Background: an optimization exercise with open tools, aiming at small area, a short achievable clock period and few clock cycles per item. Do not read the settings as production practice. Where RTL was checked, it was by simulation tests only, not by an equivalence proof against the original. Some runs may be left out. An edit can pass the tests and still lose a function that they never use. For runs 2, 5 and 6, only the layout was checked, not whether the RTL still works.

==> run_1/port_trees.png <==
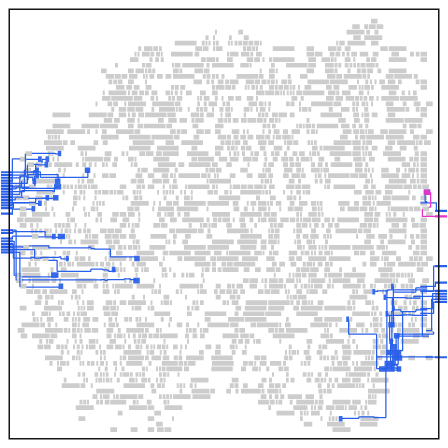
==> run_1/clock_nets.png <==
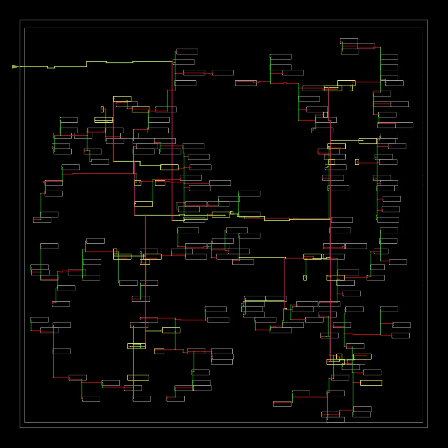
==> run_1/layers.png <==
Only two layers are drawn.
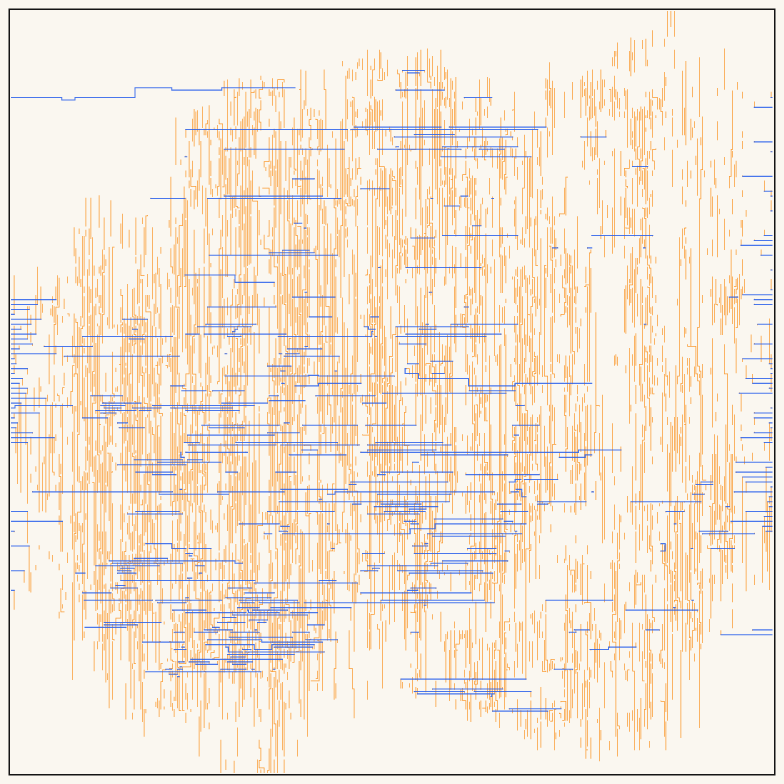
### flow/config.mk
export PLATFORM = sky130hd
export DESIGN_NAME = top
export DESIGN_NICKNAME = top
export VERILOG_FILES = /design/flow/design.v
export SDC_FILE = /design/flow/constraint.sdc
export NUM_CORES = 4
export LEC_CHECK = 0
export CAP_MARGIN = 20
export CORE_MARGIN = 2
export CORE_UTILIZATION = 40
export SLEW_MARGIN = 20
### flow/constraint.sdc
create_clock -name core_clock -period 9.0 [get_ports {clock}]
set_input_delay 1.8000 -clock core_clock [delete_from_list [all_inputs] [get_ports {clock}]]
set_output_delay 1.8000 -clock core_clock [all_outputs]
set_load 0.01 [all_outputs]
### flow/design.v
module top(
    input start, op, reset, clock,
    input [31:0] data_a, data_b,
    output busy, ready,
    output [31:0] data_o
);
reg [1:0] EA;
reg [23:0] mantissa_a, mantissa_b;
reg [22:0] mantissa_o;
reg [24:0] mantissa_soma;
reg [7:0] expoente_a, expoente_b, expoente_o;
wire[7:0] expoente_calculo;
reg [1:0] count;
reg sinal_o;
wire complemento;
reg erro;
reg [23:0] mantissa_a_inv, mantissa_b_inv;
wire [23:0] mantissa_b_inv_wire, mantissa_a_inv_wire;
wire [7:0] expoente_calculo_1;
always @(posedge clock or posedge reset)
begin
    if(reset == 1'b1)
    begin
        EA <= 2'd0;
    end
    else
    begin
        case(EA)
            2'd0 : begin
                if(start == 1'b1)
                begin
                    EA <= 2'd1;
                end
            end
            2'd1 : begin
                if(count == 2'd3)
                begin
                    EA <= 2'd2;
                end
            end
            2'd2 : begin
                if(ready == 1'b1)
                begin
                    EA <= 2'd0;
                end
            end
        endcase   
    end
end
always @(posedge clock)
begin
    if((EA == 2'd0 || EA == 2'd2 || start == 1'b1) && EA != 2'd1)
    begin
        count <= 2'd0;
    end
    else
    begin
        count <= count + 1'd1;
    end
end
always @(posedge clock or posedge reset)
begin
    if(reset == 1'b1)
    begin
        mantissa_a <= 23'd0;
        mantissa_b <= 23'd0;
        mantissa_o <= 23'd0;
        expoente_a <= 8'd0;
        expoente_b <= 8'd0;
        expoente_o <= 8'd0;
    end
    else
    begin
        case(count)
        2'd0 : begin  
            mantissa_a <= data_a[22:0];
            mantissa_b <= data_b[22:0];
            expoente_a <= data_a[30:23] - 127;
            expoente_b <= data_b[30:23] - 127;
            if(expoente_a < 8'd127)
            begin
                mantissa_a[23] <= 1'b1;
            end
            else
            begin
                mantissa_a[23] <= 1'b1;
            end
            if(expoente_b < 8'd127)
            begin
                mantissa_b[23] <= 1'b1;
            end
            else
            begin
                mantissa_b[23] <= 1'b1;
            end
            if(complemento == 1'b1)
            begin   
                    if(expoente_a > expoente_b)
                    begin
                        sinal_o <= data_a[31];
                    end
                    else
                    begin
                        if(op == 1'b1)
                        begin
                        sinal_o <= ~data_b[31];
                        end
                        else
                        begin
                        sinal_o <= data_b[31];
                        end
                    end
            end
            else if(complemento == 1'b0)
            begin           
            sinal_o <= data_a[31];
            end
            mantissa_b_inv <= ~mantissa_b + 1'b1;
            mantissa_a_inv <= ~mantissa_a + 1'b1;
        end
        2'd1 : begin  
            if(expoente_a > expoente_b)
            begin
                mantissa_b <= mantissa_b >> expoente_calculo;
            end
            else
            begin
                mantissa_a <= mantissa_a >> expoente_calculo;
            end
            if(expoente_calculo > 8'd24)
                begin
                    erro <= 1'b0;
                end
                else
                begin
            if(complemento == 1'b0)
            begin
                if(expoente_a > expoente_b)
                begin
                    erro <= (expoente_calculo_1 < 8'd24) ? mantissa_b[expoente_calculo_1[4:0]] : 1'b0;
                end
                else
                begin
                    erro <= (expoente_calculo_1 < 8'd24) ? mantissa_a[expoente_calculo_1[4:0]] : 1'b0;
                end
            end
                end
                if(expoente_calculo > 8'd24)
                begin
                    erro <= 1'b0;
                end
                else
                begin
            if(complemento == 1'b1)
            begin
                if(expoente_a > expoente_b)
                begin
                    erro <= (expoente_calculo_1 < 8'd24) ? mantissa_b_inv[expoente_calculo_1[4:0]] : 1'b0;
                end
                else
                begin
                    erro <= (expoente_calculo_1 < 8'd24) ? mantissa_a_inv[expoente_calculo_1[4:0]] : 1'b0;
                end
            end
                end
        end
        2'd2 : begin  
              if(expoente_a > expoente_b)
            begin
                expoente_o <= data_a[30:23];
            end
            else
            begin
                expoente_o <= data_b[30:23];
            end  
            if(complemento == 1'b1)
                begin
                    if(expoente_a > expoente_b)
                    begin
                        mantissa_soma <= mantissa_a + mantissa_b_inv_wire;
                    end
                    else
                    begin
                        mantissa_soma <= mantissa_a_inv_wire + mantissa_b;
                    end
                    mantissa_soma[24] <= 1'b0;
                end
                else
                begin
                    mantissa_soma <= mantissa_a + mantissa_b;
                end 
        end
        2'd3 : begin  
            if(mantissa_soma[24] == 1'b1)
            begin
                expoente_o <= expoente_o + 1'd1;
                if(complemento == 1'b1)
                begin
                    mantissa_o <= mantissa_soma[23:1] - erro;
                end
                else
                begin
                    mantissa_o <= mantissa_soma[23:1] + erro;
                end
            end
            else
            begin
                if(complemento == 1'b1)
                begin
                    mantissa_o <= mantissa_soma[22:0] - erro;
                end
                else
                begin
                    mantissa_o <= mantissa_soma[22:0] + erro;
                end
            end
        end
        endcase
    end
end
assign data_o[31] = (EA == 2'd2) ? sinal_o : 1'b0;
assign data_o[30:23] = (EA == 2'd2) ? expoente_o : 8'd0;
assign data_o[22:0] = (EA == 2'd2) ? mantissa_o : 8'd0;
assign expoente_calculo = (expoente_a > expoente_b) ? (expoente_a - expoente_b) : (expoente_b > expoente_a) ? (expoente_b - expoente_a) : 8'd0;
assign busy = (EA == 2'd1) ? 1'b1 : 1'b0;
assign ready = (EA == 2'd2) ? 1'b1 : 1'b0;
assign complemento = ((op == 1'b1 && data_a[31] == data_b[31]) || (op == 1'b0 && data_a[31] != data_b[31])) ? 1'b1 : 1'b0;
assign mantissa_b_inv_wire = (expoente_calculo < 8'd24 && expoente_calculo_1 < 8'd24 && mantissa_b_inv[expoente_calculo_1[4:0]] == 1'b1) ? ~mantissa_b + 1'b1 : ~mantissa_b;
assign mantissa_a_inv_wire = (expoente_calculo < 8'd24 && expoente_calculo_1 < 8'd24 && mantissa_a_inv[expoente_calculo_1[4:0]] == 1'b1) ? ~mantissa_a + 1'b1 : ~mantissa_a;
assign expoente_calculo_1 = expoente_calculo - 8'd1;
endmodule
### flow/run.sh
#!/bin/bash
# synth_recipe.tcl (not shown) runs the flow's synth.tcl, then flattens the netlist and writes it again
# the make line also repeats each setting of config.mk as NAME=value (left out here)
make -C /OpenROAD-flow-scripts/flow DESIGN_CONFIG=/design/flow/config.mk WORK_HOME=/design/flow/orfs CLKGATE_MAP_FILE= SYNTH_SCRIPT=/design/flow/synth_recipe.tcl finish
==> impl_metrics.toml, run 1 <==
[timing]
finalCritPeriodShare_pct = 93.0
min_period_ps = 8370
setup_violations = 0
hold_viol = 0
worstMarginPinSlew_ps = 1010
rsz0062_at_grt = "false"
setup_tns_ps = 0
maxSlewHeadroom_pct = 32.3
maxSlewViolCount = 0
fmax_mhz = 120

[drt]
m1WireLength_um = 25000
routedWlPerCell_um = 21.3
drtPass1Iterations = 9
num_vias = 15800
ant_nets = 0
drc = 0
via_per_inst = 5.96
totalWireLength_um = 56500

[synth]
syn_area_per_cell_um2 = 8.29
ys.flop_type = "dfrtp_1"
synth_cell_types = 76
synthArstFlopShare_pct = 55.7
synth_area_mm2 = 0.0171
synth-edff-count = 75
yosysTopAreaCellShare_pct = 14.2
synth_seq_cells = 174
synthTopCellsByArea = "dfrtp_1 14%, edfxtp_1 13%, ha_1 9.0%"
synth_top_area_cell = "dfrtp_1"
yosys_warnings = 1

[flow_run]
maxCapViolCount = 0

[die]
io_pins = 102
fp.coreArea_mm2 = 0.0420
fp.dieW_um = 211
die-area_mm2 = 0.0444
rows = 75
die_h_um = 211
start_util_pct = 40.7

[min_path]
hold_class = "register to register"
whs_path_depth = 1
hold_start = "count[0]"

[setup_path]
worstSetupStartpoint = "expoente_a[5]"
crit_path_max_incr_delay_ps = 640
cp.required_ps = 9190
critical_path.slowest_cell = "ha_1"
crit_arrival_ps = 8560
rrSetupSlack_ps = 630
reg2reg_depth = 31
critPathKind = "register to register"

[clock_network]
cts.path.max_buffers = 2
cts_resized = 0
cts_tree = "yes"
clk_latency_ps = 470
clock-sinks = 174
cts_hold_buffers = 0

[global_routing]
grt_max_degree = 65
grt_pass1_vias = 15600
gr-usage-all-layers_pct = 25.5
grt_first_pass_wirelength_um = 88000

[layout]
stdcell_count = 2649
mostFrequentLayoutCells = "252 x nand2_1, 185 x nor2_1, 170 x a21oi_1, 129 x o21ai_0, 123 x ha_1"
layout.nets = 2294

[status]
status = "no timing/DRC/antenna violations"

[place]
gp_congestion = 0.943
place_inst = 2617
placed_area_mm2 = 0.0187
Testbench counts for the RTL of run 1, summed over its fixed seeds: cycles 19,200, ops 3,200.
Notes on port_trees.png above:
| port | color | direction | end cells | wire |
|---|---|---|---|---|
| data_b | blue | input | 46 | 1,300 um |
| op | magenta | input | 1 | 20.6 um |

Notes on clock_nets.png above:
Clock Skews: 18.5 ps
total CTS buffers: 17

Notes on layers.png above:
| layer | color | wire length |
|---|---|---|
| M2 | orange | 25.8 mm |
| M3 | blue | 4,190 um |

[run 1: worst paths after layout]
kind,end
min in group asynchronous,expoente_o[2]
hold / removal,count[0]
setup reg to reg,mantissa_soma[23]
hold reg to reg,count[0]
max in group asynchronous,mantissa_b[11]
setup / recovery,mantissa_soma[23]
[run 1: worst max-delay path: cells and delay by family, from the launching register on]
kind                     cells  cell delay (ps)
adder cells (fa/ha/maj)      3             1380
buffers and inverters        4              530
AO/OA/AOI/OAI               16             4170
AND/OR/NAND/NOR              6              900
multiplexers                 1              400
flip-flops                   1              380
XOR/XNOR                     1              340
[run 1: synthesized netlist by cell type, types with 21 or more instances]
cell type	count
dfrtp_1	97
a31oi_1	27
edfxtp_1	75
and3_1	40
inv_1	59
a211oi_1	21
a21oi_1	172
nor3_1	41
nand2_1	252
and2_1	46
mux2i_1	67
xor2_1	77
a21o_1	38
o21ai_0	129
clkbuf_1	107
mux4_2	22
mux2_2	41
xnor2_1	107
nor2_1	185
ha_1	123
nand3_1	49
[run 1: layer usage]
layer,track usage (%),vias up
met4,8.62,0
met3,3.85,110
met1,34.4,7519
met5,0,-
li1,-,7470
met2,41.9,684
[run 1: cell type report]
cell class                      count  area (um2)  share of cell area [%]
Clock buffer                       23         499                    2.58
Clock inverter                      9         105                   0.544
Inverter                           60         228                    1.18
Multi-Input combinational cell   1692       11700                    60.6
Sequential cell                   174        4720                    24.4
Tap cell                          539         674                    3.49
Timing Repair Buffer              152        1390                    7.21
[run 1: state kept, by name, summed over array words and instances, names as in the netlist]
| register | cells |
|---|---|
| mantissa_soma | 25 |
| mantissa_a | 24 |
| mantissa_a_inv | 24 |
| mantissa_b | 24 |
| mantissa_b_inv | 24 |
| mantissa_o | 23 |
| expoente_a | 8 |
| expoente_b | 8 |
| expoente_o | 8 |
| EA | 2 |
| count | 2 |
| erro | 1 |
| sinal_o | 1 |
[run 1: kinds of logic after synthesis]
group | share of synthesized area, %
AO/OA/AOI/OAI | 19.7
flip-flops | 27.6
multiplexers | 9.51
AND/OR/NAND/NOR | 19.5
XOR/XNOR | 9.55
buffers and inverters | 4.48
adder cells (fa/ha/maj) | 9.70
==> run_1/gates.png <==
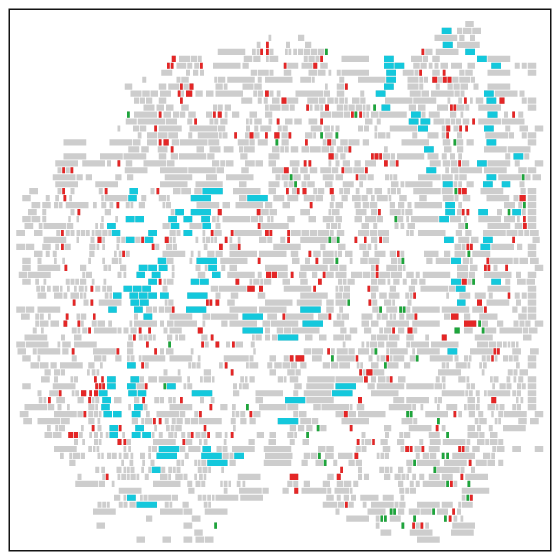

==> run 2: changes to the inputs <==
==> flow/design.v (replaced) <==
module top(
    input start, op, reset, clock,
    input [31:0] data_a, data_b,
    output busy, ready,
    output [31:0] data_o
);
reg st1, st2;    
always @(posedge clock or posedge reset)
begin
    if(reset == 1'b1)
    begin
        st1 <= 1'b0;
        st2 <= 1'b0;
    end
    else
    begin
        st1 <= start & ~st1 & ~st2;
        st2 <= st1;
    end
end
assign busy  = st1;
assign ready = st2;
wire [7:0] xa = data_a[30:23];
wire [7:0] xb = data_b[30:23];
wire a127 = (xa == 8'd127);
wire b127 = (xb == 8'd127);
wire gt = ~a127 & (b127 | ((xa ^ 8'h80) > (xb ^ 8'h80)));
wire [7:0] dab = xa - xb;
wire [7:0] dba = xb - xa;
wire [7:0] d = gt ? dab : dba;
wire big  = (d[7:5] != 3'd0) | (d[4:3] == 2'b11 && d[2:0] != 3'd0);   
wire eq24 = (d == 8'd24);
wire [4:0] amt = d[4:0] | {5{big}};    
wire comp = op ^ data_a[31] ^ data_b[31];
wire sg = (comp & ~gt) ? (op ^ data_b[31]) : data_a[31];
wire [23:0] ma = {1'b1, data_a[22:0]};
wire [23:0] mb = {1'b1, data_b[22:0]};
wire za = ~|data_a[22:0];
wire zb = ~|data_b[22:0];
wire [22:0] ml = gt ? ma[22:0] : mb[22:0];    
wire [23:0] ms = gt ? mb : ma;                
wire [24:0] sh = {ms, 1'b0} >> amt;
wire [23:0] s = sh[24:1];
wire g = sh[0];
wire er24 = eq24 & (gt ? zb : za);
wire [23:0] t = comp ? ~{s[23:1], s[0] | er24} : s;
wire [23:0] lf = {1'b1, ml};
wire [23:0] hp = lf ^ t;
wire [23:0] hq = lf & t;
reg [22:0] r_a, r_b;
reg r_q24, r_x0, r_g, r_nc, r_gt, r_sg;
always @(posedge clock)
begin
    r_a   <= hp[23:1];
    r_b   <= hq[22:0];
    r_q24 <= hq[23];
    r_x0  <= hp[0];
    r_g   <= g & ~comp;
    r_nc  <= ~comp;
    r_gt  <= gt;
    r_sg  <= sg;
end
wire [22:0] pp = r_a ^ r_b;
wire [22:0] gg = r_a & r_b;
reg [22:0] gc, pc;    
reg [22:0] gn, pn;
integer l, i, k;
always @*
begin
    gc = gg;
    pc = pp;
    for (l = 0; l < 5; l = l + 1)
    begin
        gn = gc;
        pn = pc;
        for (i = 0; i < 23; i = i + 1)
            if (i & (1 << l))
            begin
                k = ((i >> l) << l) - 1;
                gn[i] = gc[i] | (pc[i] & gc[k]);
                pn[i] = pc[i] & pc[k];
            end
        gc = gn;
        pc = pn;
    end
end    
wire ov = r_nc & (gc[22] | r_q24);
wire e  = r_g & (ov | r_x0);
wire [22:0] cin = {gc[21:0], 1'b0} | ({pc[21:0], 1'b1} & {23{e}});
wire [22:0] u = pp ^ cin;    
wire [22:0] fr = ov ? u : {u[21:0], r_x0 ^ r_g};
wire [7:0] xl = r_gt ? xa : xb;
wire [7:0] xo = xl + {7'd0, ov};
assign data_o = {r_sg, xo, fr};
endmodule
--- a/flow/config.mk
+++ b/flow/config.mk
@@ -7,5 +7,6 @@
 export LEC_CHECK = 0
 export CAP_MARGIN = 20
 export CORE_MARGIN = 2
-export CORE_UTILIZATION = 40
+export CORE_UTILIZATION = 60
+export SETUP_SLACK_MARGIN = 2
 export SLEW_MARGIN = 20
==> run_2/gates.png <==
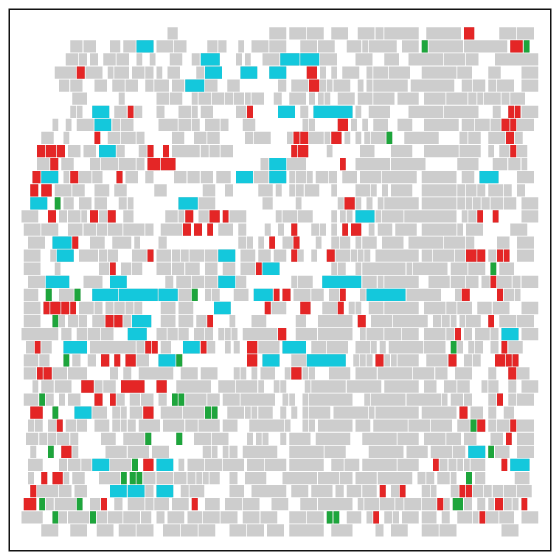
| family | color | cells | most used |
|---|---|---|---|
| mux cells | cyan | 52 | mux2i_1 |
| nor cells | red | 132 | nor2_1 |
| inv cells | green | 35 | inv_1 |

==> run_2/layers.png <==
Only two layers are drawn.
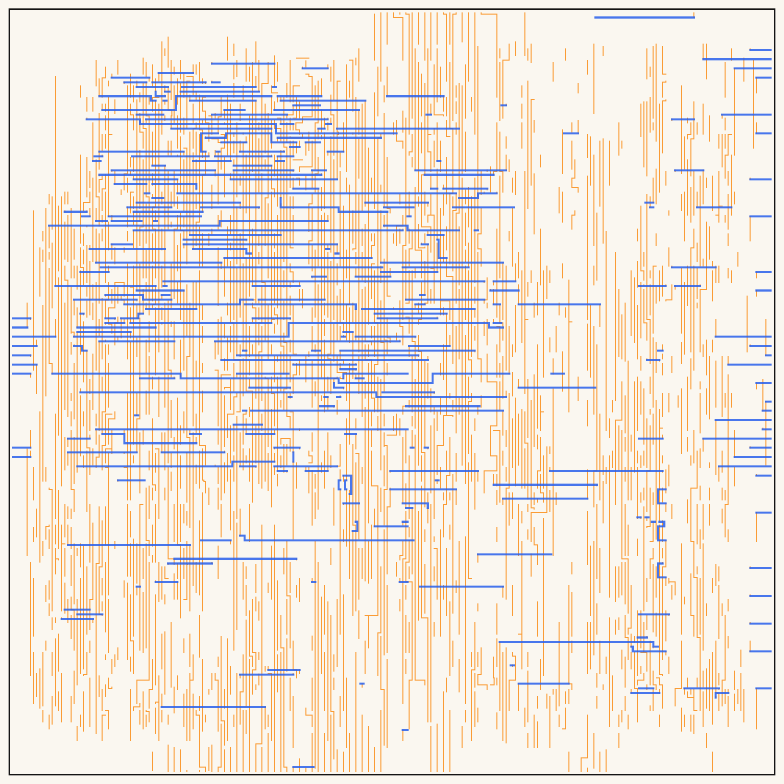
| layer | color | wire length |
|---|---|---|
| M2 | orange | 10,400 um |
| M3 | blue | 2,340 um |

==> run_2/sizing.png <==
Bar = 20 um.
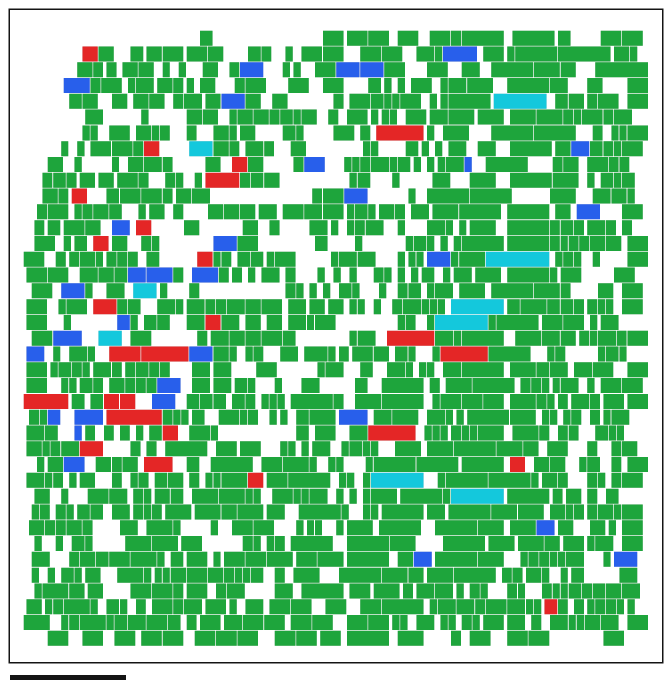
| size | color | cells | share | most used |
|---|---|---|---|---|
| x1 and smaller | green | 973 | 94% | nand2_1 |
| x6 and larger | cyan | 9 | 0.87% | clkbuf_16 |
| x2 | blue | 32 | 3.1% | mux2_2 |
| x3 and x4 | red | 26 | 2.5% | buf_4 |

==> run_2/clock_nets.png <==
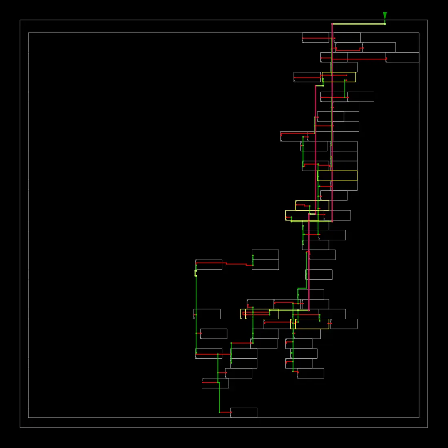
Worst-Skew Late Latency: 280 ps
total CTS buffers: 5
number of clock-tree buffers in the layout: 7

==> impl_metrics.toml, run 2 <==
[synth]
ys.flop_type = "dfxtp_1"
synth-edff-count = 0
synthArstFlopShare_pct = 3.70
yosysTopAreaCellShare_pct = 14.8
syn_inst = 974
synth_area_mm2 = 0.00704
yosysMostFrequentCell = "nand2_1"
synth_top_area_cell = "dfxtp_1"
synth_cell_types = 82
yosys_warnings = 1
syn_area_per_cell_um2 = 7.22
synth_seq_cells = 54
synthTopCellsByArea = "dfxtp_1 15%, ha_1 11%, nand2_1 8.7%"
synthTopCellsByCount = "164 x nand2_1, 67 x nor2_1, 66 x a21oi_1, 63 x ha_1, 52 x dfxtp_1"

[min_path]
hold_class = "register to register"

[layout]
stdcell_count = 1183
layout.nets = 1173
diodes = 0
mostFrequentLayoutCells = "164 x nand2_1, 101 x clkdlybuf4s50_1, 67 x nor2_1, 66 x a21oi_1, 63 x ha_1"
area_growth_syn_to_layout_pct = 18.7
biggestRegsByFlops = "r_a (23), r_b (23)"

[timing]
fin_skew_ps = 0.00600
whs_ps = 401
finalCritPeriodShare_pct = 76.1
fmax_mhz = 146
maxSlewViolCount = 0
rsz0062_at_grt = "true"
min_period_ps = 6850
setup_violations = 0
setup_tns_ps = 0
finalWorstSetupSlack_ps = 2150
worstMarginPinSlew_ps = 999
maxSlewHeadroom_pct = 33.1
hold_viol = 0

[setup_path]
crit_path_max_incr_delay_ps = 560
critical_path.endpoint_type = "register"
crit_arrival_ps = 7020
cp-start-kind = "input pin"
critical_path.slowest_cell = "clkdlybuf4s50_1"
worstPathMaxFanout = 53
cp.required_ps = 9170
critPathKind = "input pin to register"

[place]
hpwl_um = 18200
dpl_worst_slack_ps = 1470
io_buffers = 101
gp_congestion = 1.10
place_inst = 1172

[global_routing]
grt_pass1_vias = 7160
gr-total-overflow = 0
grt_max_degree = 54
gr-usage-all-layers_pct = 35.6
grt_first_pass_wirelength_um = 36700

[die]
die_h_um = 112
start_util_pct = 61.6
io_pins = 102
fp.dieW_um = 112
die-area_mm2 = 0.0126
fp.coreArea_mm2 = 0.0114
rows = 39

[drt]
drtPass1Iterations = 6
totalWireLength_um = 23400
routedWlPerCell_um = 19.8
ant_nets = 0
drc = 0
via_per_inst = 6.71
num_vias = 7936

[flow_run]
maxCapViolCount = 0

[clock_network]
clock-sinks = 54
cts_tree = "yes"
clk_pin_slew_ps = 60
cts_resized = 6
clk_root_buffer_cell = "clkbuf_16"
cts_hold_buffers = 0
cts.path.max_buffers = 2

[status]
status = "no timing/DRC/antenna violations"
==> run 2: cell count changes after synthesis, sizes merged, moves of 70 or more <==
cell    before  now
nor2       187   67
a21oi      172   68
dfrtp       97    2
nand2      253  165
o21ai      132   46
edfxtp      75    0
xnor2      107   37
==> run 2: critical path, delay by kind of cell <==
kind	cells	cell delay (ps)
multiplexers	1	410
AND/OR/NAND/NOR	6	1810
adder cells (fa/ha/maj)	2	690
buffers and inverters	4	1230
AO/OA/AOI/OAI	4	1030
==> run 2: worst paths after layout <==
kind	from	to	slack [ps]	cells past startpoint
worst max-delay path	data_a[25]	r_a[3]	2150	17
worst min-delay path	st1	st2	400	0
worst max register to register	st1	st1	8330	1
worst min register to register	st1	st2	400	0
max in group asynchronous	reset	st2	7220	2
min in group asynchronous	reset	st1	1680	2
==> run 2: per-layer routing <==
| metal | share of wire [%] | global-route usage, % | vias up | routed length (um) |
|---|---|---|---|---|
| met2 | 44 | 57.3 | 509 | 10400 |
| met5 | 0 | 0 | - | 0 |
| li1 | - | - | 3751 | - |
| met3 | 10 | 6.53 | 104 | 2340 |
| met1 | 40 | 46.6 | 3572 | 9480 |
| met4 | 5.1 | 16.1 | 0 | 1180 |
==> run 2: final cells by class <==
class / instances / area [um2] / area share (%)
clock buffers: 7 / 133 / 1.59
clock inverters: 1 / 30.0 / 0.360
inverters: 35 / 134 / 1.60
multi-input cells: 826 / 5640 / 67.6
flip-flops and latches: 54 / 1090 / 13.1
well taps: 143 / 179 / 2.14
repair buffers: 117 / 1140 / 13.7
==> run 2: through the flow <==
step | util, % | cell area, um2
6_report | 73.1 | 8350
5_1_grt | 73.1 | 8350
4_1_cts | 72.3 | 8260
3_5_place_dp | 70.6 | 8060
3_3_place_gp | 70.6 | 8060
2_1_floorplan | - | 7040
==> run 2: kinds of logic (layout without fill, tap and decap cells) <==
logic type                 count (synthesis)  after routing  share of synthesized area (%)
AOI/OAI and AO/OA                        291            291                           28.6
xor gates and xnor gates                  47             47                           5.85
adders and majority gates                 66             66                           12.1
buffers and inverters                     94            160                           5.69
DFF                                       54             54                           15.5
muxes                                     52             52                           7.75
and+or+nand+nor                          370            370                           24.5
==> run_2/ir_map.png <==
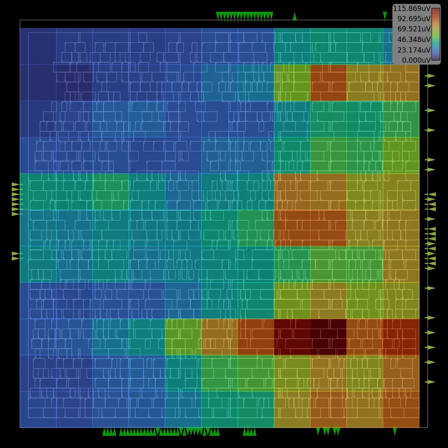

==> run 3: changes to the inputs <==
--- a/flow/design.v
+++ b/flow/design.v
@@ -24,9 +24,11 @@
 wire [7:0] xb = data_b[30:23];
 wire a127 = (xa == 8'd127);
 wire b127 = (xb == 8'd127);
-wire gt = ~a127 & (b127 | ((xa ^ 8'h80) > (xb ^ 8'h80)));
+wire [7:0] dba;
+wire bor;
+assign {bor, dba} = {1'b0, xb ^ 8'h80} - {1'b0, xa ^ 8'h80};
 wire [7:0] dab = xa - xb;
-wire [7:0] dba = xb - xa;
+wire gt = ~a127 & (b127 | bor);
 wire [7:0] d = gt ? dab : dba;
 wire big  = (d[7:5] != 3'd0) | (d[4:3] == 2'b11 && d[2:0] != 3'd0);   
 wire eq24 = (d == 8'd24);
@@ -47,12 +49,14 @@
 wire [23:0] lf = {1'b1, ml};
 wire [23:0] hp = lf ^ t;
 wire [23:0] hq = lf & t;
-reg [22:0] r_a, r_b;
+wire [22:0] up = hp[23:1] ^ hq[22:0];
+wire [22:0] ug = hp[23:1] & hq[22:0];
+reg [22:0] r_p, r_k;
 reg r_q24, r_x0, r_g, r_nc, r_gt, r_sg;
 always @(posedge clock)
 begin
-    r_a   <= hp[23:1];
-    r_b   <= hq[22:0];
+    r_p   <= up;
+    r_k   <= ug;
     r_q24 <= hq[23];
     r_x0  <= hp[0];
     r_g   <= g & ~comp;
@@ -60,8 +64,8 @@
     r_gt  <= gt;
     r_sg  <= sg;
 end
-wire [22:0] pp = r_a ^ r_b;
-wire [22:0] gg = r_a & r_b;
+wire [22:0] pp = r_p;
+wire [22:0] gg = r_k;
 reg [22:0] gc, pc;    
 reg [22:0] gn, pn;
 integer l, i, k;
==> flow/flow/run.sh (new file) <==
#!/bin/bash
export BUFFER_PORTS_ARGS="-buffer_cell sky130_fd_sc_hd__buf_1"
bash standard.sh > standard.log 2>&1
==> flow/standard.sh (new file) <==
#!/bin/bash
# synth_recipe.tcl (not shown) runs the flow's synth.tcl, then flattens the netlist and writes it again
# the make line also repeats each setting of config.mk as NAME=value (left out here)
make -C /OpenROAD-flow-scripts/flow DESIGN_CONFIG=/design/flow/config.mk WORK_HOME=/design/flow/orfs CLKGATE_MAP_FILE= SYNTH_SCRIPT=/design/flow/synth_recipe.tcl "${@:-finish}"
--- a/flow/config.mk
+++ b/flow/config.mk
@@ -8,5 +8,5 @@
 export CAP_MARGIN = 20
 export CORE_MARGIN = 2
 export CORE_UTILIZATION = 60
-export SETUP_SLACK_MARGIN = 2
+export SETUP_SLACK_MARGIN = 3.5
 export SLEW_MARGIN = 20
removed: flow/run.sh
==> run_3/ir_map.png <==
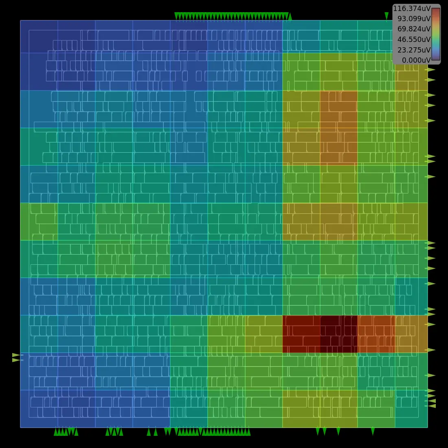

==> run_3/sizing.png <==
Bar = 20 um.
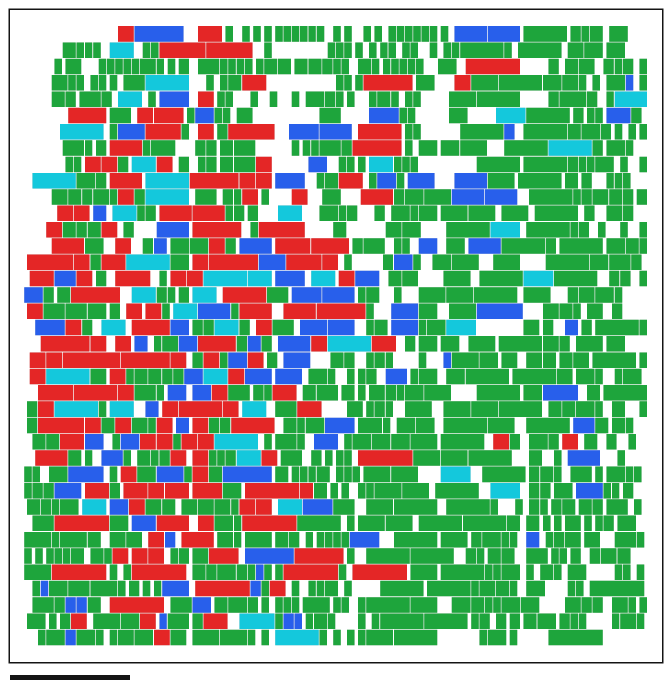
| size | color | cells | share | most used |
|---|---|---|---|---|
| x6 and larger | cyan | 40 | 3.8% | buf_6 |
| x3 and x4 | red | 146 | 14% | buf_4 |
| x2 | blue | 88 | 8.4% | mux2i_2 |
| x1 and smaller | green | 770 | 74% | nand2_1 |

==> impl_metrics.toml, run 3 <==
[layout]
multi_input_area_mm2 = 0.00605
layout.nets = 1177
final_common_cell = "nand2_1"
biggestRegsByFlops = "r_k (23), r_p (23)"
area_growth_syn_to_layout_pct = 34.5
final_area_mm2 = 0.00885
diodes = 0
mostFrequentLayoutCells = "151 x nand2_1, 90 x buf_1, 73 x buf_4, 56 x nor2_1, 51 x dfxtp_1"
fill_cells = 651

[clock_network]
clock-sinks = 54
cts_tree = "yes"
clk_pin_slew_ps = 90
cts_made_buffers = 5
clk_root_buffer_cell = "clkbuf_8"
clk_latency_ps = 300
h-tree-depth = 2
cts.path.max_buffers = 2

[synth]
synthArstFlopShare_pct = 3.70
synth_area_mm2 = 0.00658
synthTopCellsByArea = "dfxtp_1 16%, ha_1 12%, nand2_1 9.0%"
ys.flop_type = "dfxtp_1"
yosysMostFrequentCell = "nand2_1"
synth-edff-count = 0
synthTopCellsByCount = "158 x nand2_1, 64 x ha_1, 58 x nor2_1, 52 x dfxtp_1, 49 x a21oi_1"
synth_seq_cells = 54
syn_area_per_cell_um2 = 7.49
synth_top_area_cell = "dfxtp_1"
yosysTopAreaCellShare_pct = 15.8
synth_cell_types = 89
yosys_warnings = 1
syn_inst = 878

[die]
start_util_pct = 61.2
die-area_mm2 = 0.0118
rows = 38
fp.coreArea_mm2 = 0.0107
io_pins = 102
die_h_um = 109
fp.dieW_um = 109

[setup_path]
rrSetupSlack_ps = 8310
crit_path_max_incr_delay_ps = 380
crit_path_end = "r_p[2]"
cp.required_ps = 9250
worstPathMaxFanout = 9
crit_arrival_ps = 5970
worstSetupStartpoint = "data_a[25]"
critical_path.endpoint_type = "register"
critical_path.slowest_cell = "o211ai_1"
r2r_start = "st1"
rr_endpoint = "st1"
critPathKind = "input pin to register"
cp-start-kind = "input pin"
reg2reg_depth = 1

[global_routing]
gr-usage-met3_pct = 3.59
grt_first_pass_wirelength_um = 36100
gr-usage-all-layers_pct = 38.9
grt_max_degree = 35
gr-total-overflow = 0
grt_busiest_layer = "met2"
use_met1_pct = 49.8
grt_pass1_vias = 7132
antenna_found_initial = 0
grtUsageMet2_pct = 66.2

[timing]
min_period_ps = 5720
finalCritPeriodShare_pct = 63.6
setup_tns_ps = 0
maxSlewHeadroom_pct = 51.3
hold_viol = 0
rsz0062_at_grt = "true"
setup_violations = 0
maxSlewViolCount = 0
fin_skew_ps = 0.0410
fmax_mhz = 175

[place]
gp_congestion = 1.01
hpwl_um = 16800
placed_area_mm2 = 0.00707
io_buffers = 101

[status]
status = "no timing/DRC/antenna violations"

[drt]
routedWlPerCell_um = 22.3
drc = 0
totalWireLength_um = 26400
ant_nets = 0
via_per_inst = 6.89
num_vias = 8153

[min_path]
hold_start = "st1"
hold_class = "register to register"

[flow_run]
maxCapViolCount = 0
Testbench counts for the RTL of run 3, summed over its fixed seeds: cycles 9,600, ops 3,200.
==> run_3/port_trees.png <==
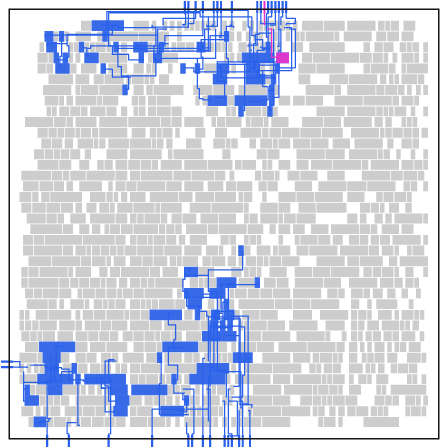
| port | color | direction | end cells | wire |
|---|---|---|---|---|
| op | magenta | input | 1 | 14.3 um |
| data_b | blue | input | 83 | 1,510 um |

==> run_3/layers.png <==
Only two layers are drawn.
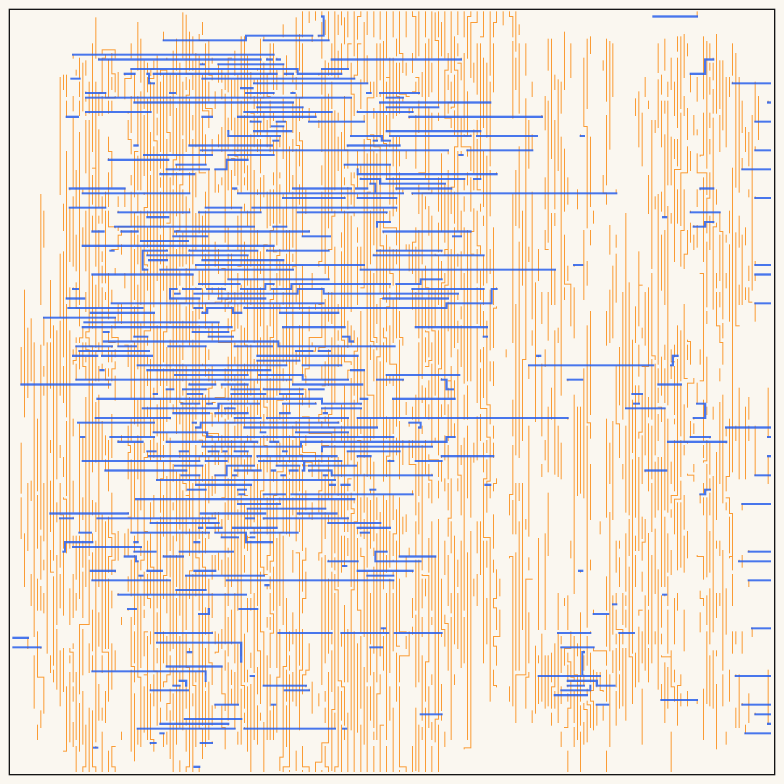
| layer | color | wire length |
|---|---|---|
| M2 | orange | 12,100 um |
| M3 | blue | 2,820 um |

run 3: area by class of cell:
cell class,instances,share of cell area [%]
Multi-Input combinational cell,755,68.3
Sequential cell,54,12.3
Clock inverter,2,0.141
Inverter,28,1.41
Clock buffer,6,0.933
Tap cell,140,1.98
Timing Repair inverter,1,0.0707
Timing Repair Buffer,198,14.8
run 3: through the flow:
stage / hold WS, ps / worst slack, ps / instances / utilization, %
finish: 413 / 3280 / 1184 / 82.3
global placement: 385 / 1930 / 1080 / 65.8
detailed placement: 395 / 1770 / 1080 / 65.8
global route: 426 / 3220 / 1184 / 82.3
floorplan: 435 / 3390 / 878 / -
CTS: 417 / 3460 / 1156 / 75.8
run 3: how the worst min path moves through the flow:
| stage | slack [ps] | end | depth (start not counted) |
|---|---|---|---|
| final | 410 | st2 | 0 |
| after CTS | 420 | st2 | 0 |
| after detailed placement | 400 | st2 | 0 |
| after global routing | 430 | st2 | 0 |
| after global placement | 380 | st2 | 0 |
| after floorplan | 440 | st2 | 0 |
run 3: logic make-up after synthesis:
logic type,share of synthesized area (%)
buf+inv,4.87
simple gates,26.4
xor+xnor,6.39
flops,16.6
compound gates,24.1
fa+ha+maj,12.8
mux,8.90
run 3: what timing repair did:
action | in CTS | in global routing
buffers inserted | 64 | 28
hold buffers | 0 | 0
resized for setup | 96 | 96
cloned | 4 | 0
endpoints found under the setup margin | 67 | 53
pin swaps | 43 | 52
run 3: worst max-delay path, delay by kind of cell:
family	cells	cell delay, ps
compound gates	5	1300
xor+xnor	1	130
fa+ha+maj	3	820
buf+inv	6	820
mux	3	720
simple gates	3	360
run 3: per-layer routing:
metal	share of wire, %	vias up	wire length [um]
li1	-	3553	-
met3	11	189	2820
met1	37	3793	9630
met4	6.8	0	1800
met5	0	-	0
met2	46	618	12100
==> run_3/clock_nets.png <==
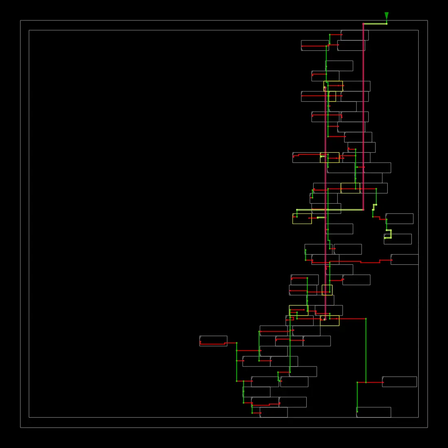

==> run 4: changes to the inputs <==
--- a/flow/config.mk
+++ b/flow/config.mk
@@ -8,5 +8,5 @@
 export CAP_MARGIN = 20
 export CORE_MARGIN = 2
 export CORE_UTILIZATION = 60
-export SETUP_SLACK_MARGIN = 3.5
+export SETUP_SLACK_MARGIN = 2
 export SLEW_MARGIN = 20
==> run_4/clock_nets.png <==
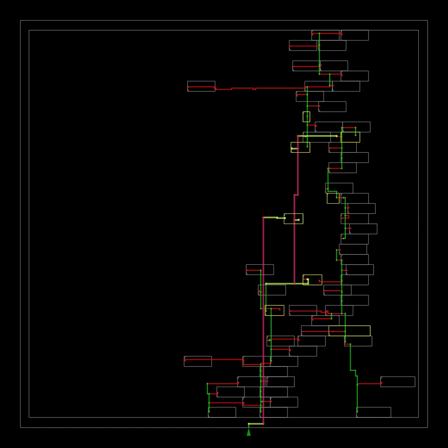
Seq cells: 54
Worst-Skew Late Latency: 300 ps

==> run_4/gates.png <==
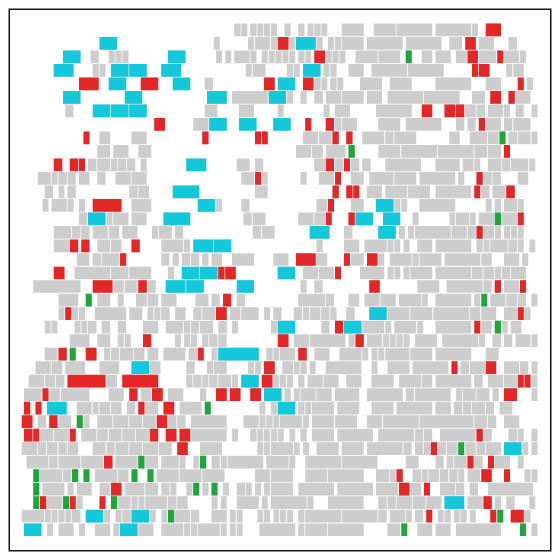
| family | color | cells | most used |
|---|---|---|---|
| nor cells | red | 124 | nor2_1 |
| mux cells | cyan | 55 | mux2i_1 |
| inv cells | green | 28 | inv_1 |

==> run_4/sizing.png <==
Bar = 20 um.
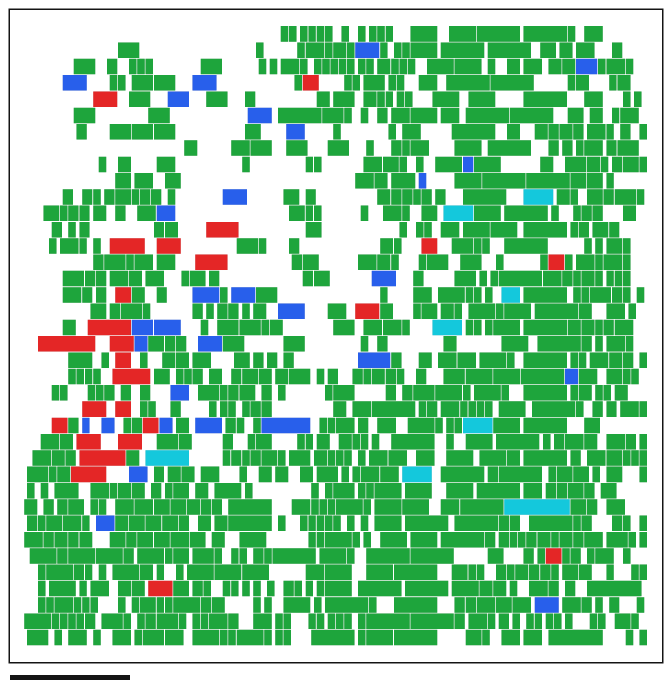
| size | color | cells | share | most used |
|---|---|---|---|---|
| x1 and smaller | green | 890 | 93% | nand2_1 |
| x3 and x4 | red | 25 | 2.6% | buf_4 |
| x6 and larger | cyan | 8 | 0.84% | clkbuf_8 |
| x2 | blue | 30 | 3.1% | mux2_2 |

==> run_4/port_trees.png <==
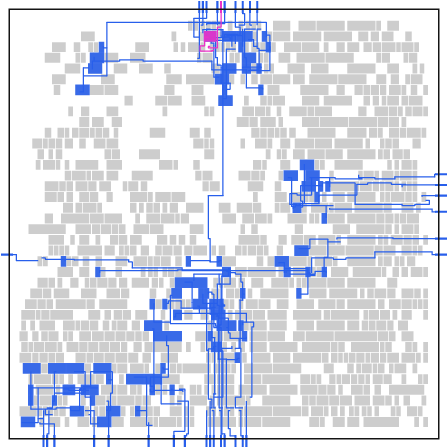
| port | color | direction | end cells | wire |
|---|---|---|---|---|
| op | magenta | input | 1 | 22.6 um |
| data_b | blue | input | 83 | 1,580 um |

==> impl_metrics.toml, run 4 <==
[timing]
min_period_ps = 6630
setup_violations = 0
fin_skew_ps = 0.00708
whs_ps = 422
setup_tns_ps = 0
rsz0062_at_grt = "false"
hold_viol = 0
maxSlewViolCount = 0
maxSlewHeadroom_pct = 36.4

[synth]
synth_area_mm2 = 0.00658
synthTopCellsByCount = "158 x nand2_1, 64 x ha_1, 58 x nor2_1, 52 x dfxtp_1, 49 x a21oi_1"
synth_seq_cells = 54
syn_inst = 878
syn_area_per_cell_um2 = 7.49
yosysMostFrequentCell = "nand2_1"
synthArstFlopShare_pct = 3.70
synth_cell_types = 89
yosysTopAreaCellShare_pct = 15.8
synth_top_area_cell = "dfxtp_1"
yosys_warnings = 1

[layout]
biggestRegsByFlops = "r_k (23), r_p (23)"
fin_util_pct = 66.4
final_common_cell = "nand2_1"
fill_cells = 926
mostFrequentLayoutCells = "158 x nand2_1, 101 x buf_1, 64 x ha_1, 58 x nor2_1, 52 x dfxtp_1"
area_growth_syn_to_layout_pct = 8.43
ff_latch_area_mm2 = 0.00109
final_area_mm2 = 0.00713
multi_input_area_mm2 = 0.00520
layout.nets = 1086

[min_path]
hold_class = "register to register"
hold_start = "st1"

[flow_run]
maxCapViolCount = 0

[setup_path]
path_buf_inv = 3
worstPathMaxFanout = 20
cp.required_ps = 9200
critical_path.endpoint_type = "register"
worstSetupStartpoint = "data_b[23]"
crit_arrival_ps = 6830
rrSetupSlack_ps = 8310
cpLargestDelayFamily = "simple AND/OR/NAND/NOR gates"
cp-start-kind = "input pin"
critPathKind = "input pin to register"
crit_path_max_incr_delay_ps = 530

[place]
io_buffers = 101
gp_congestion = 0.971
dpl_worst_slack_ps = 1810

[die]
fp.dieW_um = 109
fp.coreArea_mm2 = 0.0107
rows = 38
io_pins = 102

[drt]
routedWlPerCell_um = 19.9
totalWireLength_um = 21700
drtPass1Iterations = 6
drc = 0
ant_nets = 0
via_per_inst = 6.59
num_vias = 7205

[global_routing]
gr-total-overflow = 0
gr-usage-all-layers_pct = 35.9
grt_pass1_vias = 6534
grt_max_degree = 56
grt_first_pass_wirelength_um = 33500

[clock_network]
clk_root_buffer_cell = "clkbuf_8"
cts.path.max_buffers = 2
clock-sinks = 54
clk_pin_slew_ps = 100

[status]
status = "no timing/DRC/antenna violations"
run 4: cell counts after synthesis:
No cell type changed its count.
run 4: cell families (layout without fill, tap and decap cells):
kind of cell / after synthesis / in the layout / share of synthesized area (%)
simple gates: 358 / 359 / 26.4
compound gates: 225 / 225 / 24.1
buf+inv: 72 / 146 / 4.87
fa+ha+maj: 66 / 66 / 12.8
mux: 55 / 55 / 8.90
flops: 54 / 54 / 16.6
xor+xnor: 48 / 48 / 6.39
run 4: through the flow:
stage                     std cells
after floorplan                 878
after global placement         1081
after detailed placement       1081
after CTS                      1089
after global routing           1093
final                          1093
run 4: worst paths after layout:
path / to / depth (start not counted)
max: r_p[8] / 19
min: st2 / 0
max reg2reg: st1 / 1
min reg2reg: st2 / 0
max in group asynchronous: st1 / 2
min in group asynchronous: st2 / 2
run 4: area by class of cell:
type / count / area share (%)
multi-input combinational: 753 / 72.9
timing repair buffer: 110 / 6.26
inverter: 28 / 1.47
clock buffer: 5 / 0.965
clock inverter: 3 / 0.614
tap: 140 / 2.46
sequential: 54 / 15.3
run 4: layer usage:
metal  global-route usage (%)  wire, um
met4                     14.1       906
met1                     46.5      8910
met2                     60.5      9920
met3                     4.60      1990
met5                        0         0
run 4: repair_timing:
action | CTS | global route
setup endpoints to repair | 0 | 33
setup buffers | 0 | 3
gates resized for setup | 0 | 4
hold buffers | 0 | 0
==> run_4/layers.png <==
Only two layers are drawn.
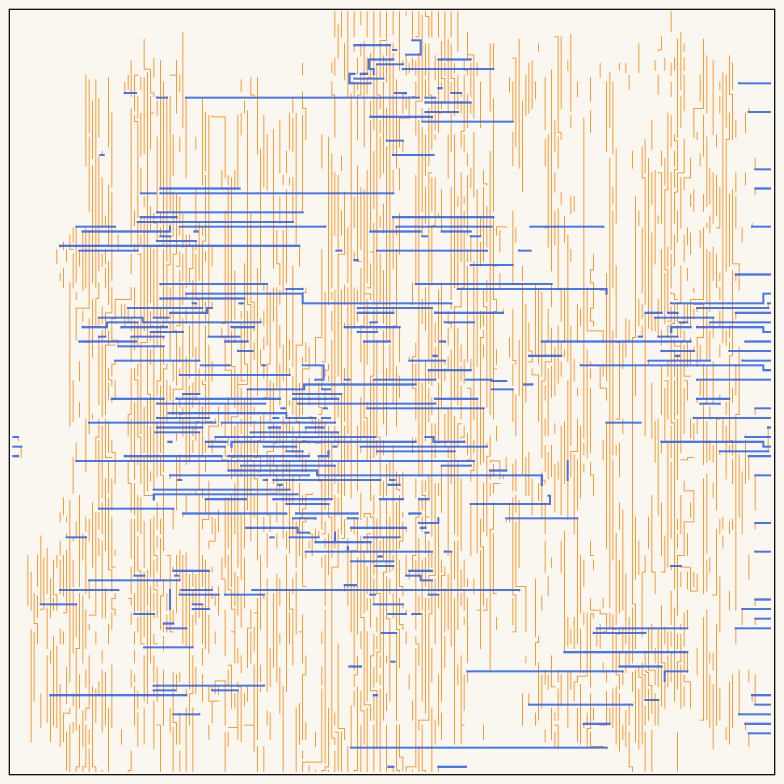

==> run 5: changes to the inputs <==
--- a/flow/design.v
+++ b/flow/design.v
@@ -46,26 +46,25 @@
 wire g = sh[0];
 wire er24 = eq24 & (gt ? zb : za);
 wire [23:0] t = comp ? ~{s[23:1], s[0] | er24} : s;
-wire [23:0] lf = {1'b1, ml};
-wire [23:0] hp = lf ^ t;
-wire [23:0] hq = lf & t;
-wire [22:0] up = hp[23:1] ^ hq[22:0];
-wire [22:0] ug = hp[23:1] & hq[22:0];
-reg [22:0] r_p, r_k;
-reg r_q24, r_x0, r_g, r_nc, r_gt, r_sg;
+reg [22:0] r_l;
+reg [23:0] r_t;
+reg r_g, r_nc, r_gt, r_sg;
 always @(posedge clock)
 begin
-    r_p   <= up;
-    r_k   <= ug;
-    r_q24 <= hq[23];
-    r_x0  <= hp[0];
-    r_g   <= g & ~comp;
-    r_nc  <= ~comp;
-    r_gt  <= gt;
-    r_sg  <= sg;
+    r_l  <= ml;
+    r_t  <= t;
+    r_g  <= g & ~comp;
+    r_nc <= ~comp;
+    r_gt <= gt;
+    r_sg <= sg;
 end
-wire [22:0] pp = r_p;
-wire [22:0] gg = r_k;
+wire [23:0] lf = {1'b1, r_l};
+wire [23:0] hp = lf ^ r_t;
+wire [23:0] hq = lf & r_t;
+wire x0  = hp[0];
+wire q24 = hq[23];
+wire [22:0] pp = hp[23:1] ^ hq[22:0];
+wire [22:0] gg = hp[23:1] & hq[22:0];
 reg [22:0] gc, pc;    
 reg [22:0] gn, pn;
 integer l, i, k;
@@ -88,11 +87,11 @@
         pc = pn;
     end
 end    
-wire ov = r_nc & (gc[22] | r_q24);
-wire e  = r_g & (ov | r_x0);
+wire ov = r_nc & (gc[22] | q24);
+wire e  = r_g & (ov | x0);
 wire [22:0] cin = {gc[21:0], 1'b0} | ({pc[21:0], 1'b1} & {23{e}});
 wire [22:0] u = pp ^ cin;    
-wire [22:0] fr = ov ? u : {u[21:0], r_x0 ^ r_g};
+wire [22:0] fr = ov ? u : {u[21:0], x0 ^ r_g};
 wire [7:0] xl = r_gt ? xa : xb;
 wire [7:0] xo = xl + {7'd0, ov};
 assign data_o = {r_sg, xo, fr};
==> run_5/layers.png <==
Only two layers are drawn.
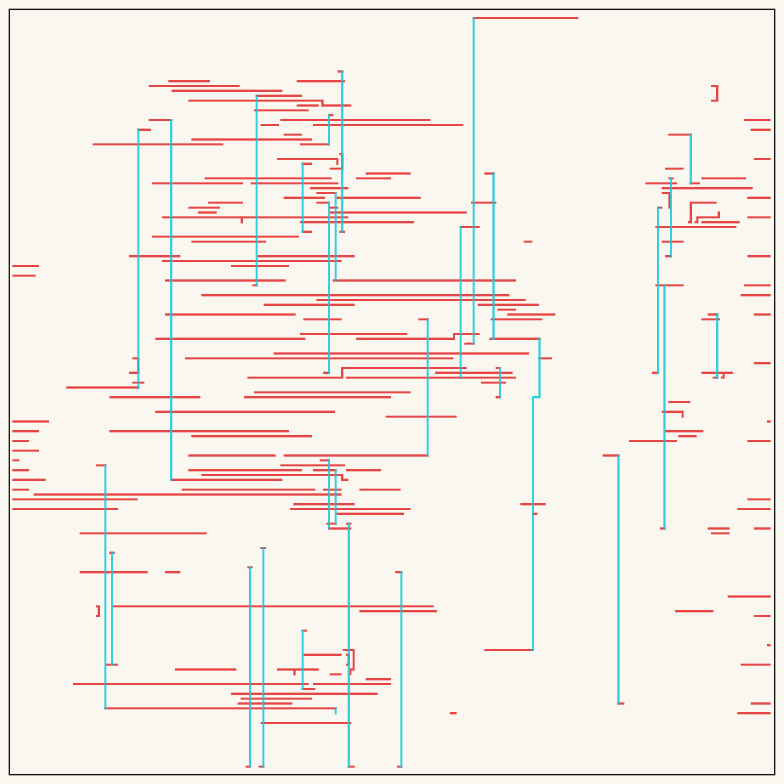
Routed WL per cell: 18.5 um
GRT Total Usage: 34.1%

==> run_5/port_trees.png <==
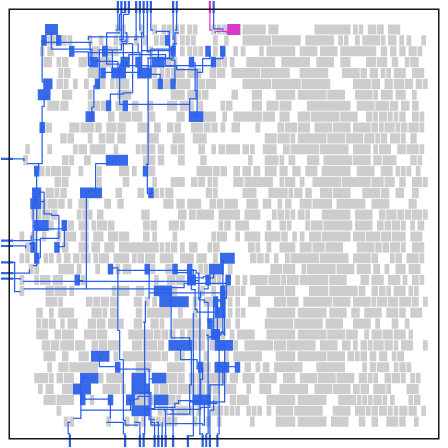
| port | color | direction | end cells | wire |
|---|---|---|---|---|
| op | magenta | input | 1 | 9.90 um |
| data_b | blue | input | 83 | 1,470 um |

==> impl_metrics.toml, run 5 <==
[status]
status = "no timing/DRC/antenna violations"

[synth]
yosys_warnings = 1
yosysMostFrequentCell = "nand2_1"
synth_area_mm2 = 0.00635
synthTopCellsByCount = "186 x nand2_1, 63 x ha_1, 60 x a21oi_1, 51 x dfxtp_1, 48 x nor2_1"
synth_cell_types = 82
synthArstFlopShare_pct = 3.77
yosysTopAreaCellShare_pct = 16.1
synthTopCellsByArea = "dfxtp_1 16%, ha_1 12%, nand2_1 11%"

[die]
fp.dieW_um = 107
start_util_pct = 61.8
die-area_mm2 = 0.0114

[drt]
totalWireLength_um = 20100
drc = 0
num_vias = 6920
drtPass1Iterations = 5

[clock_network]
cts_tree = "yes"
clk_latency_ps = 310
cts_made_buffers = 5
clk_pin_slew_ps = 90
cts.path.max_buffers = 2
h-tree-depth = 2

[global_routing]
grt_first_pass_wirelength_um = 31300
gr-total-overflow = 0
grt_max_degree = 56
grt_pass1_vias = 6179

[timing]
min_period_ps = 6800
fmax_mhz = 147
setup_violations = 0
finalCritPeriodShare_pct = 75.5
hold_viol = 0
rsz0062_at_grt = "true"
maxSlewHeadroom_pct = 37.6
worstMarginPinSlew_ps = 935

[place]
io_buffers = 101
hpwl_um = 15800

[setup_path]
crit_path_max_incr_delay_ps = 650
cp-start-kind = "input pin"
critical_path.slowest_cell = "a211oi_1"
worstPathMaxFanout = 39
cp.required_ps = 9190
critical_path.endpoint_type = "register"
crit_arrival_ps = 6980

[flow_run]
maxCapViolCount = 0

[layout]
layout.nets = 1081
diodes = 0
biggestRegsByFlops = "r_t (24), r_l (23)"
max_flop_register = "r_t"
area_growth_syn_to_layout_pct = 7.79
ff_latch_area_mm2 = 0.00107
multi_input_area_mm2 = 0.00493
==> run_5/ir_map.png <==
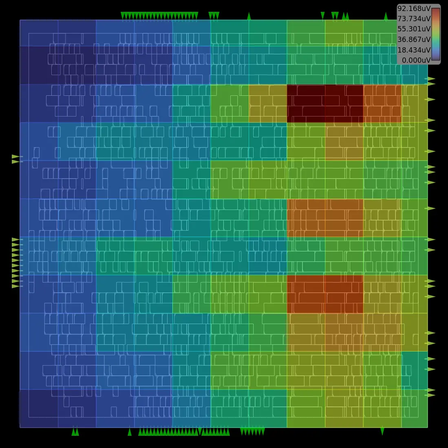

==> run_5/sizing.png <==
Bar = 20 um.
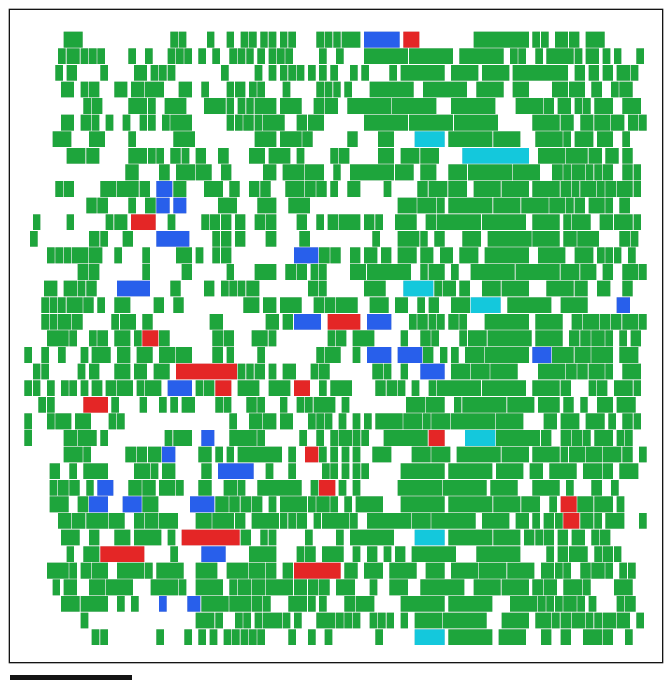
| size | color | cells | share | most used |
|---|---|---|---|---|
| x2 | blue | 25 | 2.6% | mux2_2 |
| x3 and x4 | red | 16 | 1.7% | buf_4 |
| x1 and smaller | green | 901 | 95% | nand2_1 |
| x6 and larger | cyan | 7 | 0.74% | clkbuf_8 |

==> run 5: cell families (layout without fill, tap and decap cells) <==
kind of cell | count (synthesis) | count (layout) | synth area share, %
AND/OR/NAND/NOR | 363 | 363 | 26.2
AO/OA/AOI/OAI | 238 | 238 | 25.6
buffers and inverters | 76 | 146 | 5.78
adder cells (fa/ha/maj) | 65 | 65 | 13.0
flip-flops | 53 | 53 | 16.9
XOR/XNOR | 48 | 48 | 6.62
multiplexers | 36 | 36 | 5.85
==> run 5: timing repair <==
item                       in CTS  in global routing
setup endpoints to repair       0                 21
resized for setup               0                  5
setup buffers                   0                  0
==> run 5: path summary, 6_finish.rpt <==
| path | to | from | cells after the start |
|---|---|---|---|
| setup reg to reg | st1 | st1 | 1 |
| min in group asynchronous | st2 | reset | 2 |
| max in group asynchronous | st1 | reset | 2 |
| hold / removal | st2 | st1 | 0 |
| setup / recovery | r_t[15] | data_a[26] | 17 |
| hold reg to reg | st2 | st1 | 0 |
==> run 5: area by class of cell <==
class                      instances  area share [%]
tap                              136            2.49
sequential                        53            15.7
clock buffer                       6            1.21
multi-input combinational        750            72.1
clock inverter                     2           0.549
timing repair buffer             107            6.20
inverter                          31            1.79
==> run 5: worst max-delay path: cells and delay by family <==
kind	cells	cell delay (ps)
mux	1	280
buf+inv	3	650
xor+xnor	1	140
compound gates	5	1470
fa+ha+maj	1	410
simple gates	6	2200
==> run 5: metrics by stage <==
stage	worst slack [ps]	util (%)	hold slack, ps	cell area, um2
2_1_floorplan	3310	-	435	6350
3_3_place_gp	1910	65.2	384	6700
3_5_place_dp	1770	65.2	388	6700
4_1_cts	2080	66.4	407	6820
5_1_grt	1920	66.6	422	6840
6_report	2200	66.6	409	6840
==> run 5: per-layer routing <==
layer | share of wire [%] | track usage (%) | up-vias
li1 | - | - | 3303
met1 | 43 | 47.2 | 3203
met2 | 45 | 55.6 | 350
met3 | 8.3 | 3.34 | 62
met4 | 3.3 | 11.7 | 2
met5 | 0.080 | 0 | -
==> run_5/gates.png <==
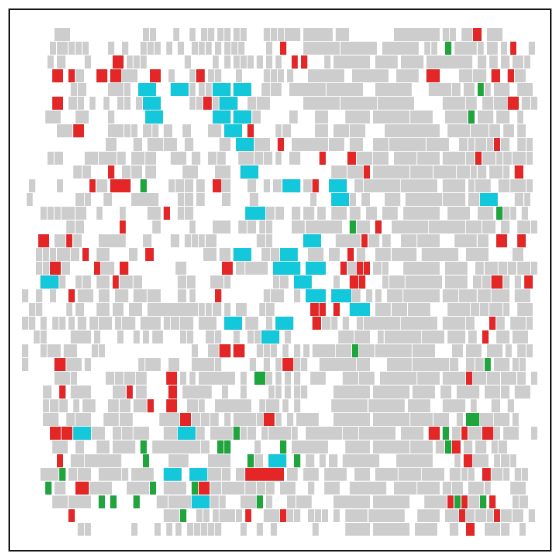

==> run 6: changes to the inputs <==
--- a/flow/config.mk
+++ b/flow/config.mk
@@ -8,5 +8,5 @@
 export CAP_MARGIN = 20
 export CORE_MARGIN = 2
 export CORE_UTILIZATION = 60
-export SETUP_SLACK_MARGIN = 2
+export SETUP_SLACK_MARGIN = 1.2
 export SLEW_MARGIN = 20
==> run_6/gates.png <==
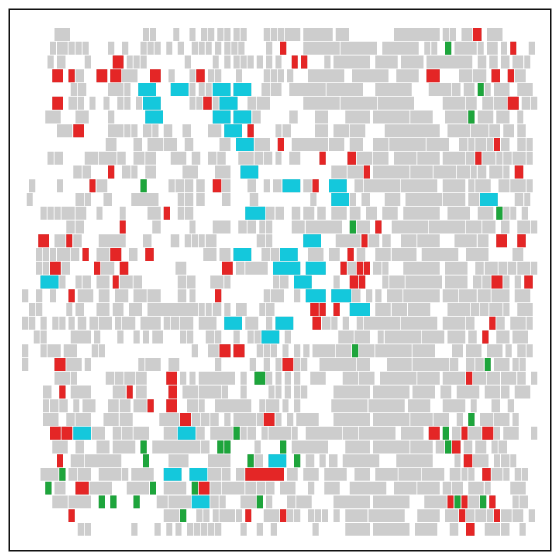
most common cell after layout, fill and taps aside: nand2_1
multi-input logic portion of the cell area: 72.1%
Cell Count, Final, Fillers Out: 1,085

==> run_6/port_trees.png <==
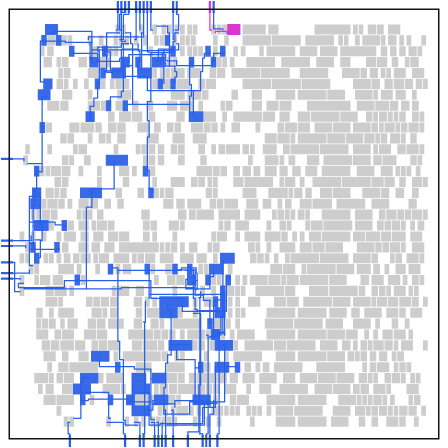
| port | color | direction | end cells | wire |
|---|---|---|---|---|
| op | magenta | input | 1 | 9.90 um |
| data_b | blue | input | 83 | 1,490 um |

==> impl_metrics.toml, run 6 <==
[status]
status = "no timing/DRC/antenna violations"

[die]
start_util_pct = 61.8
fp.coreArea_mm2 = 0.0103
die_h_um = 107

[place]
gp_congestion = 1.08
hpwl_um = 15800

[synth]
synth_area_mm2 = 0.00635
syn_area_per_cell_um2 = 7.22
syn_inst = 879
ys.flop_type = "dfxtp_1"
synthTopCellsByArea = "dfxtp_1 16%, ha_1 12%, nand2_1 11%"
yosys_warnings = 1
synth_top_area_cell = "dfxtp_1"
synth_top_family_by_area = "simple AND/OR/NAND/NOR gates"
synth-xor-area-share_pct = 6.62
synth-edff-count = 0
synthTopCellsByCount = "186 x nand2_1, 63 x ha_1, 60 x a21oi_1, 51 x dfxtp_1, 48 x nor2_1"
synth_seq_cells = 53

[drt]
drtPass1Iterations = 6
totalWireLength_um = 20000
via_per_inst = 6.41

[setup_path]
crit_path_max_incr_delay_ps = 710
critPathKind = "input pin to register"
cp.required_ps = 9160
critical_path.endpoint_type = "register"

[clock_network]
cts_hold_buffers = 0
cts.path.max_buffers = 2
clk_root_buffer_cell = "clkbuf_8"
postCtsSetupBuffers = 0
clock-sinks = 53
cts_made_buffers = 5
cts_resized = 0

[global_routing]
grt_max_degree = 56
grt_first_pass_wirelength_um = 31300
grt_pass1_vias = 6179

[timing]
fmax_mhz = 140
maxSlewViolCount = 0
min_period_ps = 7130
setup_tns_ps = 0
worstMarginPinSlew_ps = 1020

[min_path]
hold_class = "register to register"

[layout]
biggestRegsByFlops = "r_t (24), r_l (23)"
area_growth_syn_to_layout_pct = 7.47
fin_util_pct = 66.4
layout.nets = 1081

[flow_run]
maxCapViolCount = 0
==> run_6/clock_nets.png <==
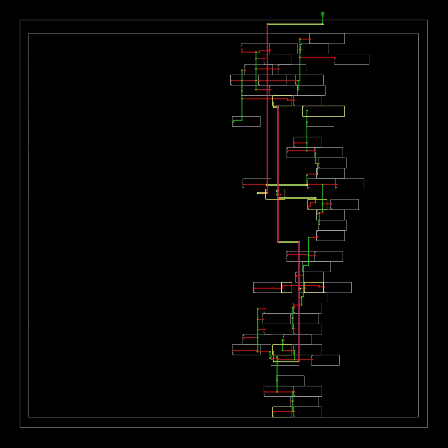
Seq cells: 53
Clock Skews: 0.0327 ps

==> run_6/ir_map.png <==
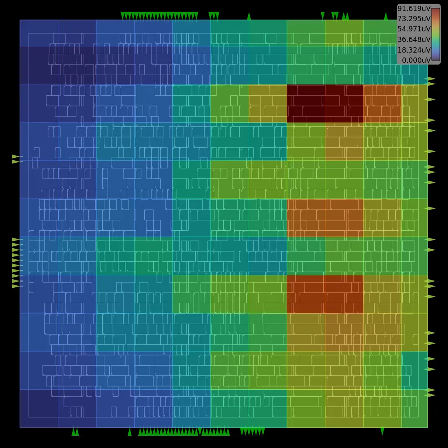

## run 6: logic make-up (layout without fill, tap and decap cells)
| family | count (synthesis) | count (layout) |
|---|---|---|
| XOR/XNOR | 48 | 48 |
| flip-flops | 53 | 53 |
| buffers and inverters | 76 | 146 |
| AO/OA/AOI/OAI | 238 | 238 |
| AND/OR/NAND/NOR | 363 | 363 |
| adder cells (fa/ha/maj) | 65 | 65 |
| multiplexers | 36 | 36 |
## run 6: final cells by class
type,instances,area (um2),share of cell area (%)
multi-input cells,750,4920,72.1
flip-flops and latches,53,1070,15.7
repair buffers,107,424,6.22
well taps,136,170,2.49
inverters,31,119,1.74
clock buffers,6,82.6,1.21
clock inverters,2,37.5,0.550
## run 6: per-layer routing
metal | vias to the layer above | global-route usage, % | part of all wire (%)
li1 | 3305 | - | -
met1 | 3232 | 47.2 | 44
met2 | 354 | 55.6 | 46
met3 | 57 | 3.34 | 7.4
met4 | 2 | 11.7 | 2.9
met5 | - | 0 | 0.080
## run 6: metrics by stage
stage | hold slack [ps] | instance area, um2
6_report | 408 | 6820
5_1_grt | 422 | 6820
3_5_place_dp | 388 | 6700
2_1_floorplan | 435 | 6350
4_1_cts | 407 | 6820
3_3_place_gp | 384 | 6700
## run 6: final timing paths
check                      cells after the start      to        from  slack, ps
max                                           17  r_t[5]  data_b[23]       1870
min                                            0     st2         st1        410
max reg2reg                                    1     st1         st1       8290
min reg2reg                                    0     st2         st1        410
max in group asynchronous                      2     st1       reset       7600
min in group asynchronous                      2     st2       reset       1290
## run 6: worst max-delay path: cells and delay by family
kind | cells | cell delay, ps
buffers and inverters | 3 | 560
AND/OR/NAND/NOR | 5 | 2080
XOR/XNOR | 1 | 710
AO/OA/AOI/OAI | 5 | 1280
multiplexers | 1 | 210
adder cells (fa/ha/maj) | 2 | 640
==> run_6/layers.png <==
Only two layers are drawn.
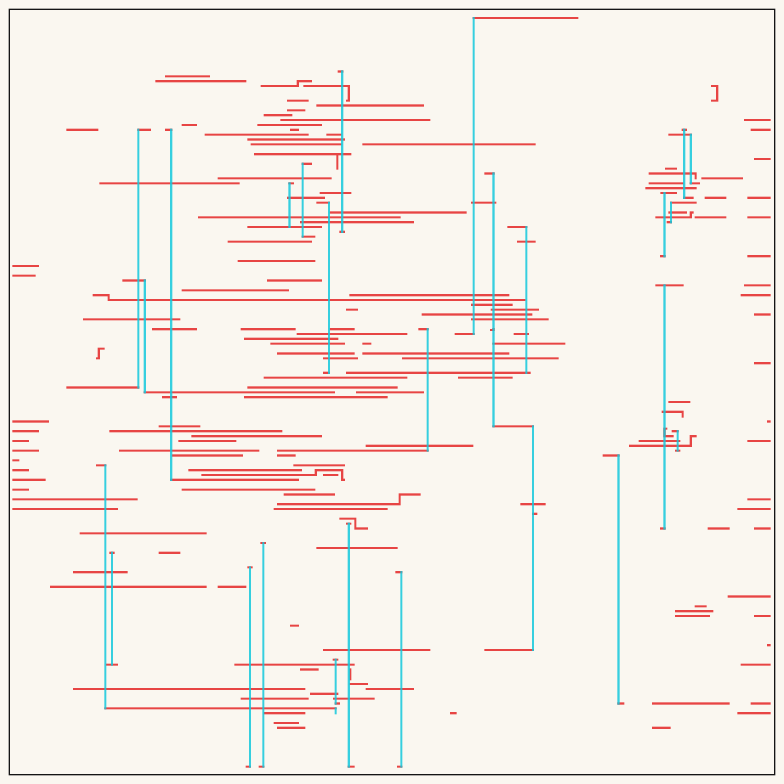

==> run 7: changes to the inputs <==
--- a/flow/design.v
+++ b/flow/design.v
@@ -45,22 +45,23 @@
 wire [23:0] s = sh[24:1];
 wire g = sh[0];
 wire er24 = eq24 & (gt ? zb : za);
-wire [23:0] t = comp ? ~{s[23:1], s[0] | er24} : s;
+wire [23:0] sx = {s[23:1], s[0] | (er24 & comp)};
 reg [22:0] r_l;
 reg [23:0] r_t;
 reg r_g, r_nc, r_gt, r_sg;
 always @(posedge clock)
 begin
     r_l  <= ml;
-    r_t  <= t;
+    r_t  <= sx;
     r_g  <= g & ~comp;
     r_nc <= ~comp;
     r_gt <= gt;
     r_sg <= sg;
 end
 wire [23:0] lf = {1'b1, r_l};
-wire [23:0] hp = lf ^ r_t;
-wire [23:0] hq = lf & r_t;
+wire [23:0] tt = r_t ^ {24{~r_nc}};    
+wire [23:0] hp = lf ^ tt;
+wire [23:0] hq = lf & tt;
 wire x0  = hp[0];
 wire q24 = hq[23];
 wire [22:0] pp = hp[23:1] ^ hq[22:0];
--- a/flow/config.mk
+++ b/flow/config.mk
@@ -8,5 +8,5 @@
 export CAP_MARGIN = 20
 export CORE_MARGIN = 2
 export CORE_UTILIZATION = 60
-export SETUP_SLACK_MARGIN = 1.2
+export SETUP_SLACK_MARGIN = 2
 export SLEW_MARGIN = 20
==> run_7/layers.png <==
Only two layers are drawn.
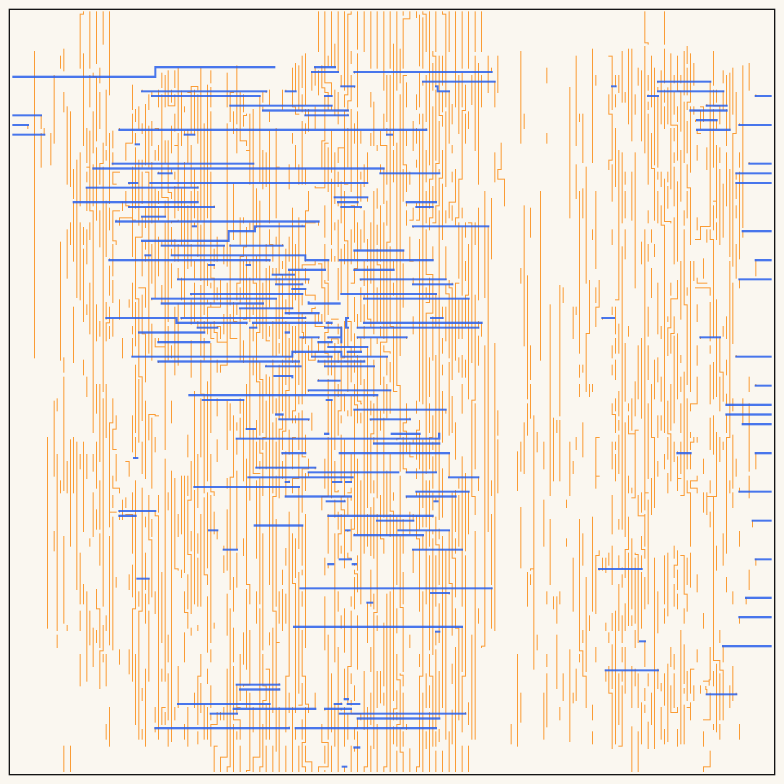
GRT Total Usage: 33.3%
Routed WL: 19,700 um
vias after detailed routing: 6,662
Routed WL per cell: 19.1 um

==> run_7/gates.png <==
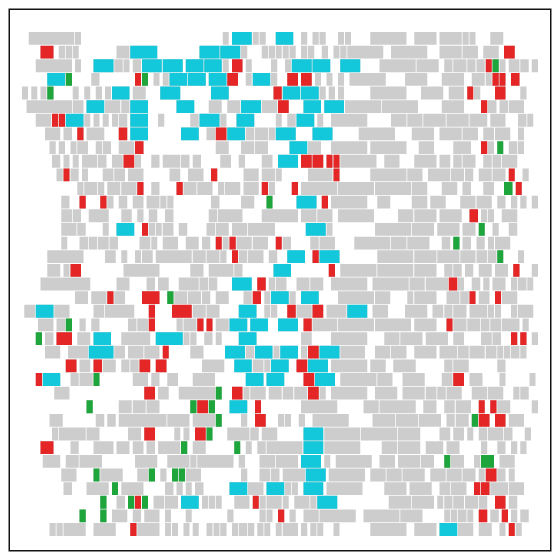
| family | color | cells | most used |
|---|---|---|---|
| mux cells | cyan | 82 | mux2i_1 |
| nor cells | red | 103 | nor2_1 |
| inv cells | green | 35 | inv_1 |

==> run_7/clock_nets.png <==
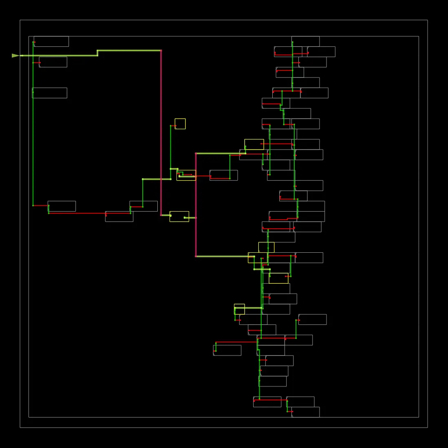
number of clock-tree buffers in the layout: 5
Worst-Skew Late Latency: 320 ps

==> run_7/port_trees.png <==
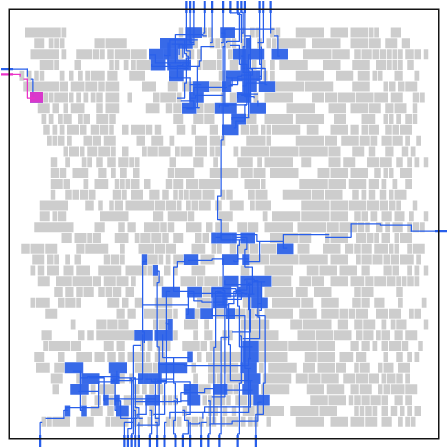
| port | color | direction | end cells | wire |
|---|---|---|---|---|
| op | magenta | input | 1 | 10.1 um |
| data_b | blue | input | 84 | 1,630 um |

==> impl_metrics.toml, run 7 <==
[place]
gp_congestion = 1.02
io_buffers = 101

[synth]
yosysTopAreaCellShare_pct = 15.8
synth_area_mm2 = 0.00645
synthTopCellsByCount = "99 x nand2_1, 63 x ha_1, 56 x nor2_1, 51 x dfxtp_1"
synthArstFlopShare_pct = 3.77
syn_inst = 826
synth_seq_cells = 53
synth-edff-count = 0

[global_routing]
use_met1_pct = 44.3
grtUsageMet2_pct = 54.9
grt_max_degree = 46
grt_pass1_vias = 6003
grt_first_pass_wirelength_um = 30700

[setup_path]
critPathKind = "register to output pin"
cp-start-kind = "register"
crit_arrival_ps = 4870
worstPathMaxFanout = 27
cp.required_ps = 7200

[die]
io_pins = 102
fp.dieW_um = 108
die_h_um = 108
die-area_mm2 = 0.0116

[timing]
fin_skew_ps = 0.0705
fmax_mhz = 150
finalCritPeriodShare_pct = 74.1
rsz0062_at_grt = "false"

[drt]
m1WireLength_um = 8240
ant_nets = 0

[status]
status = "no timing/DRC/antenna violations"

[layout]
layout.nets = 1028
biggestRegsByFlops = "r_t (24), r_l (23)"
stdcell_count = 1032
largest_reg_flops = 24
mostFrequentLayoutCells = "101 x buf_1, 99 x nand2_1, 63 x ha_1, 54 x nor2_1, 51 x dfxtp_1"

[clock_network]
cts.path.max_buffers = 2
cts_tree = "yes"
clk_root_buffer_cell = "clkbuf_8"
cts_hold_buffers = 0
h-tree-depth = 2

[min_path]
hold_class = "register to register"
Testbench counts for the RTL of run 7, summed over its fixed seeds: cycles 9,600, ops 3,200.
## run 7: cell types whose count changed in the layout (fill, tap and decap cells not counted), moves of 6 or more
cell and change:
a21oi_1 -12, nand3_1 -6, o21ai_1 -8, mux2_2 +26, xor2_1 +7, mux2i_1 +18, a21o_1 +6, nor2_1 +6
nor3_1 -6, o21ai_0 -8, nand2_1 -87
## run 7: final timing paths
| check | end | start | cells after the start | slack (ps) |
|---|---|---|---|---|
| worst max-delay path | data_o[22] | r_nc | 17 | 2330 |
| worst min-delay path | st2 | st1 | 0 | 430 |
| worst max register to register | st1 | st1 | 1 | 8300 |
| worst min register to register | st2 | st1 | 0 | 430 |
| max in group asynchronous | st1 | reset | 2 | 7610 |
| min in group asynchronous | st2 | reset | 2 | 1280 |
## run 7: through the flow
step                utilization [%]  cell area (um2)  hold WS [ps]  setup WS (ps)
finish                         67.1             6950           425           2330
floorplan                         -             6450           435           2760
detailed placement             65.9             6840           403           1990
CTS                            66.8             6930           429           2100
global route                   67.1             6950           447           2020
global placement               65.9             6840           384           2090
## run 7: cell families after synthesis
logic type               count (synthesis)  synth area share [%]
AO/OA/AOI/OAI                          215                  23.5
flip-flops                              53                  16.6
AND/OR/NAND/NOR                        275                  20.6
multiplexers                            82                  13.5
adder cells (fa/ha/maj)                 65                  12.8
buffers and inverters                   80                  5.12
XOR/XNOR                                56                  7.84
## run 7: final cells by class
cell class	count	area, um2
Inverter	34	131
Fill cell	930	3420
Clock inverter	3	26.3
Multi-Input combinational cell	693	5060
Timing Repair Buffer	107	424
Tap cell	136	170
Timing Repair inverter	1	5.00
Sequential cell	53	1070
Clock buffer	5	68.8
## run 7: worst max-delay path, stage by stage, from the launching register on
cell and delay (ps):
dfxtp_1 330, buf_4 350, xnor2_1 180, ha_1 270, ha_1 420, a21o_1 150, a21o_1 130, a21oi_1 120
o21ai_0 360, a21oi_1 150, o211a_1 160, o31ai_1 740, a21bo_2 310, a21oi_1 130, o21ai_0 200, a21oi_1 90
a311oi_1 250, buf_1 180
==> run_7/ir_map.png <==
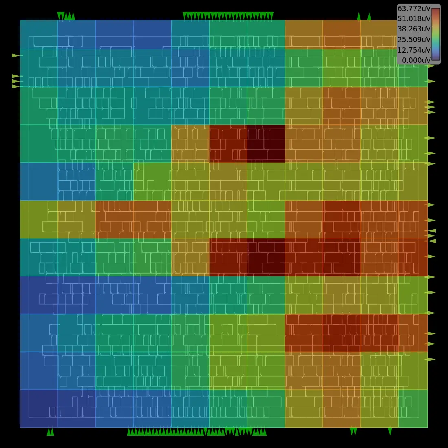

==> run 8: changes to the inputs <==
--- a/flow/config.mk
+++ b/flow/config.mk
@@ -7,6 +7,6 @@
 export LEC_CHECK = 0
 export CAP_MARGIN = 20
 export CORE_MARGIN = 2
-export CORE_UTILIZATION = 60
+export CORE_UTILIZATION = 72
 export SETUP_SLACK_MARGIN = 2
 export SLEW_MARGIN = 20
==> run_8/ir_map.png <==
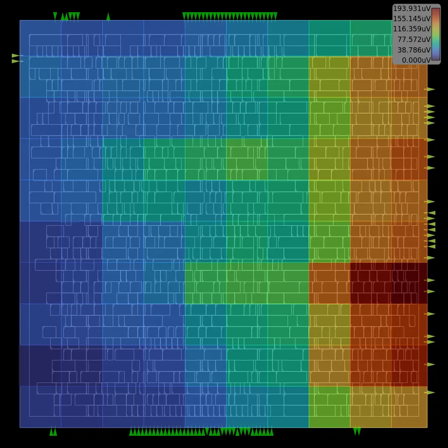

==> run_8/port_trees.png <==
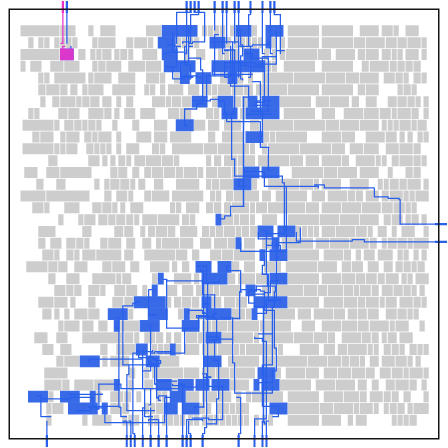
| port | color | direction | end cells | wire |
|---|---|---|---|---|
| op | magenta | input | 1 | 10.4 um |
| data_b | blue | input | 84 | 1,550 um |

==> impl_metrics.toml, run 8 <==
[setup_path]
cp.required_ps = 9200
critical_path.endpoint_type = "register"
r2r_start = "st1"
crit_arrival_ps = 7070
critPathKind = "input pin to register"
cp-start-kind = "input pin"

[global_routing]
grt_pass1_vias = 6472
gr-total-overflow = 0
grt_max_degree = 46

[die]
fp.dieW_um = 98.6
die-area_mm2 = 0.00973
die_h_um = 98.6
rows = 34
start_util_pct = 73.9

[clock_network]
cts.path.max_buffers = 2
h-tree-depth = 2
clk_latency_ps = 320

[drt]
drc = 0
totalWireLength_um = 20700
ant_nets = 0
m1WireLength_um = 7910
drtPass1Iterations = 6
wl_met3_um = 2000

[layout]
final_common_cell = "buf_1"
max_flop_register = "r_t"
fin_util_pct = 79.5
multi_input_area_mm2 = 0.00505

[synth]
synthArstFlopShare_pct = 3.77
synth-edff-count = 0
synth_seq_cells = 53
synth_top_area_cell = "dfxtp_1"
syn_area_per_cell_um2 = 7.81
synth_cell_types = 79
synth_area_mm2 = 0.00645

[timing]
finalWorstSetupSlack_ps = 2130
maxSlewViolCount = 0
setup_violations = 0
rsz0062_at_grt = "false"

[min_path]
whs_path_depth = 0
hold_class = "register to register"

[place]
place_inst = 995
dpl_worst_slack_ps = 1900
placed_area_mm2 = 0.00681

[status]
status = "no timing/DRC/antenna violations"
==> run_8/clock_nets.png <==
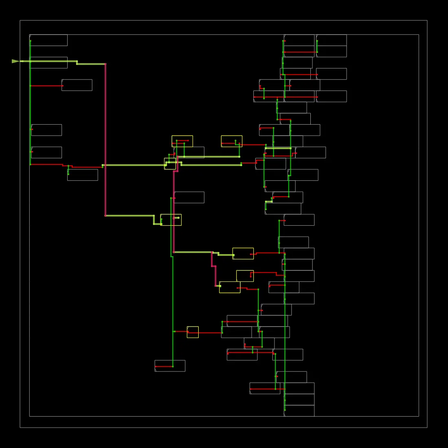
Clock Skews: 0.0191 ps
clk sinks: 53

==> run_8/gates.png <==
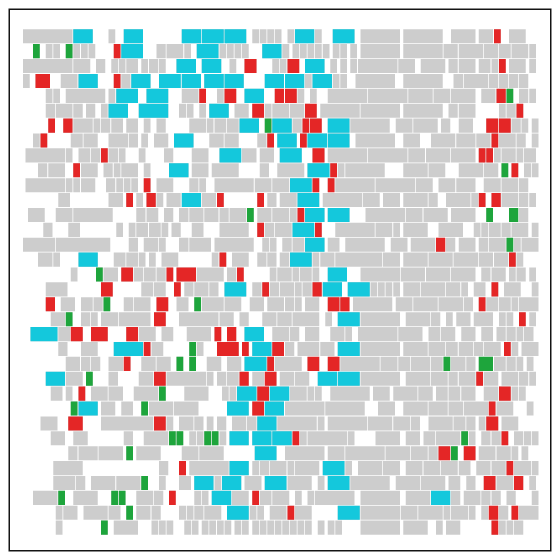
| family | color | cells | most used |
|---|---|---|---|
| nor cells | red | 103 | nor2_1 |
| inv cells | green | 35 | inv_1 |
| mux cells | cyan | 82 | mux2i_1 |

[run 8: area by class of cell]
type,instances,share of cell area (%)
Inverter,34,1.89
Tap cell,108,1.95
Clock buffer,5,0.992
Timing Repair inverter,1,0.0722
Sequential cell,53,15.5
Timing Repair Buffer,109,6.33
Clock inverter,3,0.379
Multi-Input combinational cell,693,72.9
[run 8: logic make-up (layout without fill, tap and decap cells)]
group / after synthesis / in the layout / share of synthesized area (%)
adders and majority gates: 65 / 65 / 12.8
DFF: 53 / 53 / 16.6
muxes: 82 / 82 / 13.5
xor gates and xnor gates: 56 / 56 / 7.84
and+or+nand+nor: 275 / 275 / 20.6
AOI/OAI and AO/OA: 215 / 215 / 23.5
buffers and inverters: 80 / 152 / 5.12
[run 8: worst max-delay path by stage]
stage | from | to | slack (ps)
after floorplan | r_nc | data_o[30] | 2760
after global placement | data_a[27] | r_t[1] | 2020
after detailed placement | r_nc | data_o[29] | 1900
after CTS | r_nc | data_o[29] | 2110
after global routing | data_a[27] | r_t[0] | 2020
final | data_a[27] | r_t[0] | 2130
[run 8: what timing repair did]
action,CTS,global route
setup buffers,0,2
cloned,0,1
resized for setup,2,2
setup endpoints to repair,13,6
[run 8: worst max-delay path, stage by stage]
cell,delay (ps)
buf_1,240
inv_1,80
ha_1,540
and3_4,300
a221oi_2,90
o311ai_4,370
buf_4,510
inv_2,170
buf_4,340
nand2_1,130
nand2_1,180
a31oi_1,220
and2_1,700
mux2i_1,430
nand2_1,130
a31o_1,300
o21a_1,210
a221oi_2,290
[run 8: routing by layer]
| metal | global-route usage, % | vias to the layer above |
|---|---|---|
| met5 | 0 | - |
| met4 | 19.1 | 0 |
| met3 | 7.09 | 129 |
| met2 | 69.6 | 507 |
| met1 | 51.0 | 3118 |
| li1 | - | 3160 |
==> run_8/sizing.png <==
Bar = 20 um.
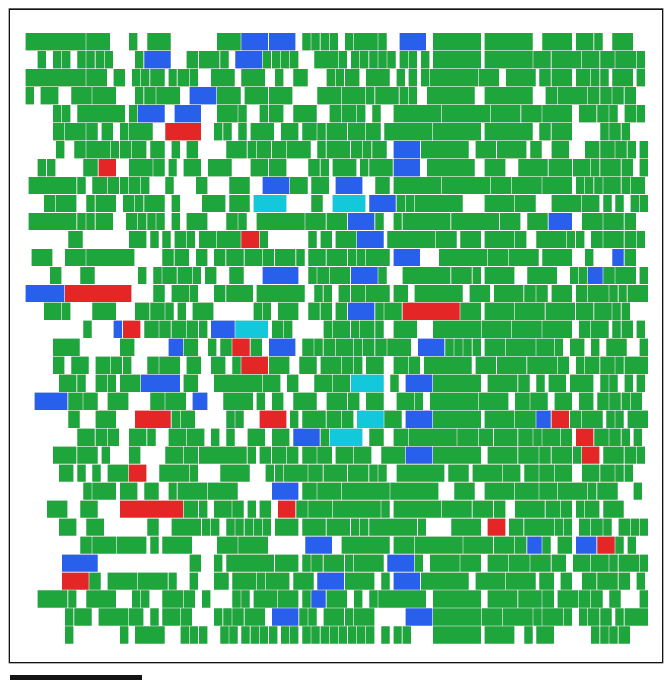

==> run 9: changes to the inputs <==
--- a/flow/config.mk
+++ b/flow/config.mk
@@ -7,6 +7,6 @@
 export LEC_CHECK = 0
 export CAP_MARGIN = 20
 export CORE_MARGIN = 2
-export CORE_UTILIZATION = 72
-export SETUP_SLACK_MARGIN = 2
+export CORE_UTILIZATION = 60
+export SETUP_SLACK_MARGIN = 2.6
 export SLEW_MARGIN = 20
==> run_9/sizing.png <==
Bar = 20 um.
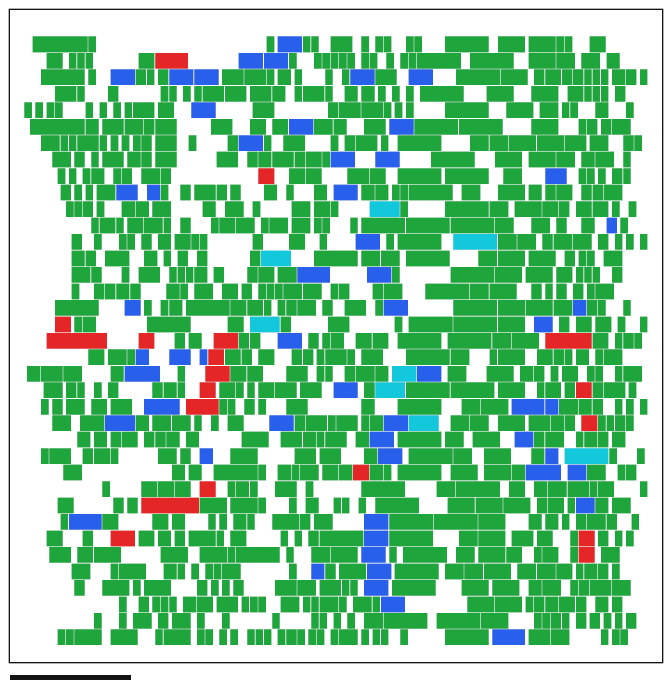
nonclk buf count: 111
post-route cell area: 0.00705 mm2

==> run_9/port_trees.png <==
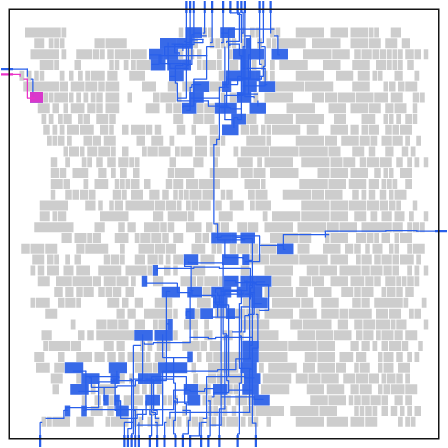
| port | color | direction | end cells | wire |
|---|---|---|---|---|
| data_b | blue | input | 84 | 1,610 um |
| op | magenta | input | 1 | 10.1 um |

==> run_9/gates.png <==
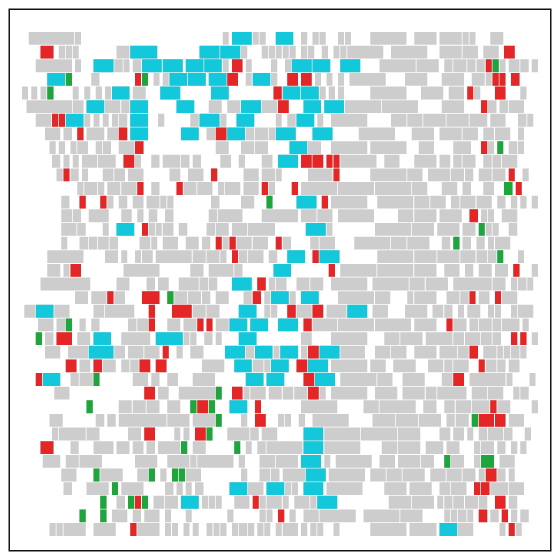
most common cell after layout, fill and taps aside: buf_1
Cell Count, Final, Fillers Out: 1,036

==> run_9/ir_map.png <==
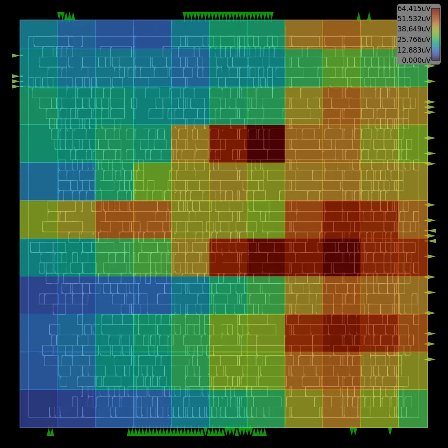

==> impl_metrics.toml, run 9 <==
[min_path]
hold_start = "st1"
whs_path_depth = 0
holdPathEnd = "st2"

[die]
rows = 37
die-area_mm2 = 0.0116
fp.dieW_um = 108
die_h_um = 108

[layout]
fill_cells = 914
diodes = 0
multi_input_area_mm2 = 0.00510
max_flop_register = "r_t"
ff_latch_area_mm2 = 0.00107
largest_reg_flops = 24

[synth]
synth_cell_types = 79
synth_seq_cells = 53
synth-simple-area-share_pct = 20.6
synth_area_mm2 = 0.00645
synthArstFlopShare_pct = 3.77
syn_area_per_cell_um2 = 7.81
syn_inst = 826
ys.flop_type = "dfxtp_1"
synthTopCellsByArea = "dfxtp_1 16%, ha_1 12%, mux2i_1 7.5%"
yosysMostFrequentCell = "nand2_1"
synth-compound-area-share_pct = 23.5
yosys_warnings = 1
synthTopCellsByCount = "99 x nand2_1, 63 x ha_1, 56 x nor2_1, 51 x dfxtp_1"
synth-edff-count = 0
synth-xor-area-share_pct = 7.84
yosysTopAreaCellShare_pct = 15.8
synthMuxAreaShare_pct = 13.5

[setup_path]
reg2reg_depth = 1
critical_path.slowest_cell = "fa_1"
r2r_start = "st1"
crit_chain = "buf_1 -> inv_1 -> fa_1 -> a21o_1 -> a221oi_2 -> o311ai_4 -> buf_4 -> mux2i_2 -> xor2_1 -> a31oi_1 -> nand2_1 -> mux2i_1 -> mux2i_1 -> a211o_1 -> a21oi_1"
cp-start-kind = "input pin"
critPathKind = "input pin to register"
cp.required_ps = 9180
critical_path.endpoint_type = "register"
path_buf_inv = 3
rr_endpoint = "st1"

[clock_network]
cts_tree = "yes"
clk_root_buffer_cell = "clkbuf_8"
cts.path.max_buffers = 2
clk_latency_ps = 320
clk_pin_slew_ps = 120
cts_hold_buffers = 0

[timing]
finalWorstSetupSlack_ps = 2760
fmax_mhz = 160
maxSlewViolCount = 0
setup_tns_ps = 0
fin_skew_ps = 0.0706
setup_violations = 0
worstMarginPinSlew_ps = 712
hold_viol = 0
min_period_ps = 6240
finalCritPeriodShare_pct = 69.3

[place]
placed_area_mm2 = 0.00684
gp_congestion = 1.02

[global_routing]
antenna_found_initial = 0
gr-usage-all-layers_pct = 33.5
grt_first_pass_wirelength_um = 30900
grt_pass1_vias = 6021
gr-total-overflow = 0

[flow_run]
maxCapViolCount = 0

[drt]
ant_nets = 0
routedWlPerCell_um = 19.4
totalWireLength_um = 20100
drc = 0

[status]
status = "no timing/DRC/antenna violations"
==> run 9: logic make-up after synthesis <==
kind of cell | after synthesis
simple gates | 275
compound gates | 215
mux | 82
buf+inv | 80
fa+ha+maj | 65
xor+xnor | 56
flops | 53
==> run 9: worst max-delay path by stage <==
stage	from	slack [ps]	cells past startpoint	end
floorplan	r_nc	2760	21	data_o[30]
CTS	data_a[27]	2600	15	r_t[14]
detailed placement	data_a[27]	1990	16	r_t[1]
global route	r_nc	2600	17	data_o[14]
global placement	data_a[27]	2090	16	r_t[1]
finish	data_a[24]	2760	15	r_t[14]
==> run 9: routing by layer <==
layer | routed length (um) | GRT usage (%) | share of wire (%)
met5 | 0 | 0 | 0
met4 | 630 | 11.8 | 3.1
met3 | 1720 | 4.66 | 8.6
met2 | 9530 | 55.7 | 47
met1 | 8200 | 44.2 | 41
==> run 9: area by class of cell <==
class,count,area share [%]
Clock buffer,5,0.976
Clock inverter,3,0.373
Timing Repair inverter,1,0.0710
Tap cell,136,2.41
Sequential cell,53,15.2
Multi-Input combinational cell,693,72.3
Inverter,34,1.86
Timing Repair Buffer,111,6.80
==> run 9: metrics by stage <==
stage | utilization [%] | hold WS, ps
6_report | 68.0 | 426
5_1_grt | 68.0 | 447
4_1_cts | 67.2 | 429
3_5_place_dp | 65.9 | 403
3_3_place_gp | 65.9 | 384
2_1_floorplan | - | 435
==> run 9: timing repair <==
item | 4_1_cts | 5_1_grt
endpoints found under the setup margin | 31 | 43
gates cloned | 1 | 0
resized for setup | 7 | 13
pin swaps | 0 | 2
endpoints found under the hold margin | 0 | 0
setup buffers | 1 | 4
==> run_9/layers.png <==
Only two layers are drawn.
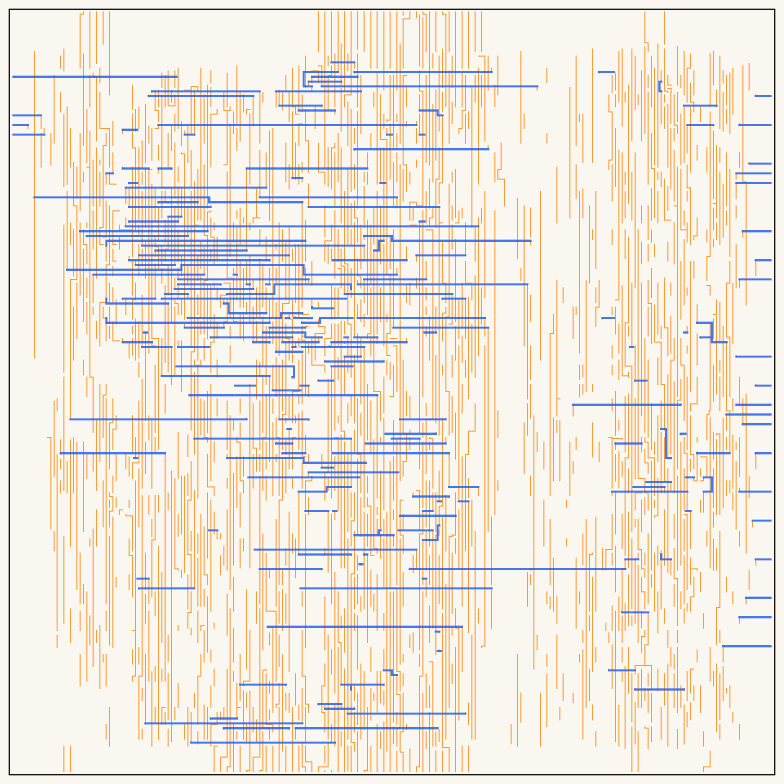

==> run 10: changes to the inputs <==
--- a/flow/config.mk
+++ b/flow/config.mk
@@ -8,5 +8,5 @@
 export CAP_MARGIN = 20
 export CORE_MARGIN = 2
 export CORE_UTILIZATION = 60
-export SETUP_SLACK_MARGIN = 2.6
+export SETUP_SLACK_MARGIN = 3.3
 export SLEW_MARGIN = 20
==> run_10/layers.png <==
Only two layers are drawn.
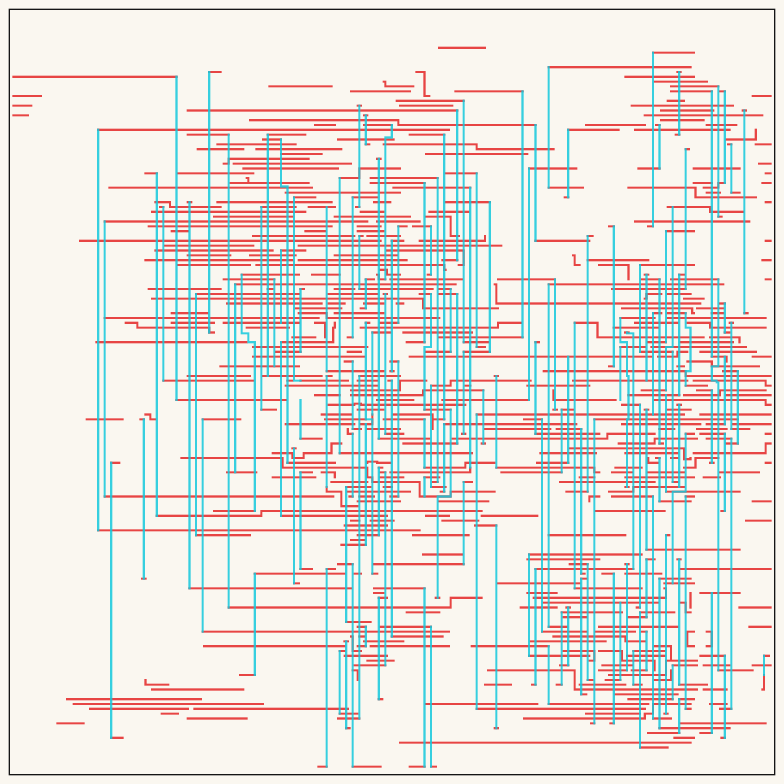
| layer | color | wire length |
|---|---|---|
| M4 | cyan | 3,280 um |
| M3 | red | 4,010 um |

==> run_10/port_trees.png <==
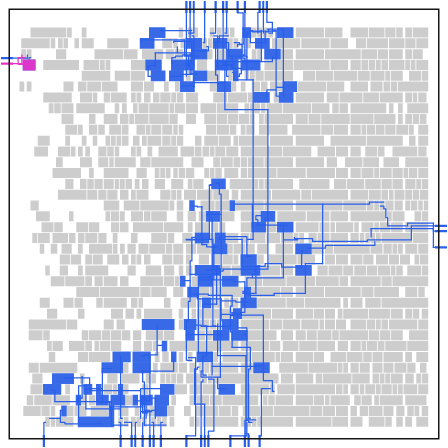
I/O Buffers: 101
Top Ports: 102

==> impl_metrics.toml, run 10 <==
[clock_network]
cts.path.max_buffers = 2
clk_pin_slew_ps = 120
clk_root_buffer_cell = "clkbuf_8"
h-tree-depth = 2
clock-sinks = 53
cts_tree = "yes"
clk_latency_ps = 340
cts_made_buffers = 5
cts_hold_buffers = 0

[timing]
rsz0062_at_grt = "true"
setup_violations = 0
fin_skew_ps = 0.0937
worstMarginPinSlew_ps = 760
maxSlewViolCount = 0
finalCritPeriodShare_pct = 70.0
min_period_ps = 6300
fmax_mhz = 159
maxSlewHeadroom_pct = 49.0
setup_tns_ps = 0
hold_viol = 0

[drt]
drc = 0
drtPass1Iterations = 13
via_per_inst = 7.40
num_vias = 8113
routedWlPerCell_um = 26.2
drt_iter0_drc = 1920
totalWireLength_um = 28800
ant_nets = 0

[status]
status = "no timing/DRC/antenna violations"

[setup_path]
reg2reg_depth = 1
critPathKind = "register to output pin"
cp-start-kind = "register"
worstPathMaxFanout = 7
r2r_start = "st1"
cp.required_ps = 7200
critical_path.endpoint_type = "output pin"
rr_endpoint = "st1"
rrSetupSlack_ps = 8310
crit_arrival_ps = 4500

[layout]
diodes = 0
largest_reg_flops = 24
mostFrequentLayoutCells = "90 x nand2_1, 72 x buf_1, 50 x buf_4, 50 x dfxtp_1, 47 x nor2_1"
layout.nets = 1093
max_flop_register = "r_t"
final_common_cell = "nand2_1"
biggestRegsByFlops = "r_t (24), r_l (23)"
drive_gt1_share_pct = 28.6

[synth]
yosysTopAreaCellShare_pct = 15.8
syn_area_per_cell_um2 = 7.81
ys.flop_type = "dfxtp_1"
yosys_warnings = 1
synth-edff-count = 0
synthArstFlopShare_pct = 3.77
synth_cell_types = 79
synth_seq_cells = 53
synthTopCellsByCount = "99 x nand2_1, 63 x ha_1, 56 x nor2_1, 51 x dfxtp_1"
synth_area_mm2 = 0.00645
synthTopCellsByArea = "dfxtp_1 16%, ha_1 12%, mux2i_1 7.5%"
syn_inst = 826
synth_top_area_cell = "dfxtp_1"
yosysSeqAreaShare_pct = 16.6
yosysMostFrequentCell = "nand2_1"
syn_nets = 959

[global_routing]
gr-total-overflow = 0
grt_pass1_vias = 6575
grt_first_pass_wirelength_um = 34100
gr-usage-all-layers_pct = 37.6
grt_max_degree = 47
antenna_found_initial = 2

[die]
fp.coreArea_mm2 = 0.0104
die_h_um = 108
start_util_pct = 62.2
die-area_mm2 = 0.0116
rows = 37
fp.dieW_um = 108

[flow_run]
maxCapViolCount = 0

[place]
hpwl_um = 15900
gp_congestion = 1.08

[min_path]
hold_class = "register to register"
whs_path_depth = 0
hold_start = "st1"
holdPathEnd = "st2"
==> run_10/ir_map.png <==
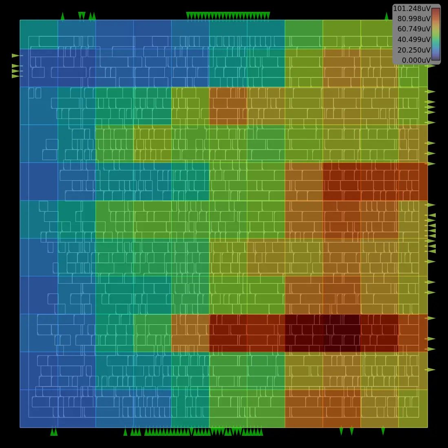

==> run_10/sizing.png <==
Bar = 20 um.
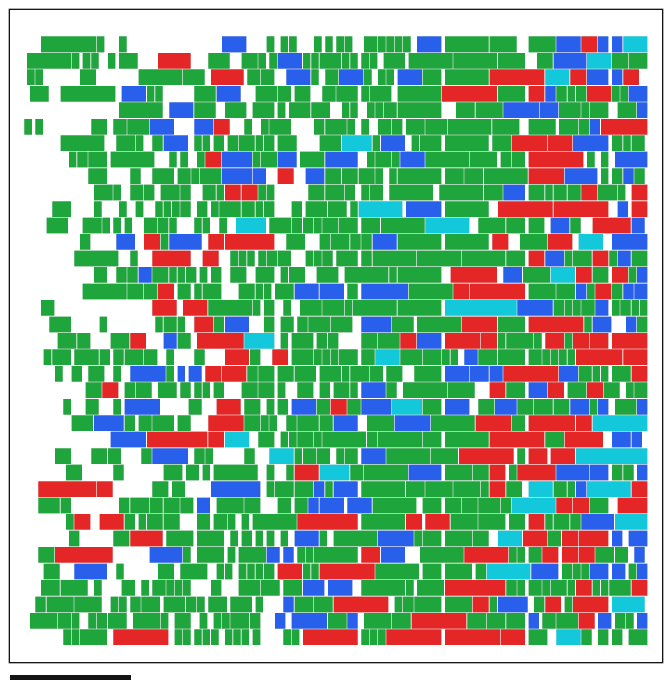
area delta synth->final: 32.0%
post-route cell area: 0.00851 mm2

[run 10: repair_timing]
action / 4_1_cts / 5_1_grt
setup buffers: 28 / 32
pin swaps: 16 / 71
resized for setup: 85 / 164
setup endpoints to repair: 51 / 47
gates cloned: 5 / 1
[run 10: cells by family after synthesis]
group	Yosys count	share of synthesized area, %
fa+ha+maj	65	12.8
xor+xnor	56	7.84
mux	82	13.5
buf+inv	80	5.12
flops	53	16.6
compound gates	215	23.5
simple gates	275	20.6
[run 10: worst max-delay path, cell delays in order (launching register included)]
cell and delay, ps:
dfxtp_2 360, buf_12 150, buf_12 150, xnor2_1 200, ha_1 300, ha_4 280, a21o_1 160, a21o_1 230
a21oi_2 290, o21ai_2 160, a21oi_4 280, buf_4 200, o221ai_2 150, and3_1 250, a21oi_1 290, xnor2_1 220
nand2_1 150, o21ai_1 140, buf_2 160
[run 10: per-layer routing]
| layer | vias up | wire [um] | track usage (%) |
|---|---|---|---|
| li1 | 3304 | - | - |
| met1 | 3648 | 9480 | 44.9 |
| met2 | 824 | 12000 | 64.6 |
| met3 | 333 | 4010 | 6.23 |
| met4 | 4 | 3280 | 19.5 |
| met5 | - | 57 | 0 |
[run 10: cell type report]
class / instances / area (um2)
multi-input cells: 694 / 5910
repair buffers: 170 / 1120
repair inverters: 2 / 15.0
well taps: 136 / 170
fillers: 570 / 1860
clock inverters: 3 / 26.3
clock buffers: 5 / 68.8
flip-flops and latches: 53 / 1070
inverters: 34 / 131
[run 10: how the worst max path moves through the flow]
stage	start	end	slack [ps]
floorplan	r_nc	data_o[22]	3240
global placement	data_a[27]	r_t[13]	2530
CTS	r_nc	data_o[30]	3160
detailed placement	data_a[27]	r_t[9]	2360
global route	r_nc	data_o[7]	2550
finish	r_nc	data_o[7]	2700
[run 10: metrics by stage]
| step | cells | area, um2 | util, % | hold WS [ps] | worst slack [ps] |
|---|---|---|---|---|---|
| final | 1097 | 8510 | 82.1 | 419 | 2700 |
| after global routing | 1097 | 8510 | 82.1 | 441 | 2550 |
| after CTS | 1064 | 7600 | 73.3 | 418 | 3160 |
| after detailed placement | 1023 | 6840 | 66.0 | 391 | 2360 |
| after global placement | 1023 | 6840 | 66.0 | 385 | 2530 |
| after floorplan | 826 | 6460 | - | 435 | 3240 |
==> run_10/clock_nets.png <==
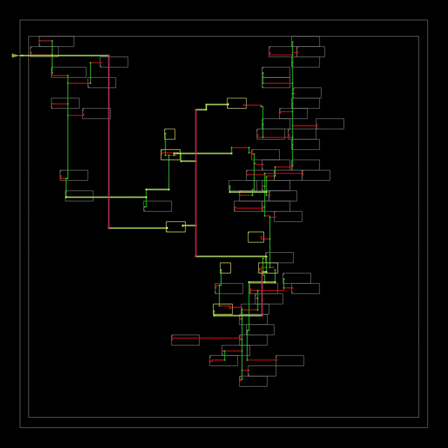

==> run 11: changes to the inputs <==
--- a/flow/config.mk
+++ b/flow/config.mk
@@ -8,5 +8,5 @@
 export CAP_MARGIN = 20
 export CORE_MARGIN = 2
 export CORE_UTILIZATION = 60
-export SETUP_SLACK_MARGIN = 3.3
+export SETUP_SLACK_MARGIN = 3.0
 export SLEW_MARGIN = 20
==> run_11/clock_nets.png <==
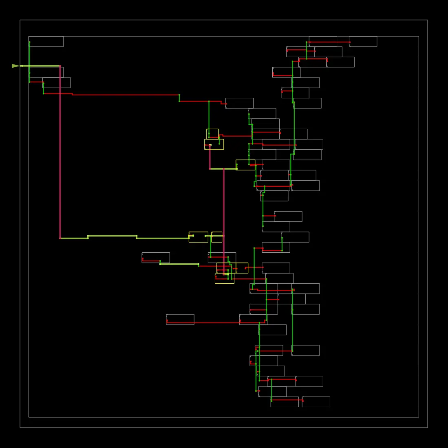
Worst-Skew Late Latency: 310 ps
Clock Skews: 0.0312 ps

==> run_11/port_trees.png <==
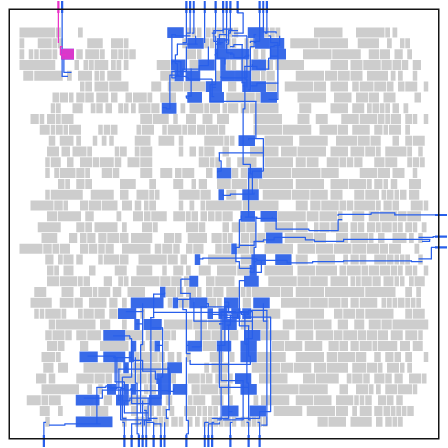
| port | color | direction | end cells | wire |
|---|---|---|---|---|
| data_b | blue | input | 84 | 1,520 um |
| op | magenta | input | 1 | 11.9 um |

==> impl_metrics.toml, run 11 <==
[place]
dpl_worst_slack_ps = 1960
gp_congestion = 0.977
io_buffers = 101
place_inst = 1024
placed_area_mm2 = 0.00685
hpwl_um = 15700

[clock_network]
cts_made_buffers = 5
cts_tree = "yes"
h-tree-depth = 2
cts_hold_buffers = 0
clk_pin_slew_ps = 110
cts.path.max_buffers = 2
clock-sinks = 53
clk_root_buffer_cell = "clkbuf_8"

[setup_path]
worstPathMaxFanout = 8
cp-start-kind = "register"
critical_path.endpoint_type = "output pin"
critPathKind = "register to output pin"
crit_arrival_ps = 4110
cp.required_ps = 7200

[die]
fp.dieW_um = 108
io_pins = 102
rows = 37
start_util_pct = 62.2
die-area_mm2 = 0.0116
die_h_um = 108
fp.coreArea_mm2 = 0.0104

[synth]
synth-simple-area-share_pct = 20.6
yosysTopAreaCellShare_pct = 15.8
synthTopCellsByCount = "99 x nand2_1, 63 x ha_1, 56 x nor2_1, 51 x dfxtp_1"
synth-edff-count = 0
synth-xor-area-share_pct = 7.84
synthAdderAreaFrac_pct = 12.8
synth_cell_types = 79
yosys_warnings = 1
yosysSeqAreaShare_pct = 16.6
synth_area_mm2 = 0.00645
synth_top_area_cell = "dfxtp_1"
syn_inst = 826
syn_nets = 959
synth_seq_cells = 53
synthTopCellsByArea = "dfxtp_1 16%, ha_1 12%, mux2i_1 7.5%"
syn_area_per_cell_um2 = 7.81
synth-compound-area-share_pct = 23.5
synth_top_family_by_area = "compound AO/OA/AOI/OAI gates"
yosysMostFrequentCell = "nand2_1"
synthArstFlopShare_pct = 3.77
ys.flop_type = "dfxtp_1"
synthMuxAreaShare_pct = 13.5

[global_routing]
grt_max_degree = 48
grt_first_pass_wirelength_um = 32200
gr-usage-all-layers_pct = 34.7
grt_pass1_vias = 6437
antenna_found_initial = 2
gr-total-overflow = 0

[timing]
fmax_mhz = 169
maxSlewHeadroom_pct = 49.5
min_period_ps = 5910
rsz0062_at_grt = "false"
hold_viol = 0
maxSlewViolCount = 0
setup_violations = 0
worstMarginPinSlew_ps = 758
finalCritPeriodShare_pct = 65.6
finalWorstSetupSlack_ps = 3090
setup_tns_ps = 0

[drt]
ant_nets = 0
via_per_inst = 6.62
routedWlPerCell_um = 20.2
drc = 0
drtPass1Iterations = 7
totalWireLength_um = 21300
num_vias = 6993
drt_iter0_drc = 924

[layout]
mostFrequentLayoutCells = "97 x buf_1, 96 x nand2_1, 55 x nor2_1, 53 x ha_1, 50 x dfxtp_1"
multi_input_area_mm2 = 0.00527
final_area_mm2 = 0.00745
biggestRegsByFlops = "r_t (24), r_l (23)"
max_flop_register = "r_t"
fill_cells = 809
drive_gt1_share_pct = 14.6
final_common_cell = "buf_1"
area_growth_syn_to_layout_pct = 15.5
ff_latch_area_mm2 = 0.00107
layout.nets = 1051
largest_reg_flops = 24
fin_util_pct = 71.9
stdcell_count = 1056

[status]
status = "no timing/DRC/antenna violations"

[min_path]
hold_class = "register to register"

[flow_run]
maxCapViolCount = 0
==> run_11/ir_map.png <==
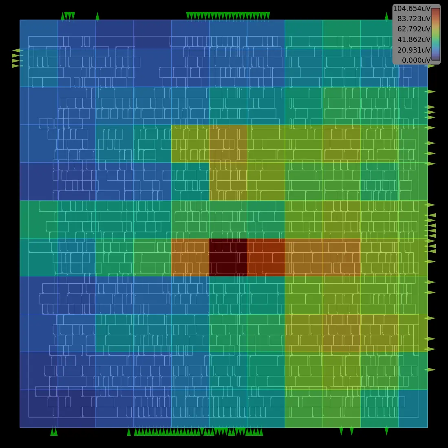

==> run_11/layers.png <==
Only two layers are drawn.
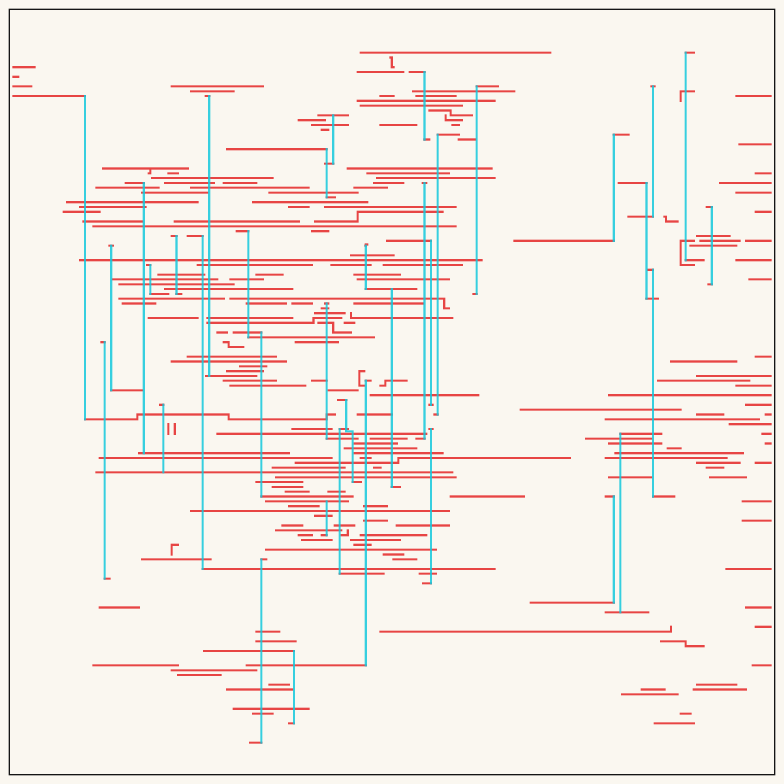
| layer | color | wire length |
|---|---|---|
| M4 | cyan | 785 um |
| M3 | red | 2,040 um |

-- run 11: kinds of logic after synthesis --
kind of cell    Yosys count
flops                    53
xor+xnor                 56
buf+inv                  80
mux                      82
simple gates            275
compound gates          215
fa+ha+maj                65
-- run 11: repair_timing --
action                     in CTS  in global routing
setup buffers                  11                  8
pin swaps                       2                  8
setup endpoints to repair      51                 42
cloned                          1                  3
gates resized for setup        21                 52
-- run 11: through the flow --
step / hold WS, ps
4_1_cts: 425
5_1_grt: 428
2_1_floorplan: 435
3_5_place_dp: 392
3_3_place_gp: 386
6_report: 423
-- run 11: final timing paths --
path / startpoint / to / slack [ps] / cells past startpoint
worst max register to register: st1 / st1 / 8320 / 1
max in group asynchronous: reset / st1 / 7610 / 2
worst min-delay path: st1 / st2 / 420 / 0
worst max-delay path: r_nc / data_o[22] / 3090 / 16
min in group asynchronous: reset / st2 / 1280 / 2
worst min register to register: st1 / st2 / 420 / 0
-- run 11: worst max-delay path, cell delays in order (launching register included) --
cell and delay [ps]:
dfxtp_4 400, buf_4 160, xnor2_1 160, ha_1 250
ha_1 430, a21o_1 200, a21oi_1 110, o21ai_1 230
a21oi_2 130, o211a_1 290, o31ai_4 320, a21bo_2 250
a21oi_2 100, o21ai_0 160, a21oi_1 100, a311oi_2 300
buf_1 190
-- run 11: layer usage --
layer	GRT usage, %	wire length, um	vias up
met5	0	13	-
met4	11.6	784	2
met3	5.02	2040	76
met2	59.8	10100	453
met1	44.2	8380	3263
li1	-	-	3199
-- run 11: layout make-up --
type                       instances  area share (%)
antenna                            1          0.0336
timing repair buffer             130            9.44
sequential                        53            14.4
tap                              136            2.28
clock buffer                       5           0.924
inverter                          34            1.76
multi-input combinational        693            70.7
clock inverter                     3           0.336
timing repair inverter             1          0.0672
==> run_11/sizing.png <==
Bar = 20 um.
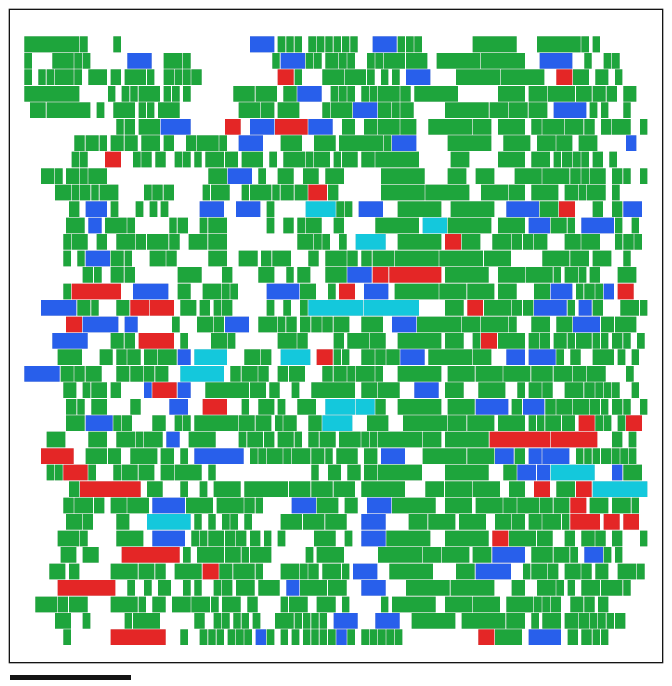

==> run 12: changes to the inputs <==
==> flow/flow/run.sh (replaced) <==
#!/bin/bash
export BUFFER_PORTS_ARGS="-buffer_cell sky130_fd_sc_hd__buf_1"
export RECOVER_POWER=100
bash standard.sh > standard.log 2>&1
==> run_12/sizing.png <==
Bar = 20 um.
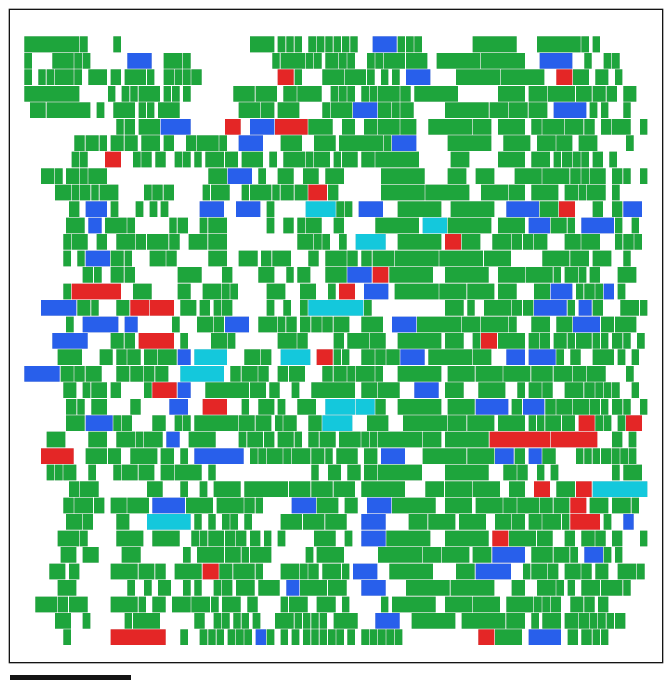
| size | color | cells | share |
|---|---|---|---|
| x1 and smaller | green | 811 | 88% |
| x2 | blue | 65 | 7.1% |
| x3 and x4 | red | 31 | 3.4% |
| x6 and larger | cyan | 12 | 1.3% |

==> run_12/clock_nets.png <==
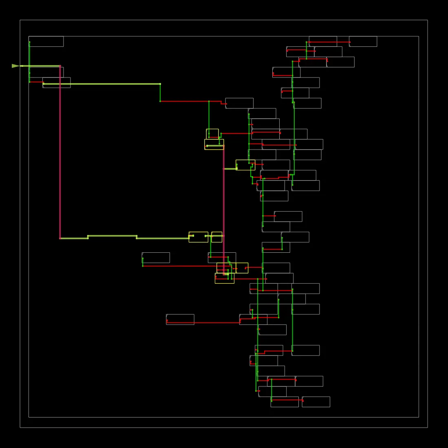
Clock Skews: 0.0312 ps

==> impl_metrics.toml, run 12 <==
[status]
status = "no timing/DRC/antenna violations"

[synth]
synth_area_mm2 = 0.00645
yosysTopAreaCellShare_pct = 15.8
synthArstFlopShare_pct = 3.77
ys.flop_type = "dfxtp_1"
synth_seq_cells = 53
yosysSeqAreaShare_pct = 16.6
yosys_warnings = 1
yosysMostFrequentCell = "nand2_1"
syn_nets = 959
synth_cell_types = 79
synthTopCellsByArea = "dfxtp_1 16%, ha_1 12%, mux2i_1 7.5%"
syn_inst = 826

[clock_network]
clk_pin_slew_ps = 110
cts.path.max_buffers = 2
cts_hold_buffers = 0
clk_root_buffer_cell = "clkbuf_8"
cts_made_buffers = 5
h-tree-depth = 2
clk_latency_ps = 310
cts_tree = "yes"

[min_path]
holdPathEnd = "st2"
hold_class = "register to register"
whs_path_depth = 0
hold_start = "st1"

[drt]
ant_nets = 0
routedWlPerCell_um = 20.2
drc = 0
totalWireLength_um = 21400
drt_iter0_drc = 930
num_vias = 6930
drtPass1Iterations = 8
via_per_inst = 6.56

[layout]
layout.nets = 1051
fill_cells = 836
area_growth_syn_to_layout_pct = 13.2
biggestRegsByFlops = "r_t (24), r_l (23)"
stdcell_count = 1056
max_flop_register = "r_t"
largest_reg_flops = 24
drive_gt1_share_pct = 11.8

[timing]
maxSlewViolCount = 0
fmax_mhz = 138
setup_tns_ps = 0
worstMarginPinSlew_ps = 1270
finalCritPeriodShare_pct = 80.4
hold_viol = 0
maxSlewHeadroom_pct = 15.4

[setup_path]
worstSetupStartpoint = "data_a[26]"
critPathKind = "input pin to register"
critical_path.endpoint_type = "register"
crit_arrival_ps = 7370
cp.required_ps = 9140
crit_path_end = "r_t[2]"
rr_endpoint = "st1"
reg2reg_depth = 1
critical_path.slowest_cell = "o311ai_0"
crit_chain = "clkbuf_1 -> inv_1 -> ha_1 -> and3_1 -> a221oi_1 -> o311ai_0 -> buf_12 -> inv_1 -> a2111oi_0 -> nand3_1 -> o41ai_1 -> clkbuf_1 -> nand3_2 -> nor2_1 -> a221oi_1 -> o21a_1 -> o32ai_1"
crit_path_max_incr_delay_ps = 760
worstPathMaxFanout = 25
rrSetupSlack_ps = 8320
cp-start-kind = "input pin"

[place]
hpwl_um = 15700
io_buffers = 101
gp_congestion = 0.977
place_inst = 1024

[flow_run]
maxCapViolCount = 0

[die]
rows = 37
die_h_um = 108
fp.dieW_um = 108
start_util_pct = 62.2
die-area_mm2 = 0.0116
fp.coreArea_mm2 = 0.0104

[global_routing]
grt_pass1_vias = 6437
grt_max_degree = 48
gr-usage-all-layers_pct = 34.7
gr-total-overflow = 0
grt_first_pass_wirelength_um = 32200
==> run_12/layers.png <==
Only two layers are drawn.
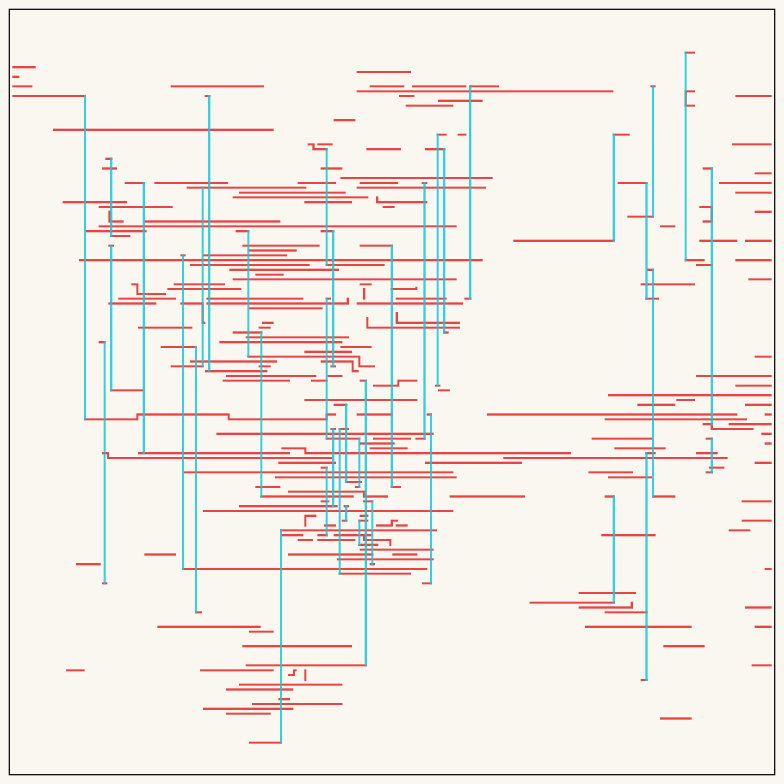
| layer | color | wire length |
|---|---|---|
| M4 | cyan | 917 um |
| M3 | red | 1,880 um |

==> run_12/port_trees.png <==
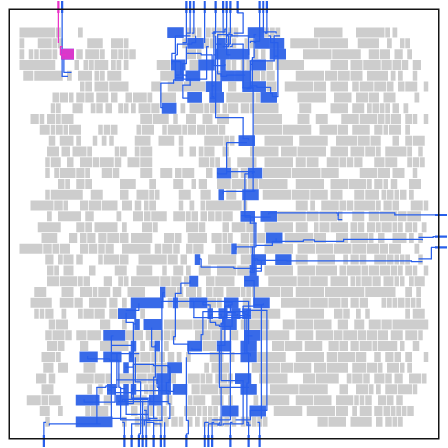

-- run 12: cell counts after synthesis --
No cell type changed its count.
-- run 12: per-stage QoR --
| stage | utilization [%] | cell area [um2] | setup WS [ps] |
|---|---|---|---|
| 6_report | 70.4 | 7300 | 1760 |
| 5_1_grt | 70.4 | 7300 | 1500 |
| 4_1_cts | 68.6 | 7110 | 2960 |
| 3_5_place_dp | 66.1 | 6850 | 1960 |
| 3_3_place_gp | 66.1 | 6850 | 2210 |
| 2_1_floorplan | - | 6450 | 3140 |
-- run 12: area by class of cell --
type | instances | area (um2) | share of cell area [%]
multi-input combinational | 693 | 5180 | 71.0
sequential | 53 | 1070 | 14.7
timing repair buffer | 130 | 647 | 8.86
tap | 136 | 170 | 2.33
inverter | 34 | 129 | 1.77
clock buffer | 5 | 68.8 | 0.943
clock inverter | 3 | 25.0 | 0.343
timing repair inverter | 1 | 5.00 | 0.0686
antenna | 1 | 2.50 | 0.0343
-- run 12: per-layer routing --
layer  global-route usage (%)  share of wire (%)  vias to the layer above  routed length [um]
met4                     11.6                4.3                        2                 916
li1                         -                  -                     3207                   -
met1                     44.2                 40                     3232                8560
met3                     5.02                8.8                       86                1880
met5                        0              0.061                        -                  13
met2                     59.8                 47                      403                9990
-- run 12: cells by family after synthesis --
logic type	Yosys count	synth area share (%)
AOI/OAI and AO/OA	215	23.5
xor gates and xnor gates	56	7.84
adders and majority gates	65	12.8
buffers and inverters	80	5.12
DFF	53	16.6
muxes	82	13.5
and+or+nand+nor	275	20.6
-- run 12: worst max-delay path: cells and delay by family --
family | cells | cell delay, ps
simple gates | 4 | 1330
fa+ha+maj | 1 | 540
buf+inv | 5 | 1270
compound gates | 7 | 2410
-- run 12: repair_timing --
item / CTS / global route
gates cloned: 1 / 3
buffers inserted: 11 / 8
gates resized for setup: 21 / 52
endpoints found under the setup margin: 51 / 42
pin swaps: 2 / 8

## static timing again, ports no longer ideal
Ports are ideal in the flow. The routed layouts listed here were re-timed in OpenROAD. Step 1: set_driving_cell puts a clkbuf_16 on clock and a buf_2 on each other input, an assumption about the parent block. Step 2, shift: input delay + t, output delay - t, t = (earliest + latest rising clock arrival at the registers) / 2. This alone moves slack from input paths to output paths. a / b / c = no drivers / after step 1 / after step 2; a / b = the first two.
run | t (ns) | setup slack, ns | worst setup path after step 2
run 1 | 0.512 | 0.633 / 0.633 / 0.633 | register to register
run 2 | 0.320 | 2.147 / 2.161 / 1.841 | input to register
run 3 | 0.332 | 3.275 / 3.268 / 2.936 | input to register
run 4 | 0.332 | 2.374 / 2.370 / 2.038 | input to register
run 5 | 0.330 | 2.205 / 2.209 / 1.880 | input to register
run 6 | 0.333 | 1.874 / 1.880 / 1.547 | input to register
run 7 | 0.342 | 2.332 / 2.300 / 2.066 | input to register
run 8 | 0.344 | 2.133 / 2.141 / 1.797 | input to register
run 9 | 0.346 | 2.761 / 2.769 / 2.423 | input to register
run 10 | 0.363 | 2.703 / 2.670 / 2.620 | input to register
run 11 | 0.343 | 3.092 / 3.056 / 2.773 | input to register
run 12 | 0.341 | 1.764 / 1.774 / 1.434 | input to register
After both steps every run listed still meets setup and hold. For run 3, which loses most, drivers alone change the setup slack by -0.007 ns; drivers and shift together by -0.339 ns.
